What follows belongs to an exercise in optimizing a design on an open flow for small area and a short achievable clock period; a production flow would make more cautious choices.
Only simulation tests tie the RTL to the original design; equivalence was not proved.
The series may have gaps, and a smaller design here may also do less where the tests do not look.
Power figures rest on the tool's default switching activity, not on a simulated workload.

## flow/design.v

```verilog
`timescale 1ns / 1ps
module ALU(A_in, B_in, ALU_ctrl, ALU_out, carry_out, zero, overflow);
    input [31:0] A_in;
    input [31:0] B_in;
    input [3:0] ALU_ctrl;
    output reg [31:0] ALU_out;
    output reg carry_out;
    output reg zero;
    output reg overflow;
    reg [32:0] B_temp;
    reg [32:0] sum_temp;
    always @(*) begin
        carry_out = 1'b0;
        overflow = 1'b0;
        B_temp = 33'b0;
        sum_temp = 33'b0;
        case (ALU_ctrl)
            4'b0000: begin
            ALU_out = A_in & B_in;
            end
            4'b0001: begin
            ALU_out = A_in | B_in;
            end
            4'b0010: begin
            sum_temp = A_in + B_in;
            ALU_out = sum_temp[31:0];
            carry_out = sum_temp[32];
            if ((A_in[31] & B_in[31] & ~ALU_out[31]) | (~A_in[31] & ~B_in[31] & ALU_out))
                overflow = 1'b1;
            else
                overflow = 1'b0;
            end
            4'b0110: begin
            B_temp = ~B_in + 1;  
            sum_temp = A_in + B_temp;
            ALU_out = sum_temp[31:0];
            if ((A_in[31] & B_temp[31] & ~ALU_out[31]) | (~A_in[31] & ~B_temp[31] & ALU_out[31]))
                overflow = 1'b1;
            else
                overflow = 1'b0;
            end
            4'b0111: begin
            ALU_out = ($signed(A_in) < $signed(B_in))?32'd1:32'd0;
            end
            4'b1100: begin
            ALU_out = ~(A_in | B_in);
            end
            4'b1111: begin
            ALU_out = (A_in == B_in) ? 1: 0;
            end
            default: begin
            sum_temp = A_in + B_in;
            ALU_out = sum_temp[31:0];
            carry_out = sum_temp[32];
            if ((A_in[31] & B_in[31] & ~ALU_out[31]) | (~A_in[31] & ~B_in[31] & ALU_out))
                overflow = 1'b1;
            else
                overflow = 1'b0;
            end
        endcase
    zero = &(~ALU_out);
    end
endmodule
`timescale 1ns / 1ps
module ALUController(ALUOp, Funct7, Funct3, Operation);
    input [1:0] ALUOp;
    input [6:0] Funct7;
    input [2:0] Funct3;
    output [3:0] Operation;
    assign Operation[0]= ((Funct3 == 3'b110) || ((Funct3 == 3'b010) && (ALUOp[0] == 1'b0)))
                         ? 1'b1 : 1'b0;
    assign Operation[1] = ((Funct3 == 3'b000) || (Funct3 == 3'b010)) ? 1'b1 : 1'b0;
    assign Operation[2] = ((Funct7 == 7'b0 && Funct3 == 3'b100 && ALUOp == 2'b10) 
                           || (Funct7 == 7'b0 && Funct3 == 3'b010 && ALUOp == 2'b10)
                          || (Funct7 == 7'b0100000 && Funct3 == 3'b000 && ALUOp == 2'b10)
                          || (Funct3 == 3'b100 && ALUOp == 2'b00) || (Funct3 == 3'b010 && ALUOp == 2'b00))
                         ? 1'b1 : 1'b0;
    assign Operation[3] = ((Funct7 == 7'b0 && Funct3 == 3'b100 && ALUOp == 2'b10)
                          || (Funct3 == 3'b100 && ALUOp == 2'b00)) ? 1'b1 : 1'b0;
endmodule
`timescale 1ns / 1ps
module Controller(Opcode, ALUSrc, MemtoReg,RegWrite, MemRead, MemWrite, ALUOp);
    input [6:0] Opcode;
    output reg ALUSrc, MemtoReg, RegWrite, MemRead, MemWrite;
    output reg [1:0] ALUOp;
    always @(Opcode)
    begin
        MemtoReg = 0;
        MemWrite = 0;
        MemRead = 0;
        ALUSrc = 0;
        RegWrite = 0;
        ALUOp = 2'b00;
        case(Opcode)
            7'b0110011: begin
                MemtoReg = 0;
                MemWrite = 0;
                MemRead = 0;
                ALUSrc = 0;
                RegWrite = 1;
                ALUOp = 2'b10;
                end
            7'b0010011: begin
                MemtoReg = 0;
                MemWrite = 0;
                MemRead = 0;
                ALUSrc = 1;
                RegWrite = 1;
                ALUOp = 2'b00;
                end
            7'b0000011: begin
                MemtoReg = 1;
                MemWrite = 0;
                MemRead = 1;
                ALUSrc = 1;
                RegWrite = 1;
                ALUOp = 2'b01;
                end
            7'b0100011: begin
                MemtoReg = 0;
                MemWrite = 1;
                MemRead = 0;
                ALUSrc = 1;
                RegWrite = 0;
                ALUOp = 2'b01;
                end
            endcase
        end
endmodule
`timescale 1ns / 1ps
module FlipFlop(clk, reset, d, q);
    input clk;
    input reset;
    input [7:0] d;
    output reg [7:0] q;
    always @ (posedge clk)
        begin
            if (reset == 1)
                q = 8'b0;
            else
                q = d;
        end
endmodule
`timescale 1ns / 1ps
module ImmGen(InstCode, ImmOut);
 input [31:0] InstCode;
 output reg [31:0] ImmOut;
 always @(InstCode)
 begin
    case (InstCode[6:0])
    7'b0000011:
        ImmOut = {InstCode[31]? {20{1'b1}}:20'b0, InstCode[31:20]};
    7'b0010011:
        ImmOut = {InstCode[31]? {20{1'b1}}:20'b0, InstCode[31:20]};
    7'b0100011:
        ImmOut = {InstCode[31]? {20{1'b1}}:20'b0, InstCode[31:25],InstCode[11:7]};
    7'b0010111:
        ImmOut = {InstCode[31:12], 12'b0};
    default:
        ImmOut = {32'b0};
    endcase
    end
endmodule
`timescale 1ns / 1ps
module Mux(S, D1, D2, Y);
    input S;
    input [31:0] D1;
    input [31:0] D2;
    output [31:0] Y;
    assign Y = S ? D2 : D1;
endmodule
`timescale 1ns / 1ps
module RegFile(clk, reset,
        rg_wrt_en, rg_wrt_addr,
        rg_rd_addr1, rg_rd_addr2,
        rg_wrt_data, 
        rg_rd_data1, rg_rd_data2);
    input clk, reset;
    input rg_wrt_en;
    input [4:0] rg_rd_addr1, rg_rd_addr2, rg_wrt_addr;
    input [31:0] rg_wrt_data;
    output [31:0] rg_rd_data1, rg_rd_data2;
    reg [31:0] memory [31:0];
    integer i;
    assign rg_rd_data1 = memory[rg_rd_addr1];
    assign rg_rd_data2 = memory[rg_rd_addr2];
    always @ (posedge clk or posedge reset) begin
        if (reset==1) begin
            for (i=0; i<32; i=i+1)
                memory[i]<=32'b0;
            end
        else if (rg_wrt_en) begin
            memory[rg_wrt_addr] <= rg_wrt_data;
            end
    end
endmodule
`timescale 1ns / 1ps
module data_path #(parameter PC_W =8, parameter INS_W = 32, parameter RF_ADDRESS = 5,
                parameter DATA_W = 32, parameter DM_ADDRESS = 9, parameter ALU_CC_W = 4)
                (clk, reset, reg_write, mem2reg, alu_src, mem_write, mem_read, alu_cc, 
                opcode, funct7, funct3, alu_result,
                instruction, data_mem_read, pc_out, reg2);
    input clk, reset, reg_write, mem2reg, alu_src, mem_write, mem_read;
    input [ALU_CC_W-1:0] alu_cc;
    output [6:0] opcode, funct7;
    output [2:0] funct3;
    output [DATA_W-1:0] alu_result;
    input [INS_W-1:0] instruction;  
    input [DATA_W-1:0] data_mem_read;  
    output [PC_W-1:0] pc_out;
    output [DATA_W-1:0] reg2;  
    wire [PC_W-1:0] next_pc;
    wire [DATA_W-1:0] reg1, imm_out;
    wire [DATA_W-1:0] write_back_data;
    wire [DATA_W-1:0] alu_input_2;
    wire carry_out, overflow, zero;
    wire wrt_addr, rd_addr1, rd_addr2;
    FlipFlop PC (.clk(clk), .reset(reset), .d(next_pc), .q(pc_out));
    assign next_pc = pc_out + 4;
    assign opcode = instruction[6:0];
    assign funct3 = instruction[14:12];
    assign funct7 = instruction[31:25];
    RegFile RF (.clk(clk), 
                .reset(reset), 
                .rg_wrt_en(reg_write), 
                .rg_wrt_addr(instruction[11:7]), 
                .rg_rd_addr1(instruction[19:15]),
                .rg_rd_addr2(instruction[24:20]), 
                .rg_wrt_data(write_back_data), 
                .rg_rd_data1(reg1), 
                .rg_rd_data2(reg2));
    ImmGen IG (.InstCode(instruction), .ImmOut(imm_out));
    Mux m1 (.D1(reg2), .D2(imm_out), .S(alu_src), .Y(alu_input_2));
    ALU alu (.A_in(reg1), .B_in(alu_input_2), .ALU_ctrl(alu_cc), .ALU_out(alu_result),
            .carry_out(carry_out), .zero(zero), .overflow(overflow));
    Mux m2 (.D1(alu_result), .D2(data_mem_read), .S(mem2reg), .Y(write_back_data));
endmodule
`timescale 1ns / 1ps
module processor(clk, reset, instr, read_data, pc, Result, mem_read, mem_write, write_data);
    input clk, reset;
    input [31:0] instr;
    input [31:0] read_data;
    output [7:0] pc;
    output [31:0] Result;
    output mem_read, mem_write;
    output [31:0] write_data;
    wire RegWrite, ALUSrc, MemtoReg, MemRead, MemWrite;
    wire [1:0] ALUOp;
    wire [6:0] opcode, funct7;
    wire [2:0] funct3;
    wire [3:0] operation;
    assign mem_read = MemRead;
    assign mem_write = MemWrite;
    Controller ctrl (.Opcode(opcode), .ALUSrc(ALUSrc), .MemtoReg(MemtoReg), .RegWrite(RegWrite), 
                    .MemRead(MemRead), .MemWrite(MemWrite), .ALUOp(ALUOp));
    ALUController alu_ctrl (.ALUOp(ALUOp), .Funct7(funct7), .Funct3(funct3), .Operation(operation));
    data_path dp (.clk(clk), .reset(reset),
                  .reg_write(RegWrite), .mem2reg(MemtoReg), .alu_src(ALUSrc), .mem_read(MemRead), .mem_write(MemWrite),
                  .alu_cc(operation),
                  .instruction(instr), .data_mem_read(read_data), .pc_out(pc), .reg2(write_data),
                  .funct7(funct7), .funct3(funct3), .opcode(opcode), .alu_result(Result));
endmodule
```

## flow/constraint.sdc

```tcl
create_clock -name core_clock -period 11.0 [get_ports {clk}]
set_input_delay 2.2000 -clock core_clock [delete_from_list [all_inputs] [get_ports {clk}]]
set_output_delay 2.2000 -clock core_clock [all_outputs]
set_load 0.01 [all_outputs]
```

## flow/config.mk

```make
export PLATFORM = sky130hd
export DESIGN_NAME = processor
export DESIGN_NICKNAME = processor
export VERILOG_FILES = /design/flow/design.v
export SDC_FILE = /design/flow/constraint.sdc
export NUM_CORES = 4
export LEC_CHECK = 0
export CAP_MARGIN = 20
export CORE_MARGIN = 2
export CORE_UTILIZATION = 33
export SETUP_SLACK_MARGIN = 0.3
export SLEW_MARGIN = 20
```

## flow/run.sh

```bash
#!/bin/bash
# synth_recipe.tcl (not shown) runs the flow's synth.tcl, then flattens the netlist and writes it again
# the make line also repeats each setting of config.mk as NAME=value (left out here)
make -C /OpenROAD-flow-scripts/flow DESIGN_CONFIG=/design/flow/config.mk WORK_HOME=/design/flow/orfs CLKGATE_MAP_FILE= SYNTH_SCRIPT=/design/flow/synth_recipe.tcl finish
```

Fig. 1: run 1, worst path highlighted
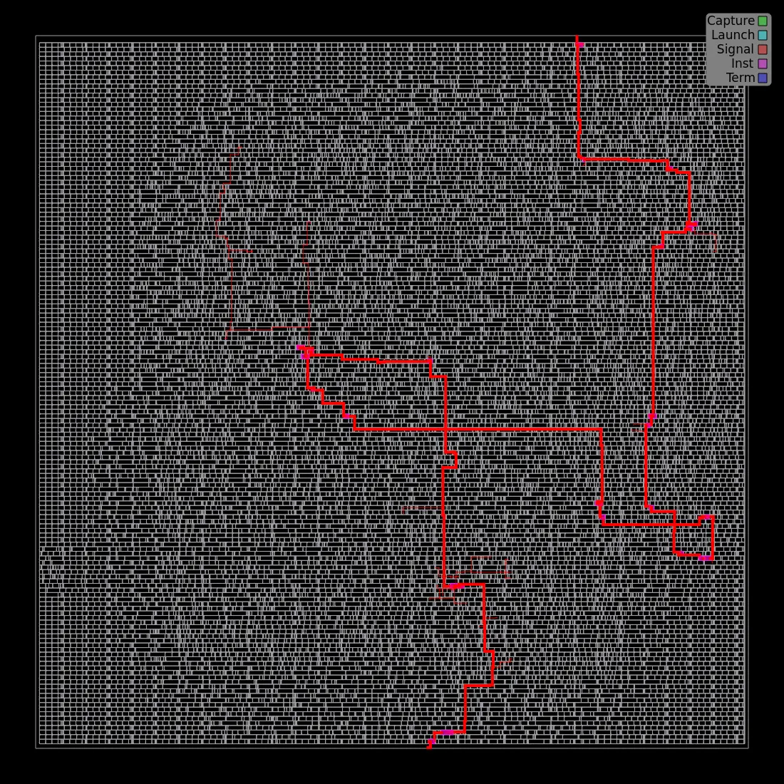
setup ws final: 0.276 ns
min Tclk post-route: 10.72 ns

Fig. 2: run 1, routed clock nets over the placement
Bar = 100 um.
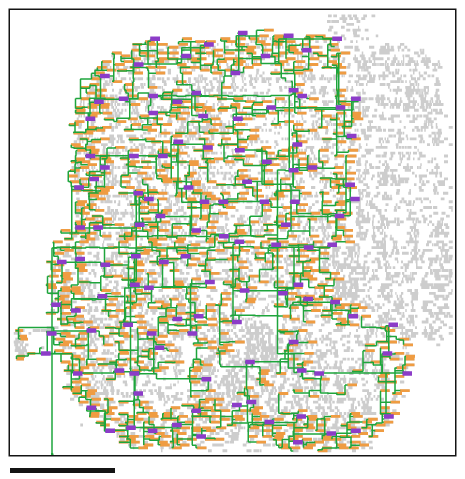
clock drivers -> purple  # count 116
flip-flops -> orange  # count 1,030
clock wires -> green  # length 14,700 um
routed clock nets = 117

==> impl_metrics.ini, run 1 <==
[run_status]
outcome = complete, no violations

[cts]
numCtsBuffers = 116
htreeDepth = 3
clkLatencyLatePin_ns = 0.78
clkTransAtPathRegs_ns = 0.05

[power_and_ir_drop]
power_mw = 8.91
p_leak_nw = 31.6
powerDensity_mw_per_mm2 = 127
vdd_ir_drop_max_mv = 0.132

[routing]
drt_iter0_drc = 9240
routed_via_density = 6.59
drt_first_pass_iters = 10
postRouteWirelength_um = 341000
wl_per_cell_um = 38.0

[sta]
rsz0062_at_grt = yes
fin_skew_ns = 0.0408
worst_slew_pin_slew_ns = 1.28
max_slew_margin_pct = 14.6
hold_viol_final = 0

[critical_path]
rr_endpoint = dp.RF.memory[24][25]$_DFFE_PP0P_
worst-endpoint-arrival_ns = 8.52
timing.rr.start = dp.RF.memory[28][2]$_DFFE_PP0P_
cp-startpoint = instr[22]
endpoint = Result[31]
cp.buffers_inverters = 9
rrSetupSlack_ns = 5.03
start_kind = input pin

[yosys]
postSynthCellCount = 6296
netlist_area_sq_mm = 0.0580
syn_avg_cell_area_sq_um = 9.20
yosysSeqAreaShare_pct = 44.4
netlist.area_leader.share_pct = 44.2
synth-async-reset-ratio_pct = 99.4
synth_area_leaders = dfrtp_1, a22oi_1, mux2_2
ys_seq_elements = 1030
yosysUniqueCellTypes = 116

[die]
die_area_sq_mm = 0.179
core_area_sq_mm = 0.174
die_x_um = 423

[placed_design]
port_buffers = 137
dp_hpwl_um = 226000
placed_area_sq_mm = 0.0649

[finish]
area_growth_pct = 20.7

[global_routing]
grt-ovfl-total = 0
grt_use_met3_pct = 13.4
grt_pass1_wl_um = 464000
Fig. 3: run 1, wiring by layer
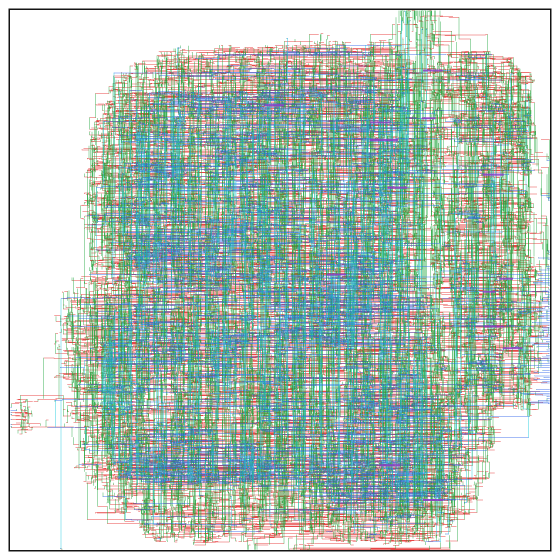
metal 3 -> blue  # wire length 46.7 mm
metal 5 -> purple  # wire length 188 um
metal 1 -> red  # wire length 127 mm
metal 2 -> green  # wire length 139 mm
metal 4 -> cyan  # wire length 28.0 mm

-- run 1: cell families (layout without fill, tap and decap cells) --
| logic type | count (synthesis) | in the layout | share of synthesized area (%) |
|---|---|---|---|
| AO/OA/AOI/OAI | 2067 | 2067 | 24.7 |
| flip-flops | 1030 | 1030 | 44.4 |
| AND/OR/NAND/NOR | 2000 | 2000 | 15.9 |
| other | 1 | 12 | 0.00647 |
| adder cells (fa/ha/maj) | 90 | 90 | 1.97 |
| XOR/XNOR | 11 | 11 | 0.166 |
| buffers and inverters | 672 | 1014 | 4.72 |
| multiplexers | 425 | 425 | 8.19 |
-- run 1: layout make-up --
class,instances,area [sq um],share of cell area [%]
multi-input combinational,4595,30600,43.7
sequential,1030,25700,36.8
timing repair buffer,693,6320,9.04
clock buffer,150,3290,4.71
tap,2325,2910,4.16
clock inverter,63,682,0.975
inverter,108,409,0.585
antenna,10,25.0,0.0358
-- run 1: layer usage --
layer	up-vias	part of all wire, %	wire length, um
li1	23700	-	-
met1	29300	37	127000
met2	4690	41	139000
met3	1472	14	46700
met4	28	8.2	28000
met5	-	0.055	187
-- run 1: cell usage after synthesis, drive strengths merged (57+ instances only) --
master  count
a21oi     174
a221oi    125
a22o       87
a22oi     658
and3      103
buf       143
clkbuf    421
dfrtp    1024
ha         88
inv       108
mux2      393
nand2    1066
nand3     156
nor2      283
nor3       82
nor4       57
o21ai     650
-- run 1: per-stage QoR --
step | hold slack, ns | setup slack [ns] | instances
2_1_floorplan | 0.455 | -5.31 | 6297
3_3_place_gp | 0.443 | -0.0724 | 8678
3_5_place_dp | 0.480 | -0.0736 | 8678
4_1_cts | 0.496 | 0.303 | 8925
5_1_grt | 0.504 | 0.237 | 8964
6_report | 0.481 | 0.276 | 8974
-- run 1: worst min-delay path by stage --
stage	slack [ns]	endpoint	startpoint	cells after the start
final	0.48	dp.PC.q[2]$_SDFF_PP0_	dp.PC.q[2]$_SDFF_PP0_	1
after global routing	0.50	dp.PC.q[2]$_SDFF_PP0_	dp.PC.q[2]$_SDFF_PP0_	1
after CTS	0.50	dp.PC.q[2]$_SDFF_PP0_	dp.PC.q[2]$_SDFF_PP0_	1
after detailed placement	0.48	dp.PC.q[2]$_SDFF_PP0_	dp.PC.q[2]$_SDFF_PP0_	1
after global placement	0.44	dp.PC.q[2]$_SDFF_PP0_	dp.PC.q[2]$_SDFF_PP0_	1
after floorplan	0.46	dp.RF.memory[25][2]$_DFFE_PP0P_	dp.RF.memory[25][2]$_DFFE_PP0P_	2
-- run 1: registers in the layout (all words and copies together) (netlist names) --
register,flops
dp.RF.memory,1024
dp.PC.q,6
-- run 1: timing repair --
item | CTS | global route
gates resized for setup | 22 | 35
buffers inserted | 34 | 33
pin swaps | 12 | 14
cloned | 0 | 1
setup endpoints to repair | 19 | 20
hold buffers | 0 | 0
-- run 1: power breakdown --
part           internal (mW)  switching (mW)  leakage [nW]  total (mW)
Combinational          0.266           0.649          15.3       0.915
Sequential              3.83          0.0438          14.3        3.87
Clock                   2.35            1.77          1.96        4.12
-- run 1: placed cells by master, fill, tap and decap left out, types with 22 or more instances in the layout --
cell type / instances
inv_1: 103
nor2b_1: 27
nand2_1: 1030
buf_4: 490
nor3_1: 75
clkbuf_8: 24
nand4_1: 43
nand2_2: 33
a21oi_1: 164
nor2_4: 93
nor2_1: 189
o21a_1: 30
a2111oi_0: 32
clkinv_2: 33
nor4_1: 51
dfrtp_1: 1024
nand3_1: 153
clkbuf_16: 118
and3_1: 103
mux2_2: 393
clkdlybuf4s50_1: 132
nand3b_1: 25
ha_1: 87
o31ai_1: 34
a22o_1: 87
o22a_1: 33
a221oi_1: 123
o21ai_1: 102
o21ai_0: 543
a22oi_1: 658
a21o_1: 25
buf_12: 52
mux2i_1: 22
==> run 2: a larger rewrite; changed files in full <==
==> flow/design.v <==
module ALU(A, B, op, Y);
    input [31:0] A, B;
    input [4:0] op;            
    output [31:0] Y;
    wire inv = op[1] | op[2];
    wire [31:0] sum = A + (B ^ {32{inv}}) + {31'b0, inv};
    wire lt = (A[31] ^ B[31]) ? A[31] : sum[31];
    wire [31:0] o = A | B;
    wire is_and = ~(|op);
    assign Y = ({32{op[0] | op[1]}} & sum)
             | {31'b0, op[2] & lt}
             | ({32{op[3]}} & ~o)
             | ({32{op[4]}} & o)
             | ({32{is_and}} & (A & B));
endmodule
module ALUController(is_r, is_mem, f3, f7, alu_op);
    input is_r, is_mem;
    input [2:0] f3;
    input [6:0] f7;
    output [4:0] alu_op;
    wire sub7 = (f7 == 7'b0100000);
    wire alt  = is_mem | (is_r & (f7 != 7'b0000000));    
    wire f000 = (f3 == 3'b000);
    wire f010 = (f3 == 3'b010);
    assign alu_op[1] = f000 & is_r & sub7;
    assign alu_op[0] = (f000 & ~(is_r & sub7)) | (f010 & alt);
    assign alu_op[2] = f010 & ~alt;
    assign alu_op[3] = (f3 == 3'b100) & ~alt;
    assign alu_op[4] = (f3 == 3'b110);
endmodule
module Controller(instr, reg_write, alu_src, mem2reg, mem_read, mem_write, alu_op);
    input [31:0] instr;
    output reg_write, alu_src, mem2reg, mem_read, mem_write;
    output [4:0] alu_op;
    wire [6:0] opcode = instr[6:0];
    wire [2:0] f3 = instr[14:12];
    wire [6:0] f7 = instr[31:25];
    wire is_r  = (opcode == 7'b0110011);
    wire is_i  = (opcode == 7'b0010011);
    wire is_ld = (opcode == 7'b0000011);
    wire is_st = (opcode == 7'b0100011);
    assign reg_write = is_r | is_i | is_ld;
    assign alu_src   = is_i | is_ld | is_st;
    assign mem2reg   = is_ld;
    assign mem_read  = is_ld;
    assign mem_write = is_st;
    ALUController ac (.is_r(is_r), .is_mem(is_ld | is_st), .f3(f3), .f7(f7), .alu_op(alu_op));
endmodule
module FlipFlop(clk, reset, q);
    input clk;
    input reset;
    output [7:0] q;
    reg [5:0] word;
    always @(posedge clk)
        if (reset)
            word <= 6'b0;
        else
            word <= word + 6'd1;
    assign q = {word, 2'b00};
endmodule
module ImmGen(instr, imm);
    input [31:0] instr;
    output [31:0] imm;
    wire is_st = (instr[6:0] == 7'b0100011);
    assign imm = {{20{instr[31]}}, instr[31:25], is_st ? instr[11:7] : instr[24:20]};
endmodule
module Mux(S, D1, D2, Y);
    input S;
    input [31:0] D1;
    input [31:0] D2;
    output [31:0] Y;
    assign Y = S ? D2 : D1;
endmodule
module RegFile(clk, reset, we, waddr, wdata, ra1, ra2, rd1, rd2);
    input clk, reset;
    input we;
    input [4:0] waddr, ra1, ra2;
    input [31:0] wdata;
    output reg [31:0] rd1, rd2;
    reg [31:0] mem [0:31];
    reg [31:0] valid;
    wire [31:0] wsel = {32{we}} & (32'b1 << waddr);
    wire [31:0] s1 = (32'b1 << ra1) & valid;
    wire [31:0] s2 = (32'b1 << ra2) & valid;
    genvar g;
    generate
        for (g = 0; g < 32; g = g + 1) begin : regs
            always @(posedge clk)
                if (wsel[g])
                    mem[g] <= wdata;
        end
    endgenerate
    always @(posedge clk or posedge reset)
        if (reset)
            valid <= 32'b0;
        else
            valid <= valid | wsel;
    integer k;
    always @(*) begin
        rd1 = 32'b0;
        rd2 = 32'b0;
        for (k = 0; k < 32; k = k + 1) begin
            rd1 = rd1 | (mem[k] & {32{s1[k]}});
            rd2 = rd2 | (mem[k] & {32{s2[k]}});
        end
    end
endmodule
module data_path(clk, reset, instr, read_data, reg_write, alu_src, mem2reg, alu_op, pc, result, reg2);
    input clk, reset;
    input [31:0] instr, read_data;
    input reg_write, alu_src, mem2reg;
    input [4:0] alu_op;
    output [7:0] pc;
    output [31:0] result;
    output [31:0] reg2;
    wire [31:0] reg1, imm, alu_b, wb;
    FlipFlop PC (.clk(clk), .reset(reset), .q(pc));
    RegFile RF (.clk(clk), .reset(reset), .we(reg_write), .waddr(instr[11:7]), .wdata(wb),
                .ra1(instr[19:15]), .ra2(instr[24:20]), .rd1(reg1), .rd2(reg2));
    ImmGen IG (.instr(instr), .imm(imm));
    Mux m1 (.S(alu_src), .D1(reg2), .D2(imm), .Y(alu_b));
    ALU alu (.A(reg1), .B(alu_b), .op(alu_op), .Y(result));
    Mux m2 (.S(mem2reg), .D1(result), .D2(read_data), .Y(wb));
endmodule
module processor(clk, reset, instr, read_data, pc, Result, mem_read, mem_write, write_data);
    input clk, reset;
    input [31:0] instr;
    input [31:0] read_data;
    output [7:0] pc;
    output [31:0] Result;
    output mem_read, mem_write;
    output [31:0] write_data;
    wire reg_write, alu_src, mem2reg;
    wire [4:0] alu_op;
    Controller ctrl (.instr(instr), .reg_write(reg_write), .alu_src(alu_src), .mem2reg(mem2reg),
                     .mem_read(mem_read), .mem_write(mem_write), .alu_op(alu_op));
    data_path dp (.clk(clk), .reset(reset), .instr(instr), .read_data(read_data),
                  .reg_write(reg_write), .alu_src(alu_src), .mem2reg(mem2reg), .alu_op(alu_op),
                  .pc(pc), .result(Result), .reg2(write_data));
endmodule
Fig. 4: run 2, routed clock nets over the placement
Bar = 100 um.
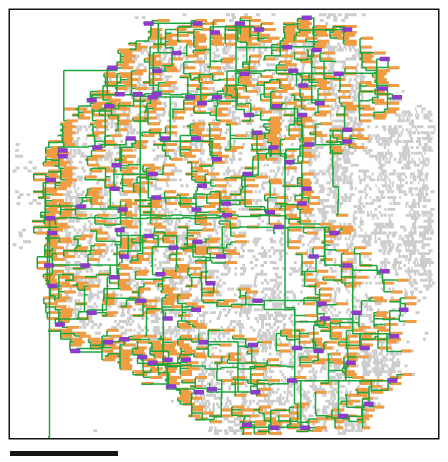
clock wires -> green  # length 14,200 um
clock drivers -> purple  # count 114
flip-flops -> orange  # count 1,062
flops lie = widely spread
routed clock nets = 115

Fig. 5: run 2, wiring by layer
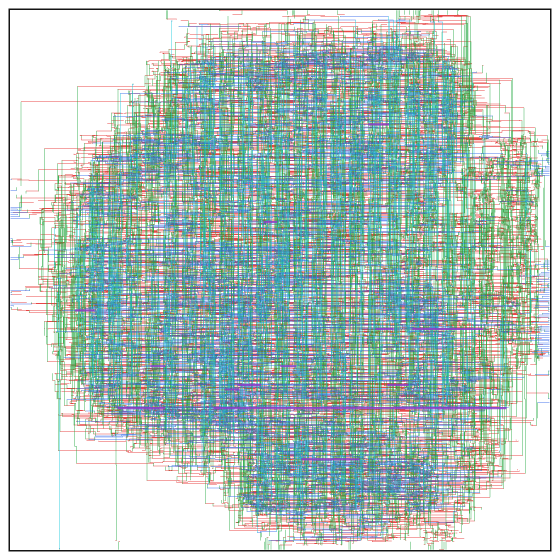
metal 1 -> red  # wire length 108 mm
metal 2 -> green  # wire length 124 mm
metal 3 -> blue  # wire length 52.8 mm
metal 4 -> cyan  # wire length 26.9 mm
metal 5 -> purple  # wire length 440 um

==> run 2 against run 1 <==
Critical path depth fell by 6. Still clean on timing, DRC and antenna. Clock power fell by 1%. Power rose by 2.8%. Non-clock buffer count rose by 1. Sequential power rose by 15%. Routed wire length fell by 8.3%. Design area fell by 11%. Register-to-register slack got worse by 0.89 ns.
==> impl_metrics.ini, run 2 <==
[run_status]
outcome = complete, no violations

[global_routing]
grt_antenna_before_repair = 21
first_global_vias = 43700
grt_use_total_pct = 38.6
grt-ovfl-total = 0
grt_pass1_wl_um = 405000
grt_max_degree = 40

[sta]
setup_viol = 0
max_slew_margin_pct = 13.7
slew_viol_final = 0
worst_slew_pin_slew_ns = 1.30
rsz0062_at_grt = yes
period_share_pct = 97.7
max_freq_mhz = 93.1
hold_viol_final = 0
fin_skew_ns = 0.0788

[cts]
clockBufferDepth = 3
cts_root_buf = clkbuf_16
ctsHoldBuffers = 0
clock-sinks = 1062
clkTransAtPathRegs_ns = 0.06
htreeDepth = 3
numCtsBuffers = 114
clkLatencyLatePin_ns = 0.83
cts_tree = done

[placed_design]
port_buffers = 137
pre_cts_ws_ns = -0.417
placed_area_sq_mm = 0.0580
dp_hpwl_um = 203000
gp_congestion = 1.07

[yosys]
netlist.area_leader.share_pct = 61.1
synth_edf_count = 1024
ys_warn_count = 3
postSynthCellCount = 3968
syn_avg_cell_area_sq_um = 12.7
synthMostInstantiatedCell = edfxtp_1
netlist_area_sq_mm = 0.0504
synth-async-reset-ratio_pct = 3.01
yosysUniqueCellTypes = 91
yosysSeqAreaShare_pct = 62.9
synth_commonest_cells = edfxtp_1, a22oi_1, nand4_1
yosys.area.top_type = edfxtp_1
ys.flop_type = edfxtp_1
synth_area_leaders = edfxtp_1, a22oi_1, nand4_1
ys_seq_elements = 1062

[critical_path]
rrSetupSlack_ns = 4.14
cp_common_cell = buf_4
rr_endpoint = dp.RF.mem[6][13]$_DFFE_PP_
cp-startpoint = instr[16]
start_kind = input pin
rr_worst_depth = 21
worst-endpoint-arrival_ns = 8.54
cp.required_ns = 8.80
critPathKind = input pin to primary output
timing.rr.start = dp.RF.valid[1]$_DFF_PP0_
critPathMaxStageDelay_ns = 0.72
cp_slowest_cell = clkdlybuf4s50_1
path_cells = clkdlybuf4s50_1 -> buf_4 -> nor3b_4 -> and2_2 -> buf_4 -> a221oi_1 -> nand4_1 -> or3_1 -> ha_1 -> nand4_1 -> inv_1 -> a221oi_1 -> a21boi_2 -> o21ai_0 -> a211oi_2 -> buf_4 -> or2_1 -> a31oi_1 -> or3_1 -> nand2_1 -> clkdlybuf4s50_1
end_kind = primary output
cp_max_fo = 12
endpoint = Result[0]

[routing]
routed_via_density = 7.24
wl_per_cell_um = 47.5
vias = 47600
route.detailed.drc = 0
postRouteWirelength_um = 312000
drt_first_pass_iters = 10
drt_iter0_drc = 10600
final_antenna_net_count = 0

[power_and_ir_drop]
powerDensity_mw_per_mm2 = 147
vdd_ir_drop_max_mv = 0.137
p_leak_nw = 20.9

[job]
cap_violations = 0

[finish]
final_common_cell = edfxtp_1
largest_reg_flops = 1024
area_growth_pct = 23.8
drive_above_1_share_pct = 21.2
fin_nets = 4539
final_cell_area_sq_mm = 0.0623
final_cell_mix = edfxtp_1, a22oi_1, buf_4, nand4_1, nand3_1
max_flop_register = dp.RF.mem
fillCellCount = 14300

[min_path]
hold_class = register to register
min_path_cells = 1

[die]
die_x_um = 395
placementRows = 143
core_area_sq_mm = 0.152
fp.dieH_um = 395
die_area_sq_mm = 0.156
ioPinCount = 140
initial_core_util_pct = 33.2
Fig. 6: run 2, worst path highlighted
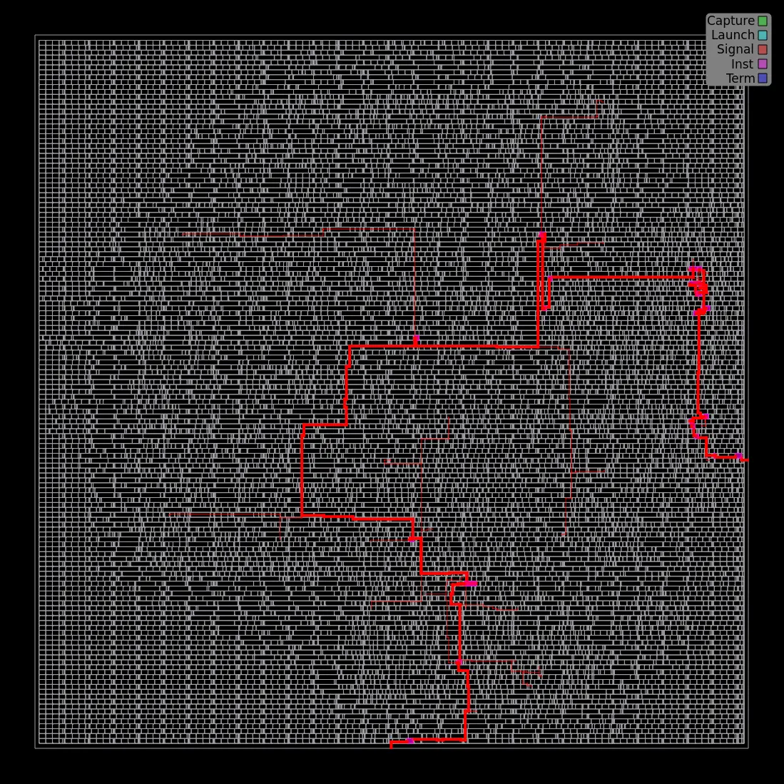
min Tclk post-route: 10.74 ns
setup ws final: 0.257 ns
Setup TNS: 0 ns
Layout Cells excl Fill: 6,574

Fig. 7: run 2, cells coloured by class
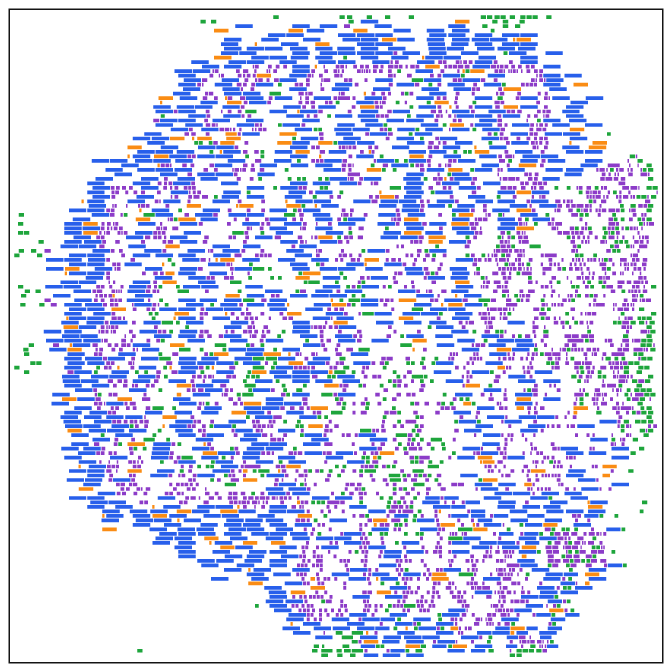
sequential cells -> blue  # cells 1,062, share of their area 53%
clock drivers and dummy loads -> orange  # cells 213, share of their area 6.5%
combinational and other logic -> purple  # cells 2,567, share of their area 30%
remaining buffers and delay cells -> green  # cells 694, share of their area 10%

==> run 2: routing by layer <==
metal / routed length (um) / track usage, %
met5: 439 / 0.954
met4: 26900 / 25.4
met3: 52800 / 16.9
met2: 124000 / 53.6
met1: 108000 / 48.2
==> run 2: worst min-delay path by stage <==
| stage | startpoint | endpoint | slack (ns) |
|---|---|---|---|
| 2_1_floorplan | dp.PC.word[0]$_SDFF_PP0_ | dp.PC.word[0]$_SDFF_PP0_ | 0.47 |
| 3_3_place_gp | dp.PC.word[0]$_SDFF_PP0_ | dp.PC.word[0]$_SDFF_PP0_ | 0.44 |
| 3_5_place_dp | dp.PC.word[0]$_SDFF_PP0_ | dp.PC.word[0]$_SDFF_PP0_ | 0.46 |
| 4_1_cts | dp.PC.word[0]$_SDFF_PP0_ | dp.PC.word[0]$_SDFF_PP0_ | 0.47 |
| 5_1_grt | dp.PC.word[0]$_SDFF_PP0_ | dp.PC.word[0]$_SDFF_PP0_ | 0.52 |
| 6_report | dp.PC.word[0]$_SDFF_PP0_ | dp.PC.word[0]$_SDFF_PP0_ | 0.46 |
==> run 2: through the flow <==
stage          power (mW)  setup TNS (ns)  instances  util (%)  hold slack [ns]
5_1_grt              9.30               0       6566      41.1            0.521
3_5_place_dp         5.12           -2.10       6342      38.2            0.457
4_1_cts              9.10               0       6559      40.9            0.471
3_3_place_gp         5.12           -3.32       6341      38.2            0.444
6_report             9.16               0       6574      41.1            0.464
2_1_floorplan        4.79               0       3969         -            0.469
==> run 2: what timing repair did <==
action,CTS,global route
setup endpoints to repair,27,25
setup buffers,4,4
cloned,0,3
resized for setup,16,59
pin swaps,3,10
==> run 2: layout make-up <==
type,count,area [sq um],area share (%)
sequential,1062,31700,50.8
multi-input combinational,2544,17900,28.7
timing repair buffer,694,6270,10.1
clock buffer,134,2990,4.79
tap,2030,2540,4.07
clock inverter,79,890,1.43
inverter,23,86.3,0.138
antenna,8,20.0,0.0321
==> run 2: logic make-up after synthesis <==
group	share of synthesized area (%)
adder cells (fa/ha/maj)	0.860
other	0.00745
buffers and inverters	3.03
AO/OA/AOI/OAI	16.5
XOR/XNOR	0.880
multiplexers	0.835
AND/OR/NAND/NOR	15.0
flip-flops	62.9
==> run 2: critical path: cells and delay by family <==
family / cells / cell delay, ns
compound gates: 6 / 1.30
buf+inv: 6 / 2.23
fa+ha+maj: 1 / 0.30
simple gates: 8 / 2.46
==> run 2: power by group <==
part           total (mW)  internal (mW)  switching (mW)
clock network        4.08           2.30            1.78
logic               0.615          0.196           0.420
registers            4.46           4.45          0.0117
total                9.16           6.95            2.21
## Run 3: files that changed since run 2, shown whole
removed: flow/run.sh
==> flow/design.v <==
module ALU(A, B, op, Y);
    input [31:0] A, B;
    input [4:0] op;            
    output [31:0] Y;
    wire inv = op[1] | op[2];
    wire addsub = op[0] | op[1];
    wire is_and = ~(|op);
    wire [31:0] Bx = B ^ {32{inv}};
    wire [32:0] g0 = {A & Bx, inv};
    wire [32:0] p0 = {A ^ Bx, 1'b0};
    wire [32:0] g1, p1, g2, p2, g3, p3, g4, p4, g5, p5, g6;
    genvar k;
    generate
        for (k = 0; k < 33; k = k + 1) begin : pre
            if (k >= 1)  begin assign g1[k] = g0[k] | (p0[k] & g0[k-1]);  assign p1[k] = p0[k] & p0[k-1];  end
            else         begin assign g1[k] = g0[k];                      assign p1[k] = p0[k];             end
            if (k >= 2)  begin assign g2[k] = g1[k] | (p1[k] & g1[k-2]);  assign p2[k] = p1[k] & p1[k-2];  end
            else         begin assign g2[k] = g1[k];                      assign p2[k] = p1[k];             end
            if (k >= 4)  begin assign g3[k] = g2[k] | (p2[k] & g2[k-4]);  assign p3[k] = p2[k] & p2[k-4];  end
            else         begin assign g3[k] = g2[k];                      assign p3[k] = p2[k];             end
            if (k >= 8)  begin assign g4[k] = g3[k] | (p3[k] & g3[k-8]);  assign p4[k] = p3[k] & p3[k-8];  end
            else         begin assign g4[k] = g3[k];                      assign p4[k] = p3[k];             end
            if (k >= 16) begin assign g5[k] = g4[k] | (p4[k] & g4[k-16]); assign p5[k] = p4[k] & p4[k-16]; end
            else         begin assign g5[k] = g4[k];                      assign p5[k] = p4[k];             end
            if (k >= 32) begin assign g6[k] = g5[k] | (p5[k] & g5[k-32]); end
            else         begin assign g6[k] = g5[k];                      end
        end
    endgenerate
    wire [31:0] c = g6[31:0];           
    wire [31:0] p = p0[32:1];
    wire [31:0] o = A | B;
    wire [31:0] rest = ({32{op[3]}} & ~o) | ({32{op[4]}} & o) | ({32{is_and}} & (A & B));
    wire [31:0] y0 = ({32{addsub}} &  p) | rest;
    wire [31:0] y1 = ({32{addsub}} & ~p) | rest;
    wire [31:0] yc = (c & y1) | (~c & y0);
    wire lt = (A[31] ^ B[31]) ? A[31] : (p[31] ^ c[31]);
    assign Y = {yc[31:1], yc[0] | (op[2] & lt)};
endmodule
module ALUController(is_r, is_mem, f3, f7, alu_op);
    input is_r, is_mem;
    input [2:0] f3;
    input [6:0] f7;
    output [4:0] alu_op;
    wire sub7 = (f7 == 7'b0100000);
    wire alt  = is_mem | (is_r & (f7 != 7'b0000000));    
    wire f000 = (f3 == 3'b000);
    wire f010 = (f3 == 3'b010);
    assign alu_op[1] = f000 & is_r & sub7;
    assign alu_op[0] = (f000 & ~(is_r & sub7)) | (f010 & alt);
    assign alu_op[2] = f010 & ~alt;
    assign alu_op[3] = (f3 == 3'b100) & ~alt;
    assign alu_op[4] = (f3 == 3'b110);
endmodule
module Controller(instr, reg_write, alu_src, mem2reg, mem_read, mem_write, alu_op);
    input [31:0] instr;
    output reg_write, alu_src, mem2reg, mem_read, mem_write;
    output [4:0] alu_op;
    wire [6:0] opcode = instr[6:0];
    wire [2:0] f3 = instr[14:12];
    wire [6:0] f7 = instr[31:25];
    wire is_r  = (opcode == 7'b0110011);
    wire is_i  = (opcode == 7'b0010011);
    wire is_ld = (opcode == 7'b0000011);
    wire is_st = (opcode == 7'b0100011);
    assign reg_write = is_r | is_i | is_ld;
    assign alu_src   = is_i | is_ld | is_st;
    assign mem2reg   = is_ld;
    assign mem_read  = is_ld;
    assign mem_write = is_st;
    ALUController ac (.is_r(is_r), .is_mem(is_ld | is_st), .f3(f3), .f7(f7), .alu_op(alu_op));
endmodule
module FlipFlop(clk, reset, q);
    input clk;
    input reset;
    output [7:0] q;
    reg [5:0] word;
    always @(posedge clk)
        if (reset)
            word <= 6'b0;
        else
            word <= word + 6'd1;
    assign q = {word, 2'b00};
endmodule
module ImmGen(instr, imm);
    input [31:0] instr;
    output [31:0] imm;
    wire is_st = (instr[6:0] == 7'b0100011);
    assign imm = {{20{instr[31]}}, instr[31:25], is_st ? instr[11:7] : instr[24:20]};
endmodule
module Mux(S, D1, D2, Y);
    input S;
    input [31:0] D1;
    input [31:0] D2;
    output [31:0] Y;
    assign Y = S ? D2 : D1;
endmodule
module RegFile(clk, reset, we, waddr, wdata, ra1, ra2, rd1, rd2);
    input clk, reset;
    input we;
    input [4:0] waddr, ra1, ra2;
    input [31:0] wdata;
    output reg [31:0] rd1, rd2;
    reg [31:0] mem [0:31];
    wire [31:0] wsel = {32{reset}} | ({32{we}} & (32'b1 << waddr));
    wire [31:0] wbits = ~(wdata & {32{~reset}});
    wire [31:0] s1 = 32'b1 << ra1;
    wire [31:0] s2 = 32'b1 << ra2;
    genvar g;
    generate
        for (g = 0; g < 32; g = g + 1) begin : regs
            always @(posedge clk)
                if (wsel[g])
                    mem[g] <= wbits;
        end
    endgenerate
    integer k;
    always @(*) begin
        rd1 = 32'b0;
        rd2 = 32'b0;
        for (k = 0; k < 32; k = k + 1) begin
            rd1 = rd1 | (~mem[k] & {32{s1[k]}});
            rd2 = rd2 | (~mem[k] & {32{s2[k]}});
        end
    end
endmodule
module data_path(clk, reset, instr, read_data, reg_write, alu_src, mem2reg, alu_op, pc, result, reg2);
    input clk, reset;
    input [31:0] instr, read_data;
    input reg_write, alu_src, mem2reg;
    input [4:0] alu_op;
    output [7:0] pc;
    output [31:0] result;
    output [31:0] reg2;
    wire [31:0] reg1, imm, alu_b, wb;
    FlipFlop PC (.clk(clk), .reset(reset), .q(pc));
    RegFile RF (.clk(clk), .reset(reset), .we(reg_write), .waddr(instr[11:7]), .wdata(wb),
                .ra1(instr[19:15]), .ra2(instr[24:20]), .rd1(reg1), .rd2(reg2));
    ImmGen IG (.instr(instr), .imm(imm));
    Mux m1 (.S(alu_src), .D1(reg2), .D2(imm), .Y(alu_b));
    ALU alu (.A(reg1), .B(alu_b), .op(alu_op), .Y(result));
    Mux m2 (.S(mem2reg), .D1(result), .D2(read_data), .Y(wb));
endmodule
module processor(clk, reset, instr, read_data, pc, Result, mem_read, mem_write, write_data);
    input clk, reset;
    input [31:0] instr;
    input [31:0] read_data;
    output [7:0] pc;
    output [31:0] Result;
    output mem_read, mem_write;
    output [31:0] write_data;
    wire reg_write, alu_src, mem2reg;
    wire [4:0] alu_op;
    Controller ctrl (.instr(instr), .reg_write(reg_write), .alu_src(alu_src), .mem2reg(mem2reg),
                     .mem_read(mem_read), .mem_write(mem_write), .alu_op(alu_op));
    data_path dp (.clk(clk), .reset(reset), .instr(instr), .read_data(read_data),
                  .reg_write(reg_write), .alu_src(alu_src), .mem2reg(mem2reg), .alu_op(alu_op),
                  .pc(pc), .result(Result), .reg2(write_data));
endmodule
==> flow/flow/run.sh <==
#!/bin/bash
# Layout flow: the standard ORFS flow (standard.sh), with the standard synthesis unchanged.
# The only change: the input and output ports are buffered with a plain buffer cell
# (sky130_fd_sc_hd__buf_4) rather than the delay cell buffer_ports picks by default.
# Each step's full output goes to a log file of its own in this folder.
set -euo pipefail
cd "$(dirname "${BASH_SOURCE[0]}")/.."
bash standard.sh synth > log_synth.txt 2>&1
bash standard.sh "BUFFER_PORTS_ARGS=-buffer_cell sky130_fd_sc_hd__buf_4" finish > log_layout.txt 2>&1
==> flow/standard.sh <==
#!/bin/bash
# synth_recipe.tcl (not shown) runs the flow's synth.tcl, then flattens the netlist and writes it again
# the make line also repeats each setting of config.mk as NAME=value (left out here)
make -C /OpenROAD-flow-scripts/flow DESIGN_CONFIG=/design/flow/config.mk WORK_HOME=/design/flow/orfs CLKGATE_MAP_FILE= SYNTH_SCRIPT=/design/flow/synth_recipe.tcl "${@:-finish}"
==> flow/config.mk <==
export PLATFORM = sky130hd
export DESIGN_NAME = processor
export DESIGN_NICKNAME = processor
export VERILOG_FILES = /design/flow/design.v
export SDC_FILE = /design/flow/constraint.sdc
export NUM_CORES = 4
export LEC_CHECK = 0
export ABC_AREA = 1
export CAP_MARGIN = 30
export CORE_MARGIN = 2
export CORE_UTILIZATION = 45
export SETUP_SLACK_MARGIN = 5
export SLEW_MARGIN = 30
export TNS_END_PERCENT = 0
Fig. 8: run 3, worst path highlighted
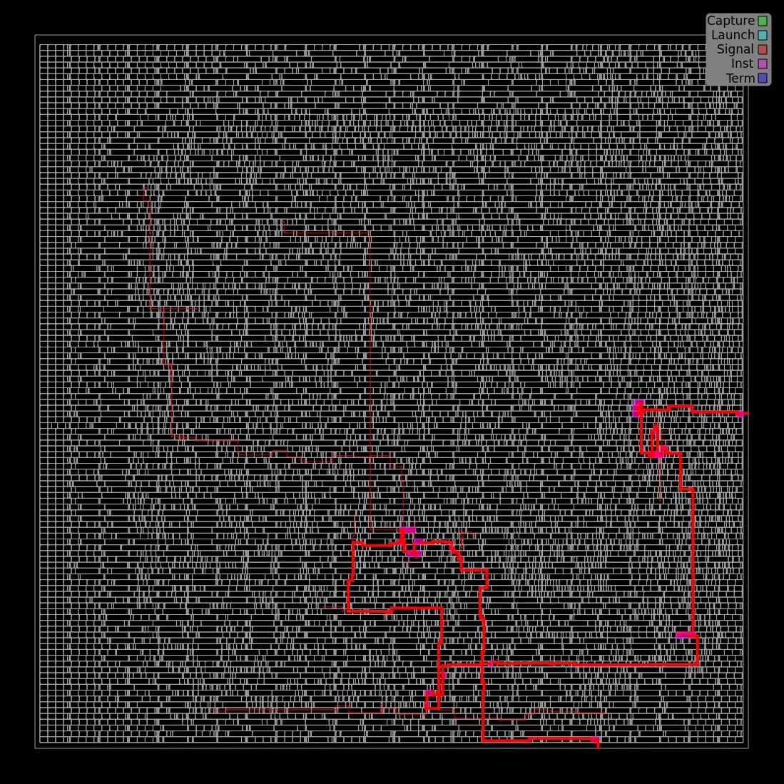
Layout Cells excl Fill: 6,431
setup ws final: 2.55 ns

Fig. 9: run 3, cells coloured by class
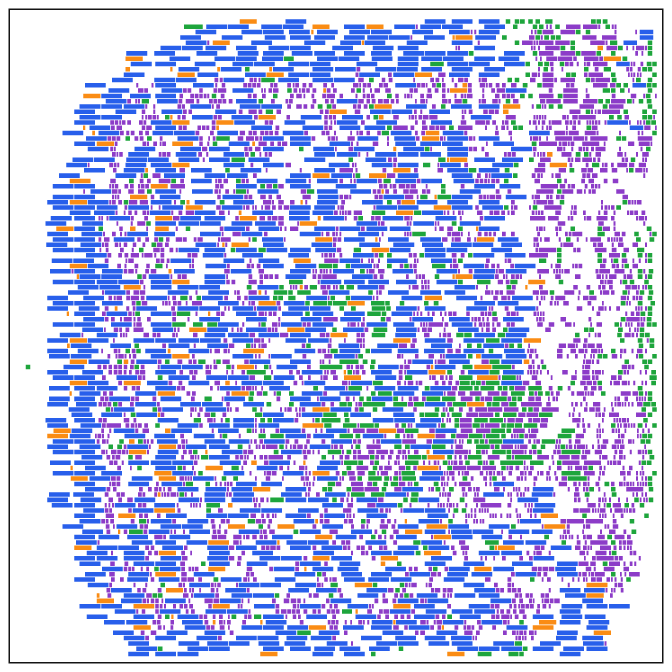
sequential cells -> blue  # cells 1,030, share of their area 51%
remaining buffers and delay cells -> green  # cells 686, share of their area 11%
combinational and other logic -> purple  # cells 3,086, share of their area 32%
clock drivers and dummy loads -> orange  # cells 197, share of their area 5.8%

==> run 3 against run 2 <==
Synthesized cell count is 9.3% higher. Non-clock buffer count decreased by 8. Routed wire length decreased by 9.5%. Fmax up 27%. Die area down 29%. Synthesized area down 2.9%. Global-route usage increased by 10 points.
==> impl_metrics.ini, run 3 <==
[run_status]
outcome = complete, no violations

[sta]
finalCriticalPeriod_ns = 8.45
max_slew_margin_pct = 18.6
timing.setup.tns_ns = 0
whs_ns = 0.460
fin_skew_ns = 0.0618
slew_viol_final = 0

[power_and_ir_drop]
power_mw = 10.0
p_leak_nw = 21.2
switchingPower_mw = 2.86
p_clk_share_pct = 37.6
seqPwrFrac_pct = 47.7
switching_share_pct = 28.6
powerDensity_mw_per_mm2 = 160
p_comb_share_pct = 14.7

[yosys]
yosysSeqAreaShare_pct = 63.1
yosysUniqueCellTypes = 70
synth_commonest_cells = edfxtp_1, o22ai_1, nand2_1
synthMostInstantiatedCell = edfxtp_1
ys_seq_elements = 1030
ys.flop_type = edfxtp_1
synth-async-reset-ratio_pct = 0
synth_area_leaders = edfxtp_1, o22ai_1, nand2_1
postSynthCellCount = 4338

[finish]
multi_input_area_sq_mm = 0.0180
drive_above_1_share_pct = 28.8
final_common_cell = edfxtp_1
utilization_pct = 58.2
final_cell_mix = edfxtp_1, o22ai_1, buf_4, nand2_1, nor2_1
area_growth_pct = 27.7
fin_nets = 5010

[routing]
drt_first_pass_iters = 15
wl_per_cell_um = 44.0
vias = 48700
final_antenna_net_count = 0
routed_via_density = 7.57
postRouteWirelength_um = 283000
route.detailed.drc = 0

[die]
ioPinCount = 140
fp.dieH_um = 334
die_x_um = 334
placementRows = 120

[placed_design]
gp_congestion = 1.05
placed_area_sq_mm = 0.0531
port_buffers = 137
dp_hpwl_um = 166000

[critical_path]
timing.rr.start = dp.RF.mem[15][5]$_DFFE_PP_
start_kind = input pin
rrSetupSlack_ns = 6.41
cp.required_ns = 8.80
end_kind = primary output

[cts]
cts_tree = done
clock-sinks = 1030
htreeDepth = 3
clkTransAtPathRegs_ns = 0.07

[global_routing]
grt_antenna_before_repair = 26
grt_max_degree = 46
Fig. 10: run 3, wiring by layer
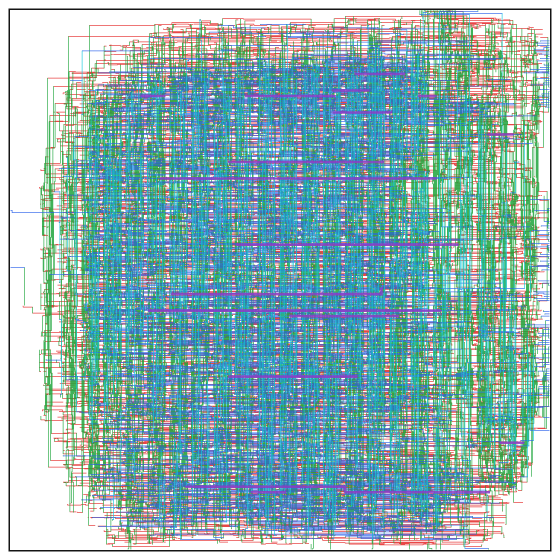
metal 4 -> cyan  # wire length 31.2 mm
metal 1 -> red  # wire length 88.7 mm
metal 3 -> blue  # wire length 56.1 mm
metal 2 -> green  # wire length 105 mm
metal 5 -> purple  # wire length 1,260 um

Fig. 11: run 3, routed clock nets over the placement
Bar = 100 um.
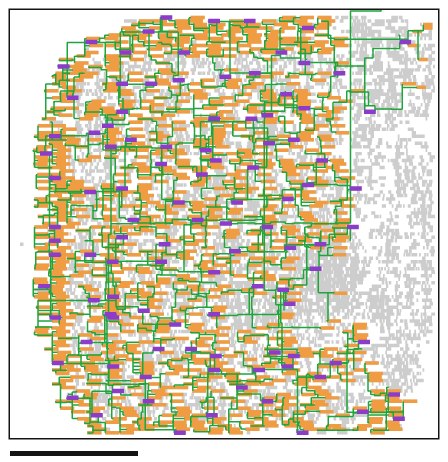
flip-flops -> orange  # count 1,030
clock drivers -> purple  # count 106
clock wires -> green  # length 12,800 um
routed clock nets = 107

## run 3: changes by cell type after synthesis, sizes merged, moves of 111 or more
cell | before | now
and3 | 127 | 4
o21ai | 51 | 192
inv | 23 | 345
nor4 | 33 | 144
a22oi | 606 | 6
nor2 | 115 | 447
nand4 | 345 | 115
clkbuf | 221 | 53
o22ai | 0 | 542
nand2 | 200 | 506
## run 3: cell type report
| class | count | area share, % |
|---|---|---|
| Antenna cell | 29 | 0.116 |
| Clock buffer | 124 | 4.36 |
| Clock inverter | 73 | 1.30 |
| Inverter | 347 | 2.38 |
| Multi-Input combinational cell | 2737 | 28.9 |
| Sequential cell | 1030 | 49.4 |
| Tap cell | 1403 | 2.81 |
| Timing Repair Buffer | 686 | 10.7 |
| Timing Repair inverter | 2 | 0.0321 |
## run 3: timing repair
| action | CTS | global route |
|---|---|---|
| resized for setup | 297 | 306 |
| buffers inserted | 224 | 72 |
| setup endpoints to repair | 1088 | 1024 |
| gates cloned | 10 | 2 |
| hold endpoints to repair | 0 | 0 |
| pin swaps | 119 | 117 |
## run 3: cell families (layout without fill, tap and decap cells)
kind of cell / Yosys count / in the layout / synth area share, %
AOI/OAI and AO/OA: 1131 / 1131 / 15.0
xor gates and xnor gates: 35 / 35 / 0.627
adders and majority gates: 34 / 34 / 0.870
buffers and inverters: 575 / 1232 / 5.26
DFF: 1030 / 1030 / 63.1
muxes: 1 / 1 / 0.0205
other: 1 / 31 / 0.00767
and+or+nand+nor: 1531 / 1534 / 15.0
## run 3: layer usage
| layer | GRT usage [%] | wire (um) |
|---|---|---|
| met4 | 39.2 | 31200 |
| met5 | 4.34 | 1260 |
| met2 | 64.5 | 105000 |
| met3 | 28.7 | 56100 |
| met1 | 56.9 | 88700 |
## run 3: power by group through the flow
| stage | clock [mW] | combinational [mW] | sequential [mW] |
|---|---|---|---|
| 2_1_floorplan | 0 | 0.513 | 4.81 |
| 3_3_place_gp | 0 | 1.09 | 4.85 |
| 3_5_place_dp | 0 | 1.10 | 4.85 |
| 4_1_cts | 3.72 | 1.24 | 4.77 |
| 5_1_grt | 3.87 | 1.46 | 4.79 |
| 6_report | 3.76 | 1.47 | 4.77 |
## run 3: path summary, 6_finish.rpt
kind	endpoint	depth (start not counted)
setup / recovery	Result[24]	19
hold / removal	dp.PC.word[0]$_SDFF_PP0_	1
setup reg to reg	dp.RF.mem[27][30]$_DFFE_PP_	22
hold reg to reg	dp.PC.word[0]$_SDFF_PP0_	1
## run 3: critical path, stage by stage
cell,delay (ns)
buf_4,0.17
nand2_1,0.20
nor2_4,0.10
nand3_4,0.18
buf_12,0.19
buf_4,0.30
nor2_1,0.07
or4_1,0.49
nor3_1,0.27
nand2_1,0.31
ha_4,0.44
nand2_2,0.12
nor2_4,0.12
inv_1,0.12
nor3_1,0.28
a21boi_2,0.10
xor2_1,0.18
o21ai_2,0.23
buf_4,0.16
==> run 4, diff against run 3 <==
--- a/flow/config.mk
+++ b/flow/config.mk
@@ -8,7 +8,7 @@
 export ABC_AREA = 1
 export CAP_MARGIN = 30
 export CORE_MARGIN = 2
-export CORE_UTILIZATION = 45
+export CORE_UTILIZATION = 50
 export SETUP_SLACK_MARGIN = 5
 export SLEW_MARGIN = 30
 export TNS_END_PERCENT = 0
Fig. 12: run 4, routed clock nets over the placement
Bar = 100 um.
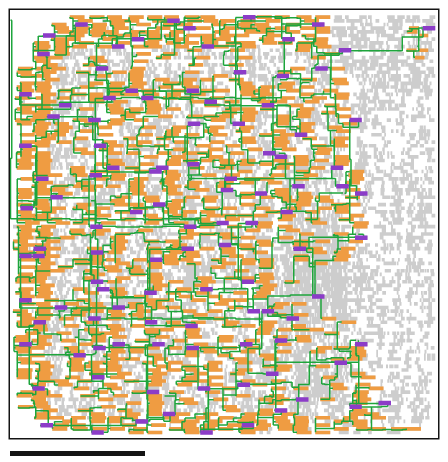
clock wires -> green  # length 12,500 um
flip-flops -> orange  # count 1,030
clock drivers -> purple  # count 108
routed clock nets = 109
flops lie = widely spread

Fig. 13: run 4, local utilization
The die is cut into 32 by 32 equal tiles; dark purple is low, yellow is high, 0 to 100% covered.
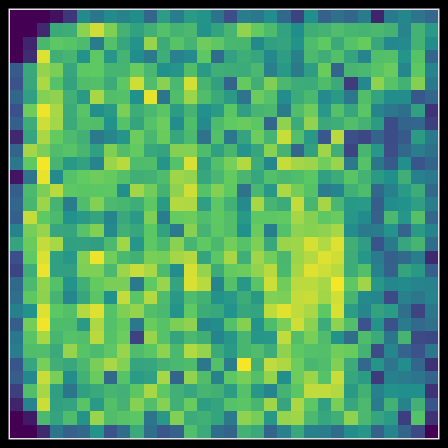
tiles over 75% full = 24%
nearly empty tiles = 1.1%
fullest tile = 99%
mean over tiles = 61%

==> run 4 against run 3 <==
Final cell count down 1.5%. Clock skew down 0.026 ns. Clock power increased by 4%. Worst setup slack worse by 0.12 ns. Critical endpoint is now Result[17]. Critical path depth increased by 1. Largest cell class unchanged. Critical path type unchanged.
==> impl_metrics.ini, run 4 <==
[sta]
finalCriticalPeriod_ns = 8.57
whs_ns = 0.474
fin_skew_ns = 0.0356
slew_viol_final = 0
timing.setup.tns_ns = 0
hold_viol_final = 0
setup_viol = 0
worst_slew_pin_slew_ns = 1.19
max_slew_margin_pct = 20.7

[yosys]
synth_area_leaders = edfxtp_1, o22ai_1, nand2_1
ys_warn_count = 3
yosysUniqueCellTypes = 70
postSynthCellCount = 4338
synth_commonest_cells = edfxtp_1, o22ai_1, nand2_1
netlist_area_sq_mm = 0.0489
synthMostInstantiatedCell = edfxtp_1
ys.flop_type = edfxtp_1
netlist.area_leader.share_pct = 62.9
ys_seq_elements = 1030
yosys.area.top_type = edfxtp_1
synth_edf_count = 1024
yosysSeqAreaShare_pct = 63.1
synth-async-reset-ratio_pct = 0

[power_and_ir_drop]
vdd_ir_drop_max_mv = 0.177
powerDensity_mw_per_mm2 = 161
p_leak_nw = 21.6

[finish]
final_common_cell = edfxtp_1
utilization_pct = 65.0
area_growth_pct = 28.8
final_cell_area_sq_mm = 0.0630
final_cell_mix = edfxtp_1, o22ai_1, buf_4, nand2_1, nor2_1
max_flop_register = dp.RF.mem
stdcell_count = 6335
largest_reg_flops = 1024
drive_above_1_share_pct = 28.3
fin_nets = 5022

[die]
core_area_sq_mm = 0.0969
fp.dieH_um = 317
placementRows = 114
die_x_um = 317
die_area_sq_mm = 0.100
ioPinCount = 140

[critical_path]
worst-endpoint-arrival_ns = 6.37
cp-startpoint = instr[17]
rr_endpoint = dp.RF.mem[14][17]$_DFFE_PP_
rrSetupSlack_ns = 6.42
start_kind = input pin
timing.rr.start = dp.RF.mem[17][13]$_DFFE_PP_
rr_worst_depth = 18
cp.required_ns = 8.80
cp_max_fo = 13
endpoint = Result[17]
end_kind = primary output

[global_routing]
first_global_vias = 43200
grt_use_total_pct = 55.5
grt_antenna_before_repair = 34
grt_pass1_wl_um = 368000
grt_max_degree = 47
grt-ovfl-total = 0

[routing]
drt_first_pass_iters = 11
routed_via_density = 7.77
vias = 49200
final_antenna_net_count = 0
wl_per_cell_um = 44.9
drt_iter0_drc = 10100
postRouteWirelength_um = 285000
route.detailed.drc = 0

[cts]
clock-sinks = 1030
clockBufferDepth = 3
clkLatencyLatePin_ns = 0.76
cts_tree = done
clkTransAtPathRegs_ns = 0.05
htreeDepth = 3
ctsHoldBuffers = 0
cts_root_buf = clkbuf_16

[placed_design]
gp_congestion = 1.03
port_buffers = 137
placed_area_sq_mm = 0.0529
dp_hpwl_um = 163000

[min_path]
hold_start = dp.PC.word[0]$_SDFF_PP0_
hold_class = register to register

[run_status]
outcome = complete, no violations
Fig. 14: run 4, cells coloured by class
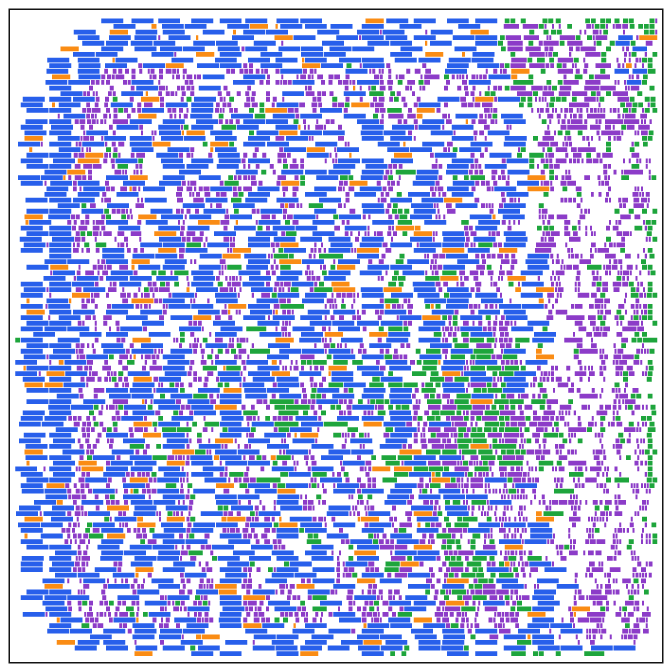
clock drivers and dummy loads -> orange  # cells 200, share of their area 6.1%
combinational and other logic -> purple  # cells 3,084, share of their area 32%
sequential cells -> blue  # cells 1,030, share of their area 50%
remaining buffers and delay cells -> green  # cells 698, share of their area 12%

Fig. 15: run 4, wiring by layer
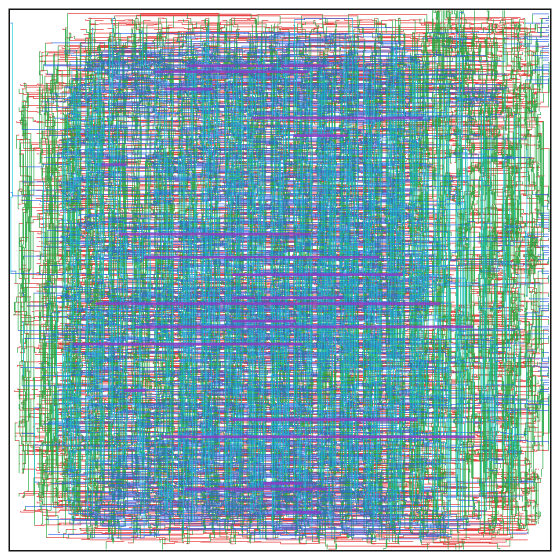
metal 1 -> red  # wire length 87.0 mm
metal 2 -> green  # wire length 106 mm
metal 3 -> blue  # wire length 57.3 mm
metal 5 -> purple  # wire length 1,720 um
metal 4 -> cyan  # wire length 32.2 mm

## run 4: cell counts after synthesis
Identical to the previous run, type by type.
## run 4: power by group
part           total [mW]  switching [mW]  internal [mW]  leakage, nW
Clock                3.91            1.64           2.27         1.80
Combinational        1.44            1.03          0.413         11.7
Sequential           4.78           0.132           4.65         8.03
## run 4: kinds of logic after synthesis
kind of cell	synth area share [%]
DFF	63.1
other	0.00767
muxes	0.0205
and+or+nand+nor	15.0
adders and majority gates	0.870
AOI/OAI and AO/OA	15.0
buffers and inverters	5.26
xor gates and xnor gates	0.627
## run 4: repair_timing
item	in CTS	in global routing
cloned	14	1
pin swaps	161	85
endpoints found under the setup margin	1088	928
setup buffers	269	56
hold endpoints to repair	0	0
resized for setup	459	128
## run 4: layout make-up
| class | count | area, sq um | area share [%] |
|---|---|---|---|
| diodes | 47 | 118 | 0.187 |
| clock buffers | 118 | 2780 | 4.42 |
| clock inverters | 82 | 941 | 1.49 |
| inverters | 347 | 1480 | 2.35 |
| multi-input cells | 2736 | 17800 | 28.3 |
| flip-flops and latches | 1030 | 30900 | 49.0 |
| well taps | 1276 | 1600 | 2.54 |
| repair buffers | 698 | 7330 | 11.6 |
| repair inverters | 1 | 8.76 | 0.0139 |
## run 4: worst min path at each step
stage,slack (ns),cells past startpoint,to
finish,0.47,1,dp.PC.word[0]$_SDFF_PP0_
global route,0.50,1,dp.PC.word[0]$_SDFF_PP0_
CTS,0.48,1,dp.PC.word[0]$_SDFF_PP0_
detailed placement,0.46,1,dp.PC.word[0]$_SDFF_PP0_
global placement,0.43,1,dp.PC.word[0]$_SDFF_PP0_
floorplan,0.45,1,dp.PC.word[0]$_SDFF_PP0_
## run 4: per-layer routing
layer	up-vias	global-route usage (%)	wire [um]
met2	6265	71.4	106000
met1	23000	62.8	87000
met4	46	46.3	32200
li1	17800	-	-
met5	-	5.73	1720
met3	2129	36.0	57300
## run 4: worst max-delay path: stages
cell and delay (ns):
buf_4 0.24, inv_4 0.13, nand4_1 0.21, buf_12 0.23, buf_4 0.25, o211ai_1 0.14
nor4_2 0.70, nand4_1 0.25, buf_4 0.23, ha_4 0.31, nand2_4 0.08, nor2_4 0.11
inv_2 0.08, nor3_4 0.22, nand2_2 0.10, o21ai_4 0.24, a21oi_1 0.10, o21ai_1 0.11
o2111ai_2 0.20, buf_4 0.22
## run 4: stage by stage
step	total power, mW	worst slack (ns)
2_1_floorplan	5.32	3.40
6_report	10.1	2.43
4_1_cts	9.92	2.75
3_3_place_gp	5.94	1.13
3_5_place_dp	5.94	1.09
5_1_grt	10.3	2.46
==> run 5, diff against run 4 <==
--- a/flow/config.mk
+++ b/flow/config.mk
@@ -8,7 +8,8 @@
 export ABC_AREA = 1
 export CAP_MARGIN = 30
 export CORE_MARGIN = 2
-export CORE_UTILIZATION = 50
+export CORE_UTILIZATION = 45
+export PLACE_DENSITY = 0.7
 export SETUP_SLACK_MARGIN = 5
 export SLEW_MARGIN = 30
 export TNS_END_PERCENT = 0
Fig. 16: run 5, local utilization
The die is cut into 33 by 33 equal tiles; dark purple is low, yellow is high, 0 to 100% covered.
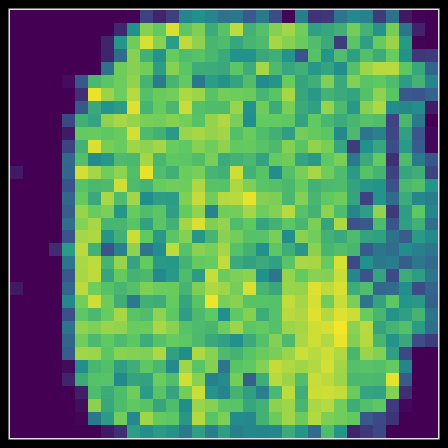
nearly empty tiles = 17%
fullest tile = 99%
tiles over 75% full = 31%
mean over tiles = 54%
emptiest ninth of the die = upper left

Fig. 17: run 5, wiring by layer
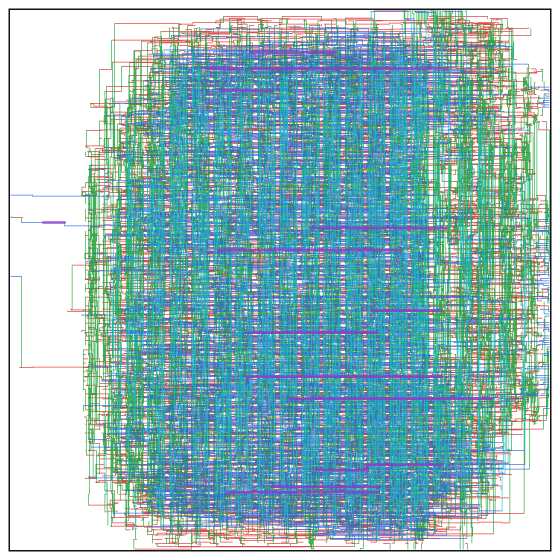
metal 2 -> green  # wire length 99.9 mm
metal 1 -> red  # wire length 80.7 mm
metal 3 -> blue  # wire length 55.6 mm
metal 4 -> cyan  # wire length 33.0 mm
metal 5 -> purple  # wire length 1,040 um

==> run 5 against run 4 <==
Clock power is 7.7% lower. Final cell count is 0.96% higher. Highest routed layer unchanged. Critical endpoint unchanged. Clock skew grew 0.0053 ns. Non-clock buffer count decreased by 46. Fmax fell by 0.10%. Critical path type unchanged. Critical path depth up 3. Routed wire length is 5.0% lower. Sequential share of layout area rose by 1.0 points. Synthesized cell count did not move. Worst setup slack lost 0.0086 ns. Largest cell class unchanged.
==> impl_metrics.ini, run 5 <==
[global_routing]
grt_use_total_pct = 46.9
grt_use_met3_pct = 30.0
grt_max_degree = 38
grt_busiest_layer = met2
use_met1_pct = 52.8
grt_antenna_before_repair = 39
grt_pass1_wl_um = 356000
first_global_vias = 43400

[critical_path]
cp.required_ns = 8.80
path_cells = buf_4 -> inv_1 -> nand4_1 -> nor2_1 -> buf_4 -> inv_2 -> buf_4 -> nor2_1 -> a21oi_1 -> o221ai_1 -> nor4_2 -> nand2_1 -> ha_4 -> nand2_4 -> nor2_2 -> inv_2 -> nor3_4 -> nand2_2 -> o21ai_4 -> a21oi_2 -> o21ai_2 -> o2111ai_2 -> buf_4
critPathMaxStageDelay_ns = 0.60
cp_slowest_cell = nor4_2
cp_common_cell = buf_4
rrSetupSlack_ns = 6.30

[yosys]
yosysUniqueCellTypes = 70
synthXorXnorAreaFrac_pct = 0.627
synth.area.mux_share_pct = 0.0205
ys_warn_count = 3
synth_edf_count = 1024
ys_seq_elements = 1030
synthMostInstantiatedCell = edfxtp_1
synth_top_family_by_area = simple AND/OR/NAND/NOR gates
netlist_area_sq_mm = 0.0489
yosys.area.top_type = edfxtp_1

[power_and_ir_drop]
switching_share_pct = 27.4
p_leak_nw = 20.8
p_comb_share_pct = 14.3
seqPwrFrac_pct = 48.8
switchingPower_mw = 2.69

[finish]
drive_above_1_share_pct = 26.8
final_cell_area_sq_mm = 0.0617
area_growth_pct = 26.2
seq_area_sq_mm = 0.0309
largest_reg_flops = 1024

[routing]
route.detailed.drc = 0
postRouteWirelength_um = 270000
vias = 49400
drt_first_pass_iters = 28

[placed_design]
port_buffers = 137
dp_hpwl_um = 154000
pre_cts_ws_ns = 0.920

[sta]
worst_slew_pin_slew_ns = 1.19
finalCriticalPeriod_ns = 8.58

[cts]
clkLatencyLatePin_ns = 0.71
clkTransAtPathRegs_ns = 0.07
htreeDepth = 3

[die]
die_area_sq_mm = 0.111

[run_status]
outcome = complete, no violations
Fig. 18: run 5, routed clock nets over the placement
Bar = 100 um.
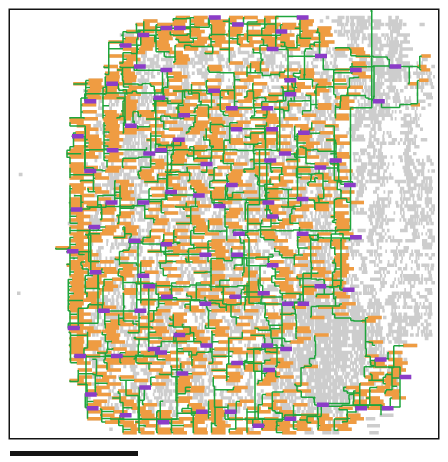
clock wires -> green  # length 11,800 um
clock drivers -> purple  # count 99
flip-flops -> orange  # count 1,030
routed clock nets = 100

Fig. 19: run 5, cells coloured by class
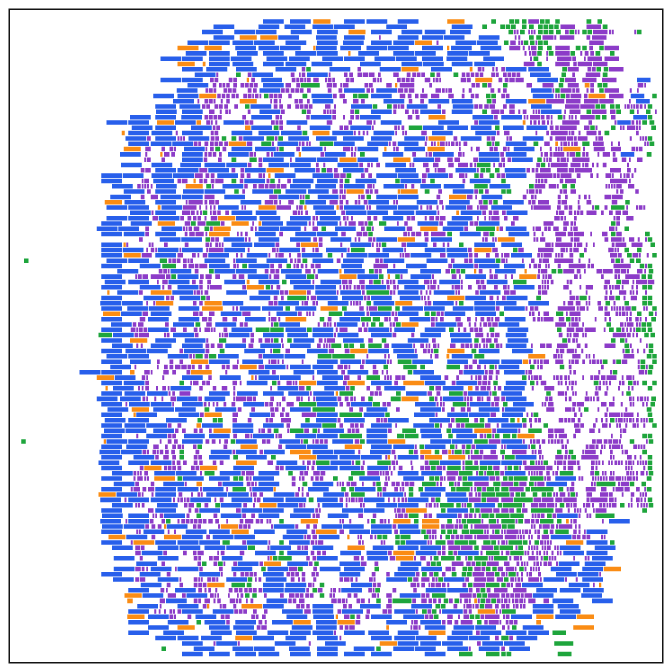
combinational and other logic -> purple  # cells 3,087, share of their area 32%
clock drivers and dummy loads -> orange  # cells 178, share of their area 5.6%
remaining buffers and delay cells -> green  # cells 652, share of their area 11%
sequential cells -> blue  # cells 1,030, share of their area 52%

-- run 5: cell count changes in the layout (fill, tap and decap cells not counted), moves of 7 or more --
cell	delta
clkbuf_1	+7
buf_12	-40
buf_4	+11
nor4_1	+11
o21ai_1	-9
clkinv_2	-7
nand2_1	+7
clkbuf_16	-8
nor4_2	-13
buf_6	-14
-- run 5: path summary, 6_finish.rpt --
check,end,start
max,Result[17],instr[16]
max reg2reg,dp.RF.mem[10][24]$_DFFE_PP_,dp.RF.mem[1][1]$_DFFE_PP_
min reg2reg,dp.PC.word[0]$_SDFF_PP0_,dp.PC.word[0]$_SDFF_PP0_
min,dp.PC.word[0]$_SDFF_PP0_,dp.PC.word[0]$_SDFF_PP0_
-- run 5: timing repair --
item / CTS / global route
endpoints found under the setup margin: 1088 / 1056
cloned: 13 / 1
hold endpoints to repair: 0 / 0
setup buffers: 221 / 81
resized for setup: 288 / 204
hold buffers: 0 / 0
pin swaps: 105 / 85
-- run 5: final cells by class --
| class | count | share of cell area, % |
|---|---|---|
| multi-input cells | 2737 | 28.7 |
| clock buffers | 117 | 4.23 |
| well taps | 1403 | 2.85 |
| inverters | 347 | 2.41 |
| repair buffers | 652 | 10.4 |
| flip-flops and latches | 1030 | 50.0 |
| repair inverters | 3 | 0.0426 |
| clock inverters | 61 | 1.17 |
| diodes | 46 | 0.187 |
-- run 5: worst max-delay path, delay by kind of cell --
family	cells	cell delay, ns
AOI/OAI and AO/OA	6	0.90
adders and majority gates	1	0.41
buffers and inverters	7	1.19
and+or+nand+nor	9	1.64
-- run 5: power by group through the flow --
stage               logic [mW]  registers, mW  clock network [mW]
CTS                       1.19           4.77                3.57
detailed placement        1.06           4.85                   0
global route              1.39           4.80                3.71
finish                    1.40           4.79                3.61
global placement          1.06           4.85                   0
floorplan                0.513           4.81                   0
-- run 5: cell families after synthesis --
logic type | count (synthesis)
XOR/XNOR | 35
buffers and inverters | 575
flip-flops | 1030
AO/OA/AOI/OAI | 1131
AND/OR/NAND/NOR | 1531
multiplexers | 1
adder cells (fa/ha/maj) | 34
other | 1
-- run 5: stage by stage --
stage | util, % | hold WS [ns]
6_report | 57.5 | 0.476
5_1_grt | 57.4 | 0.501
3_5_place_dp | 49.2 | 0.471
2_1_floorplan | - | 0.455
4_1_cts | 55.6 | 0.486
3_3_place_gp | 49.1 | 0.433
-- run 5: per-layer routing --
layer	share of wire, %	vias to the layer above
met5	0.39	-
met4	12	28
met3	21	2316
met2	37	6586
met1	30	22800
li1	-	17700

==> layout pictures side by side <==
Local utilization.
picture 1
The die is cut into 39 by 39 equal tiles; dark purple is low, yellow is high, 0 to 100% covered.
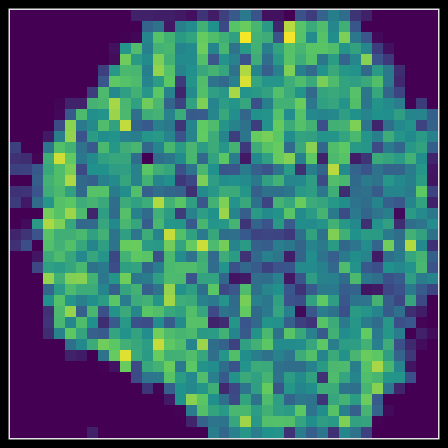
picture 2
The die is cut into 33 by 33 equal tiles; dark purple is low, yellow is high, 0 to 100% covered.
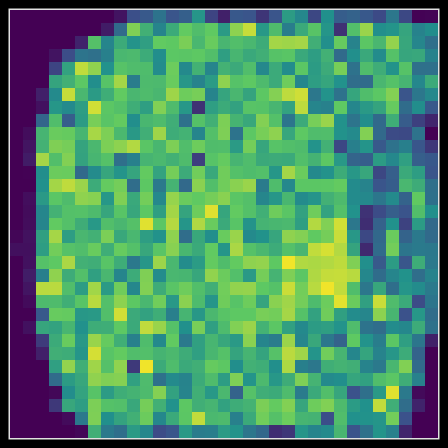
run 3: picture 2
run 2: picture 1
Of these, highest utilization: picture 2

## static timing again, ports no longer ideal
No port has a modelled driver above. Below, the same layouts with a new extraction and two added sets of constraints.
Step 1: set_driving_cell puts a clkbuf_16 on clk and a buf_2 on each other input, an assumption about the parent block.
Step 2 times the ports against the registers' clock, not the clock port: input delays grow and output delays shrink by t, the midpoint of the rising clock arrivals with the driver on.
Three values: ideal, step 1, step 2; two values: the first two.
run	t, ns	setup WS [ns]	worst slew at a driven data input, ns	pins driven straight from the clock port
run 1	0.843	0.276 / 0.254 / 0.254	0.09	1
run 2	0.878	0.257 / 0.229 / 0.229	0.06	1
run 3	0.802	2.546 / 2.380 / 2.380	0.19	1
run 4	0.807	2.431 / 2.374 / 2.374	0.18	1
run 5	0.766	2.422 / 2.337 / 2.337	0.15	1
After both steps setup and hold are still met in every run listed. For run 3, which loses most, drivers alone change the setup slack by -0.166 ns; drivers and shift together by -0.166 ns.
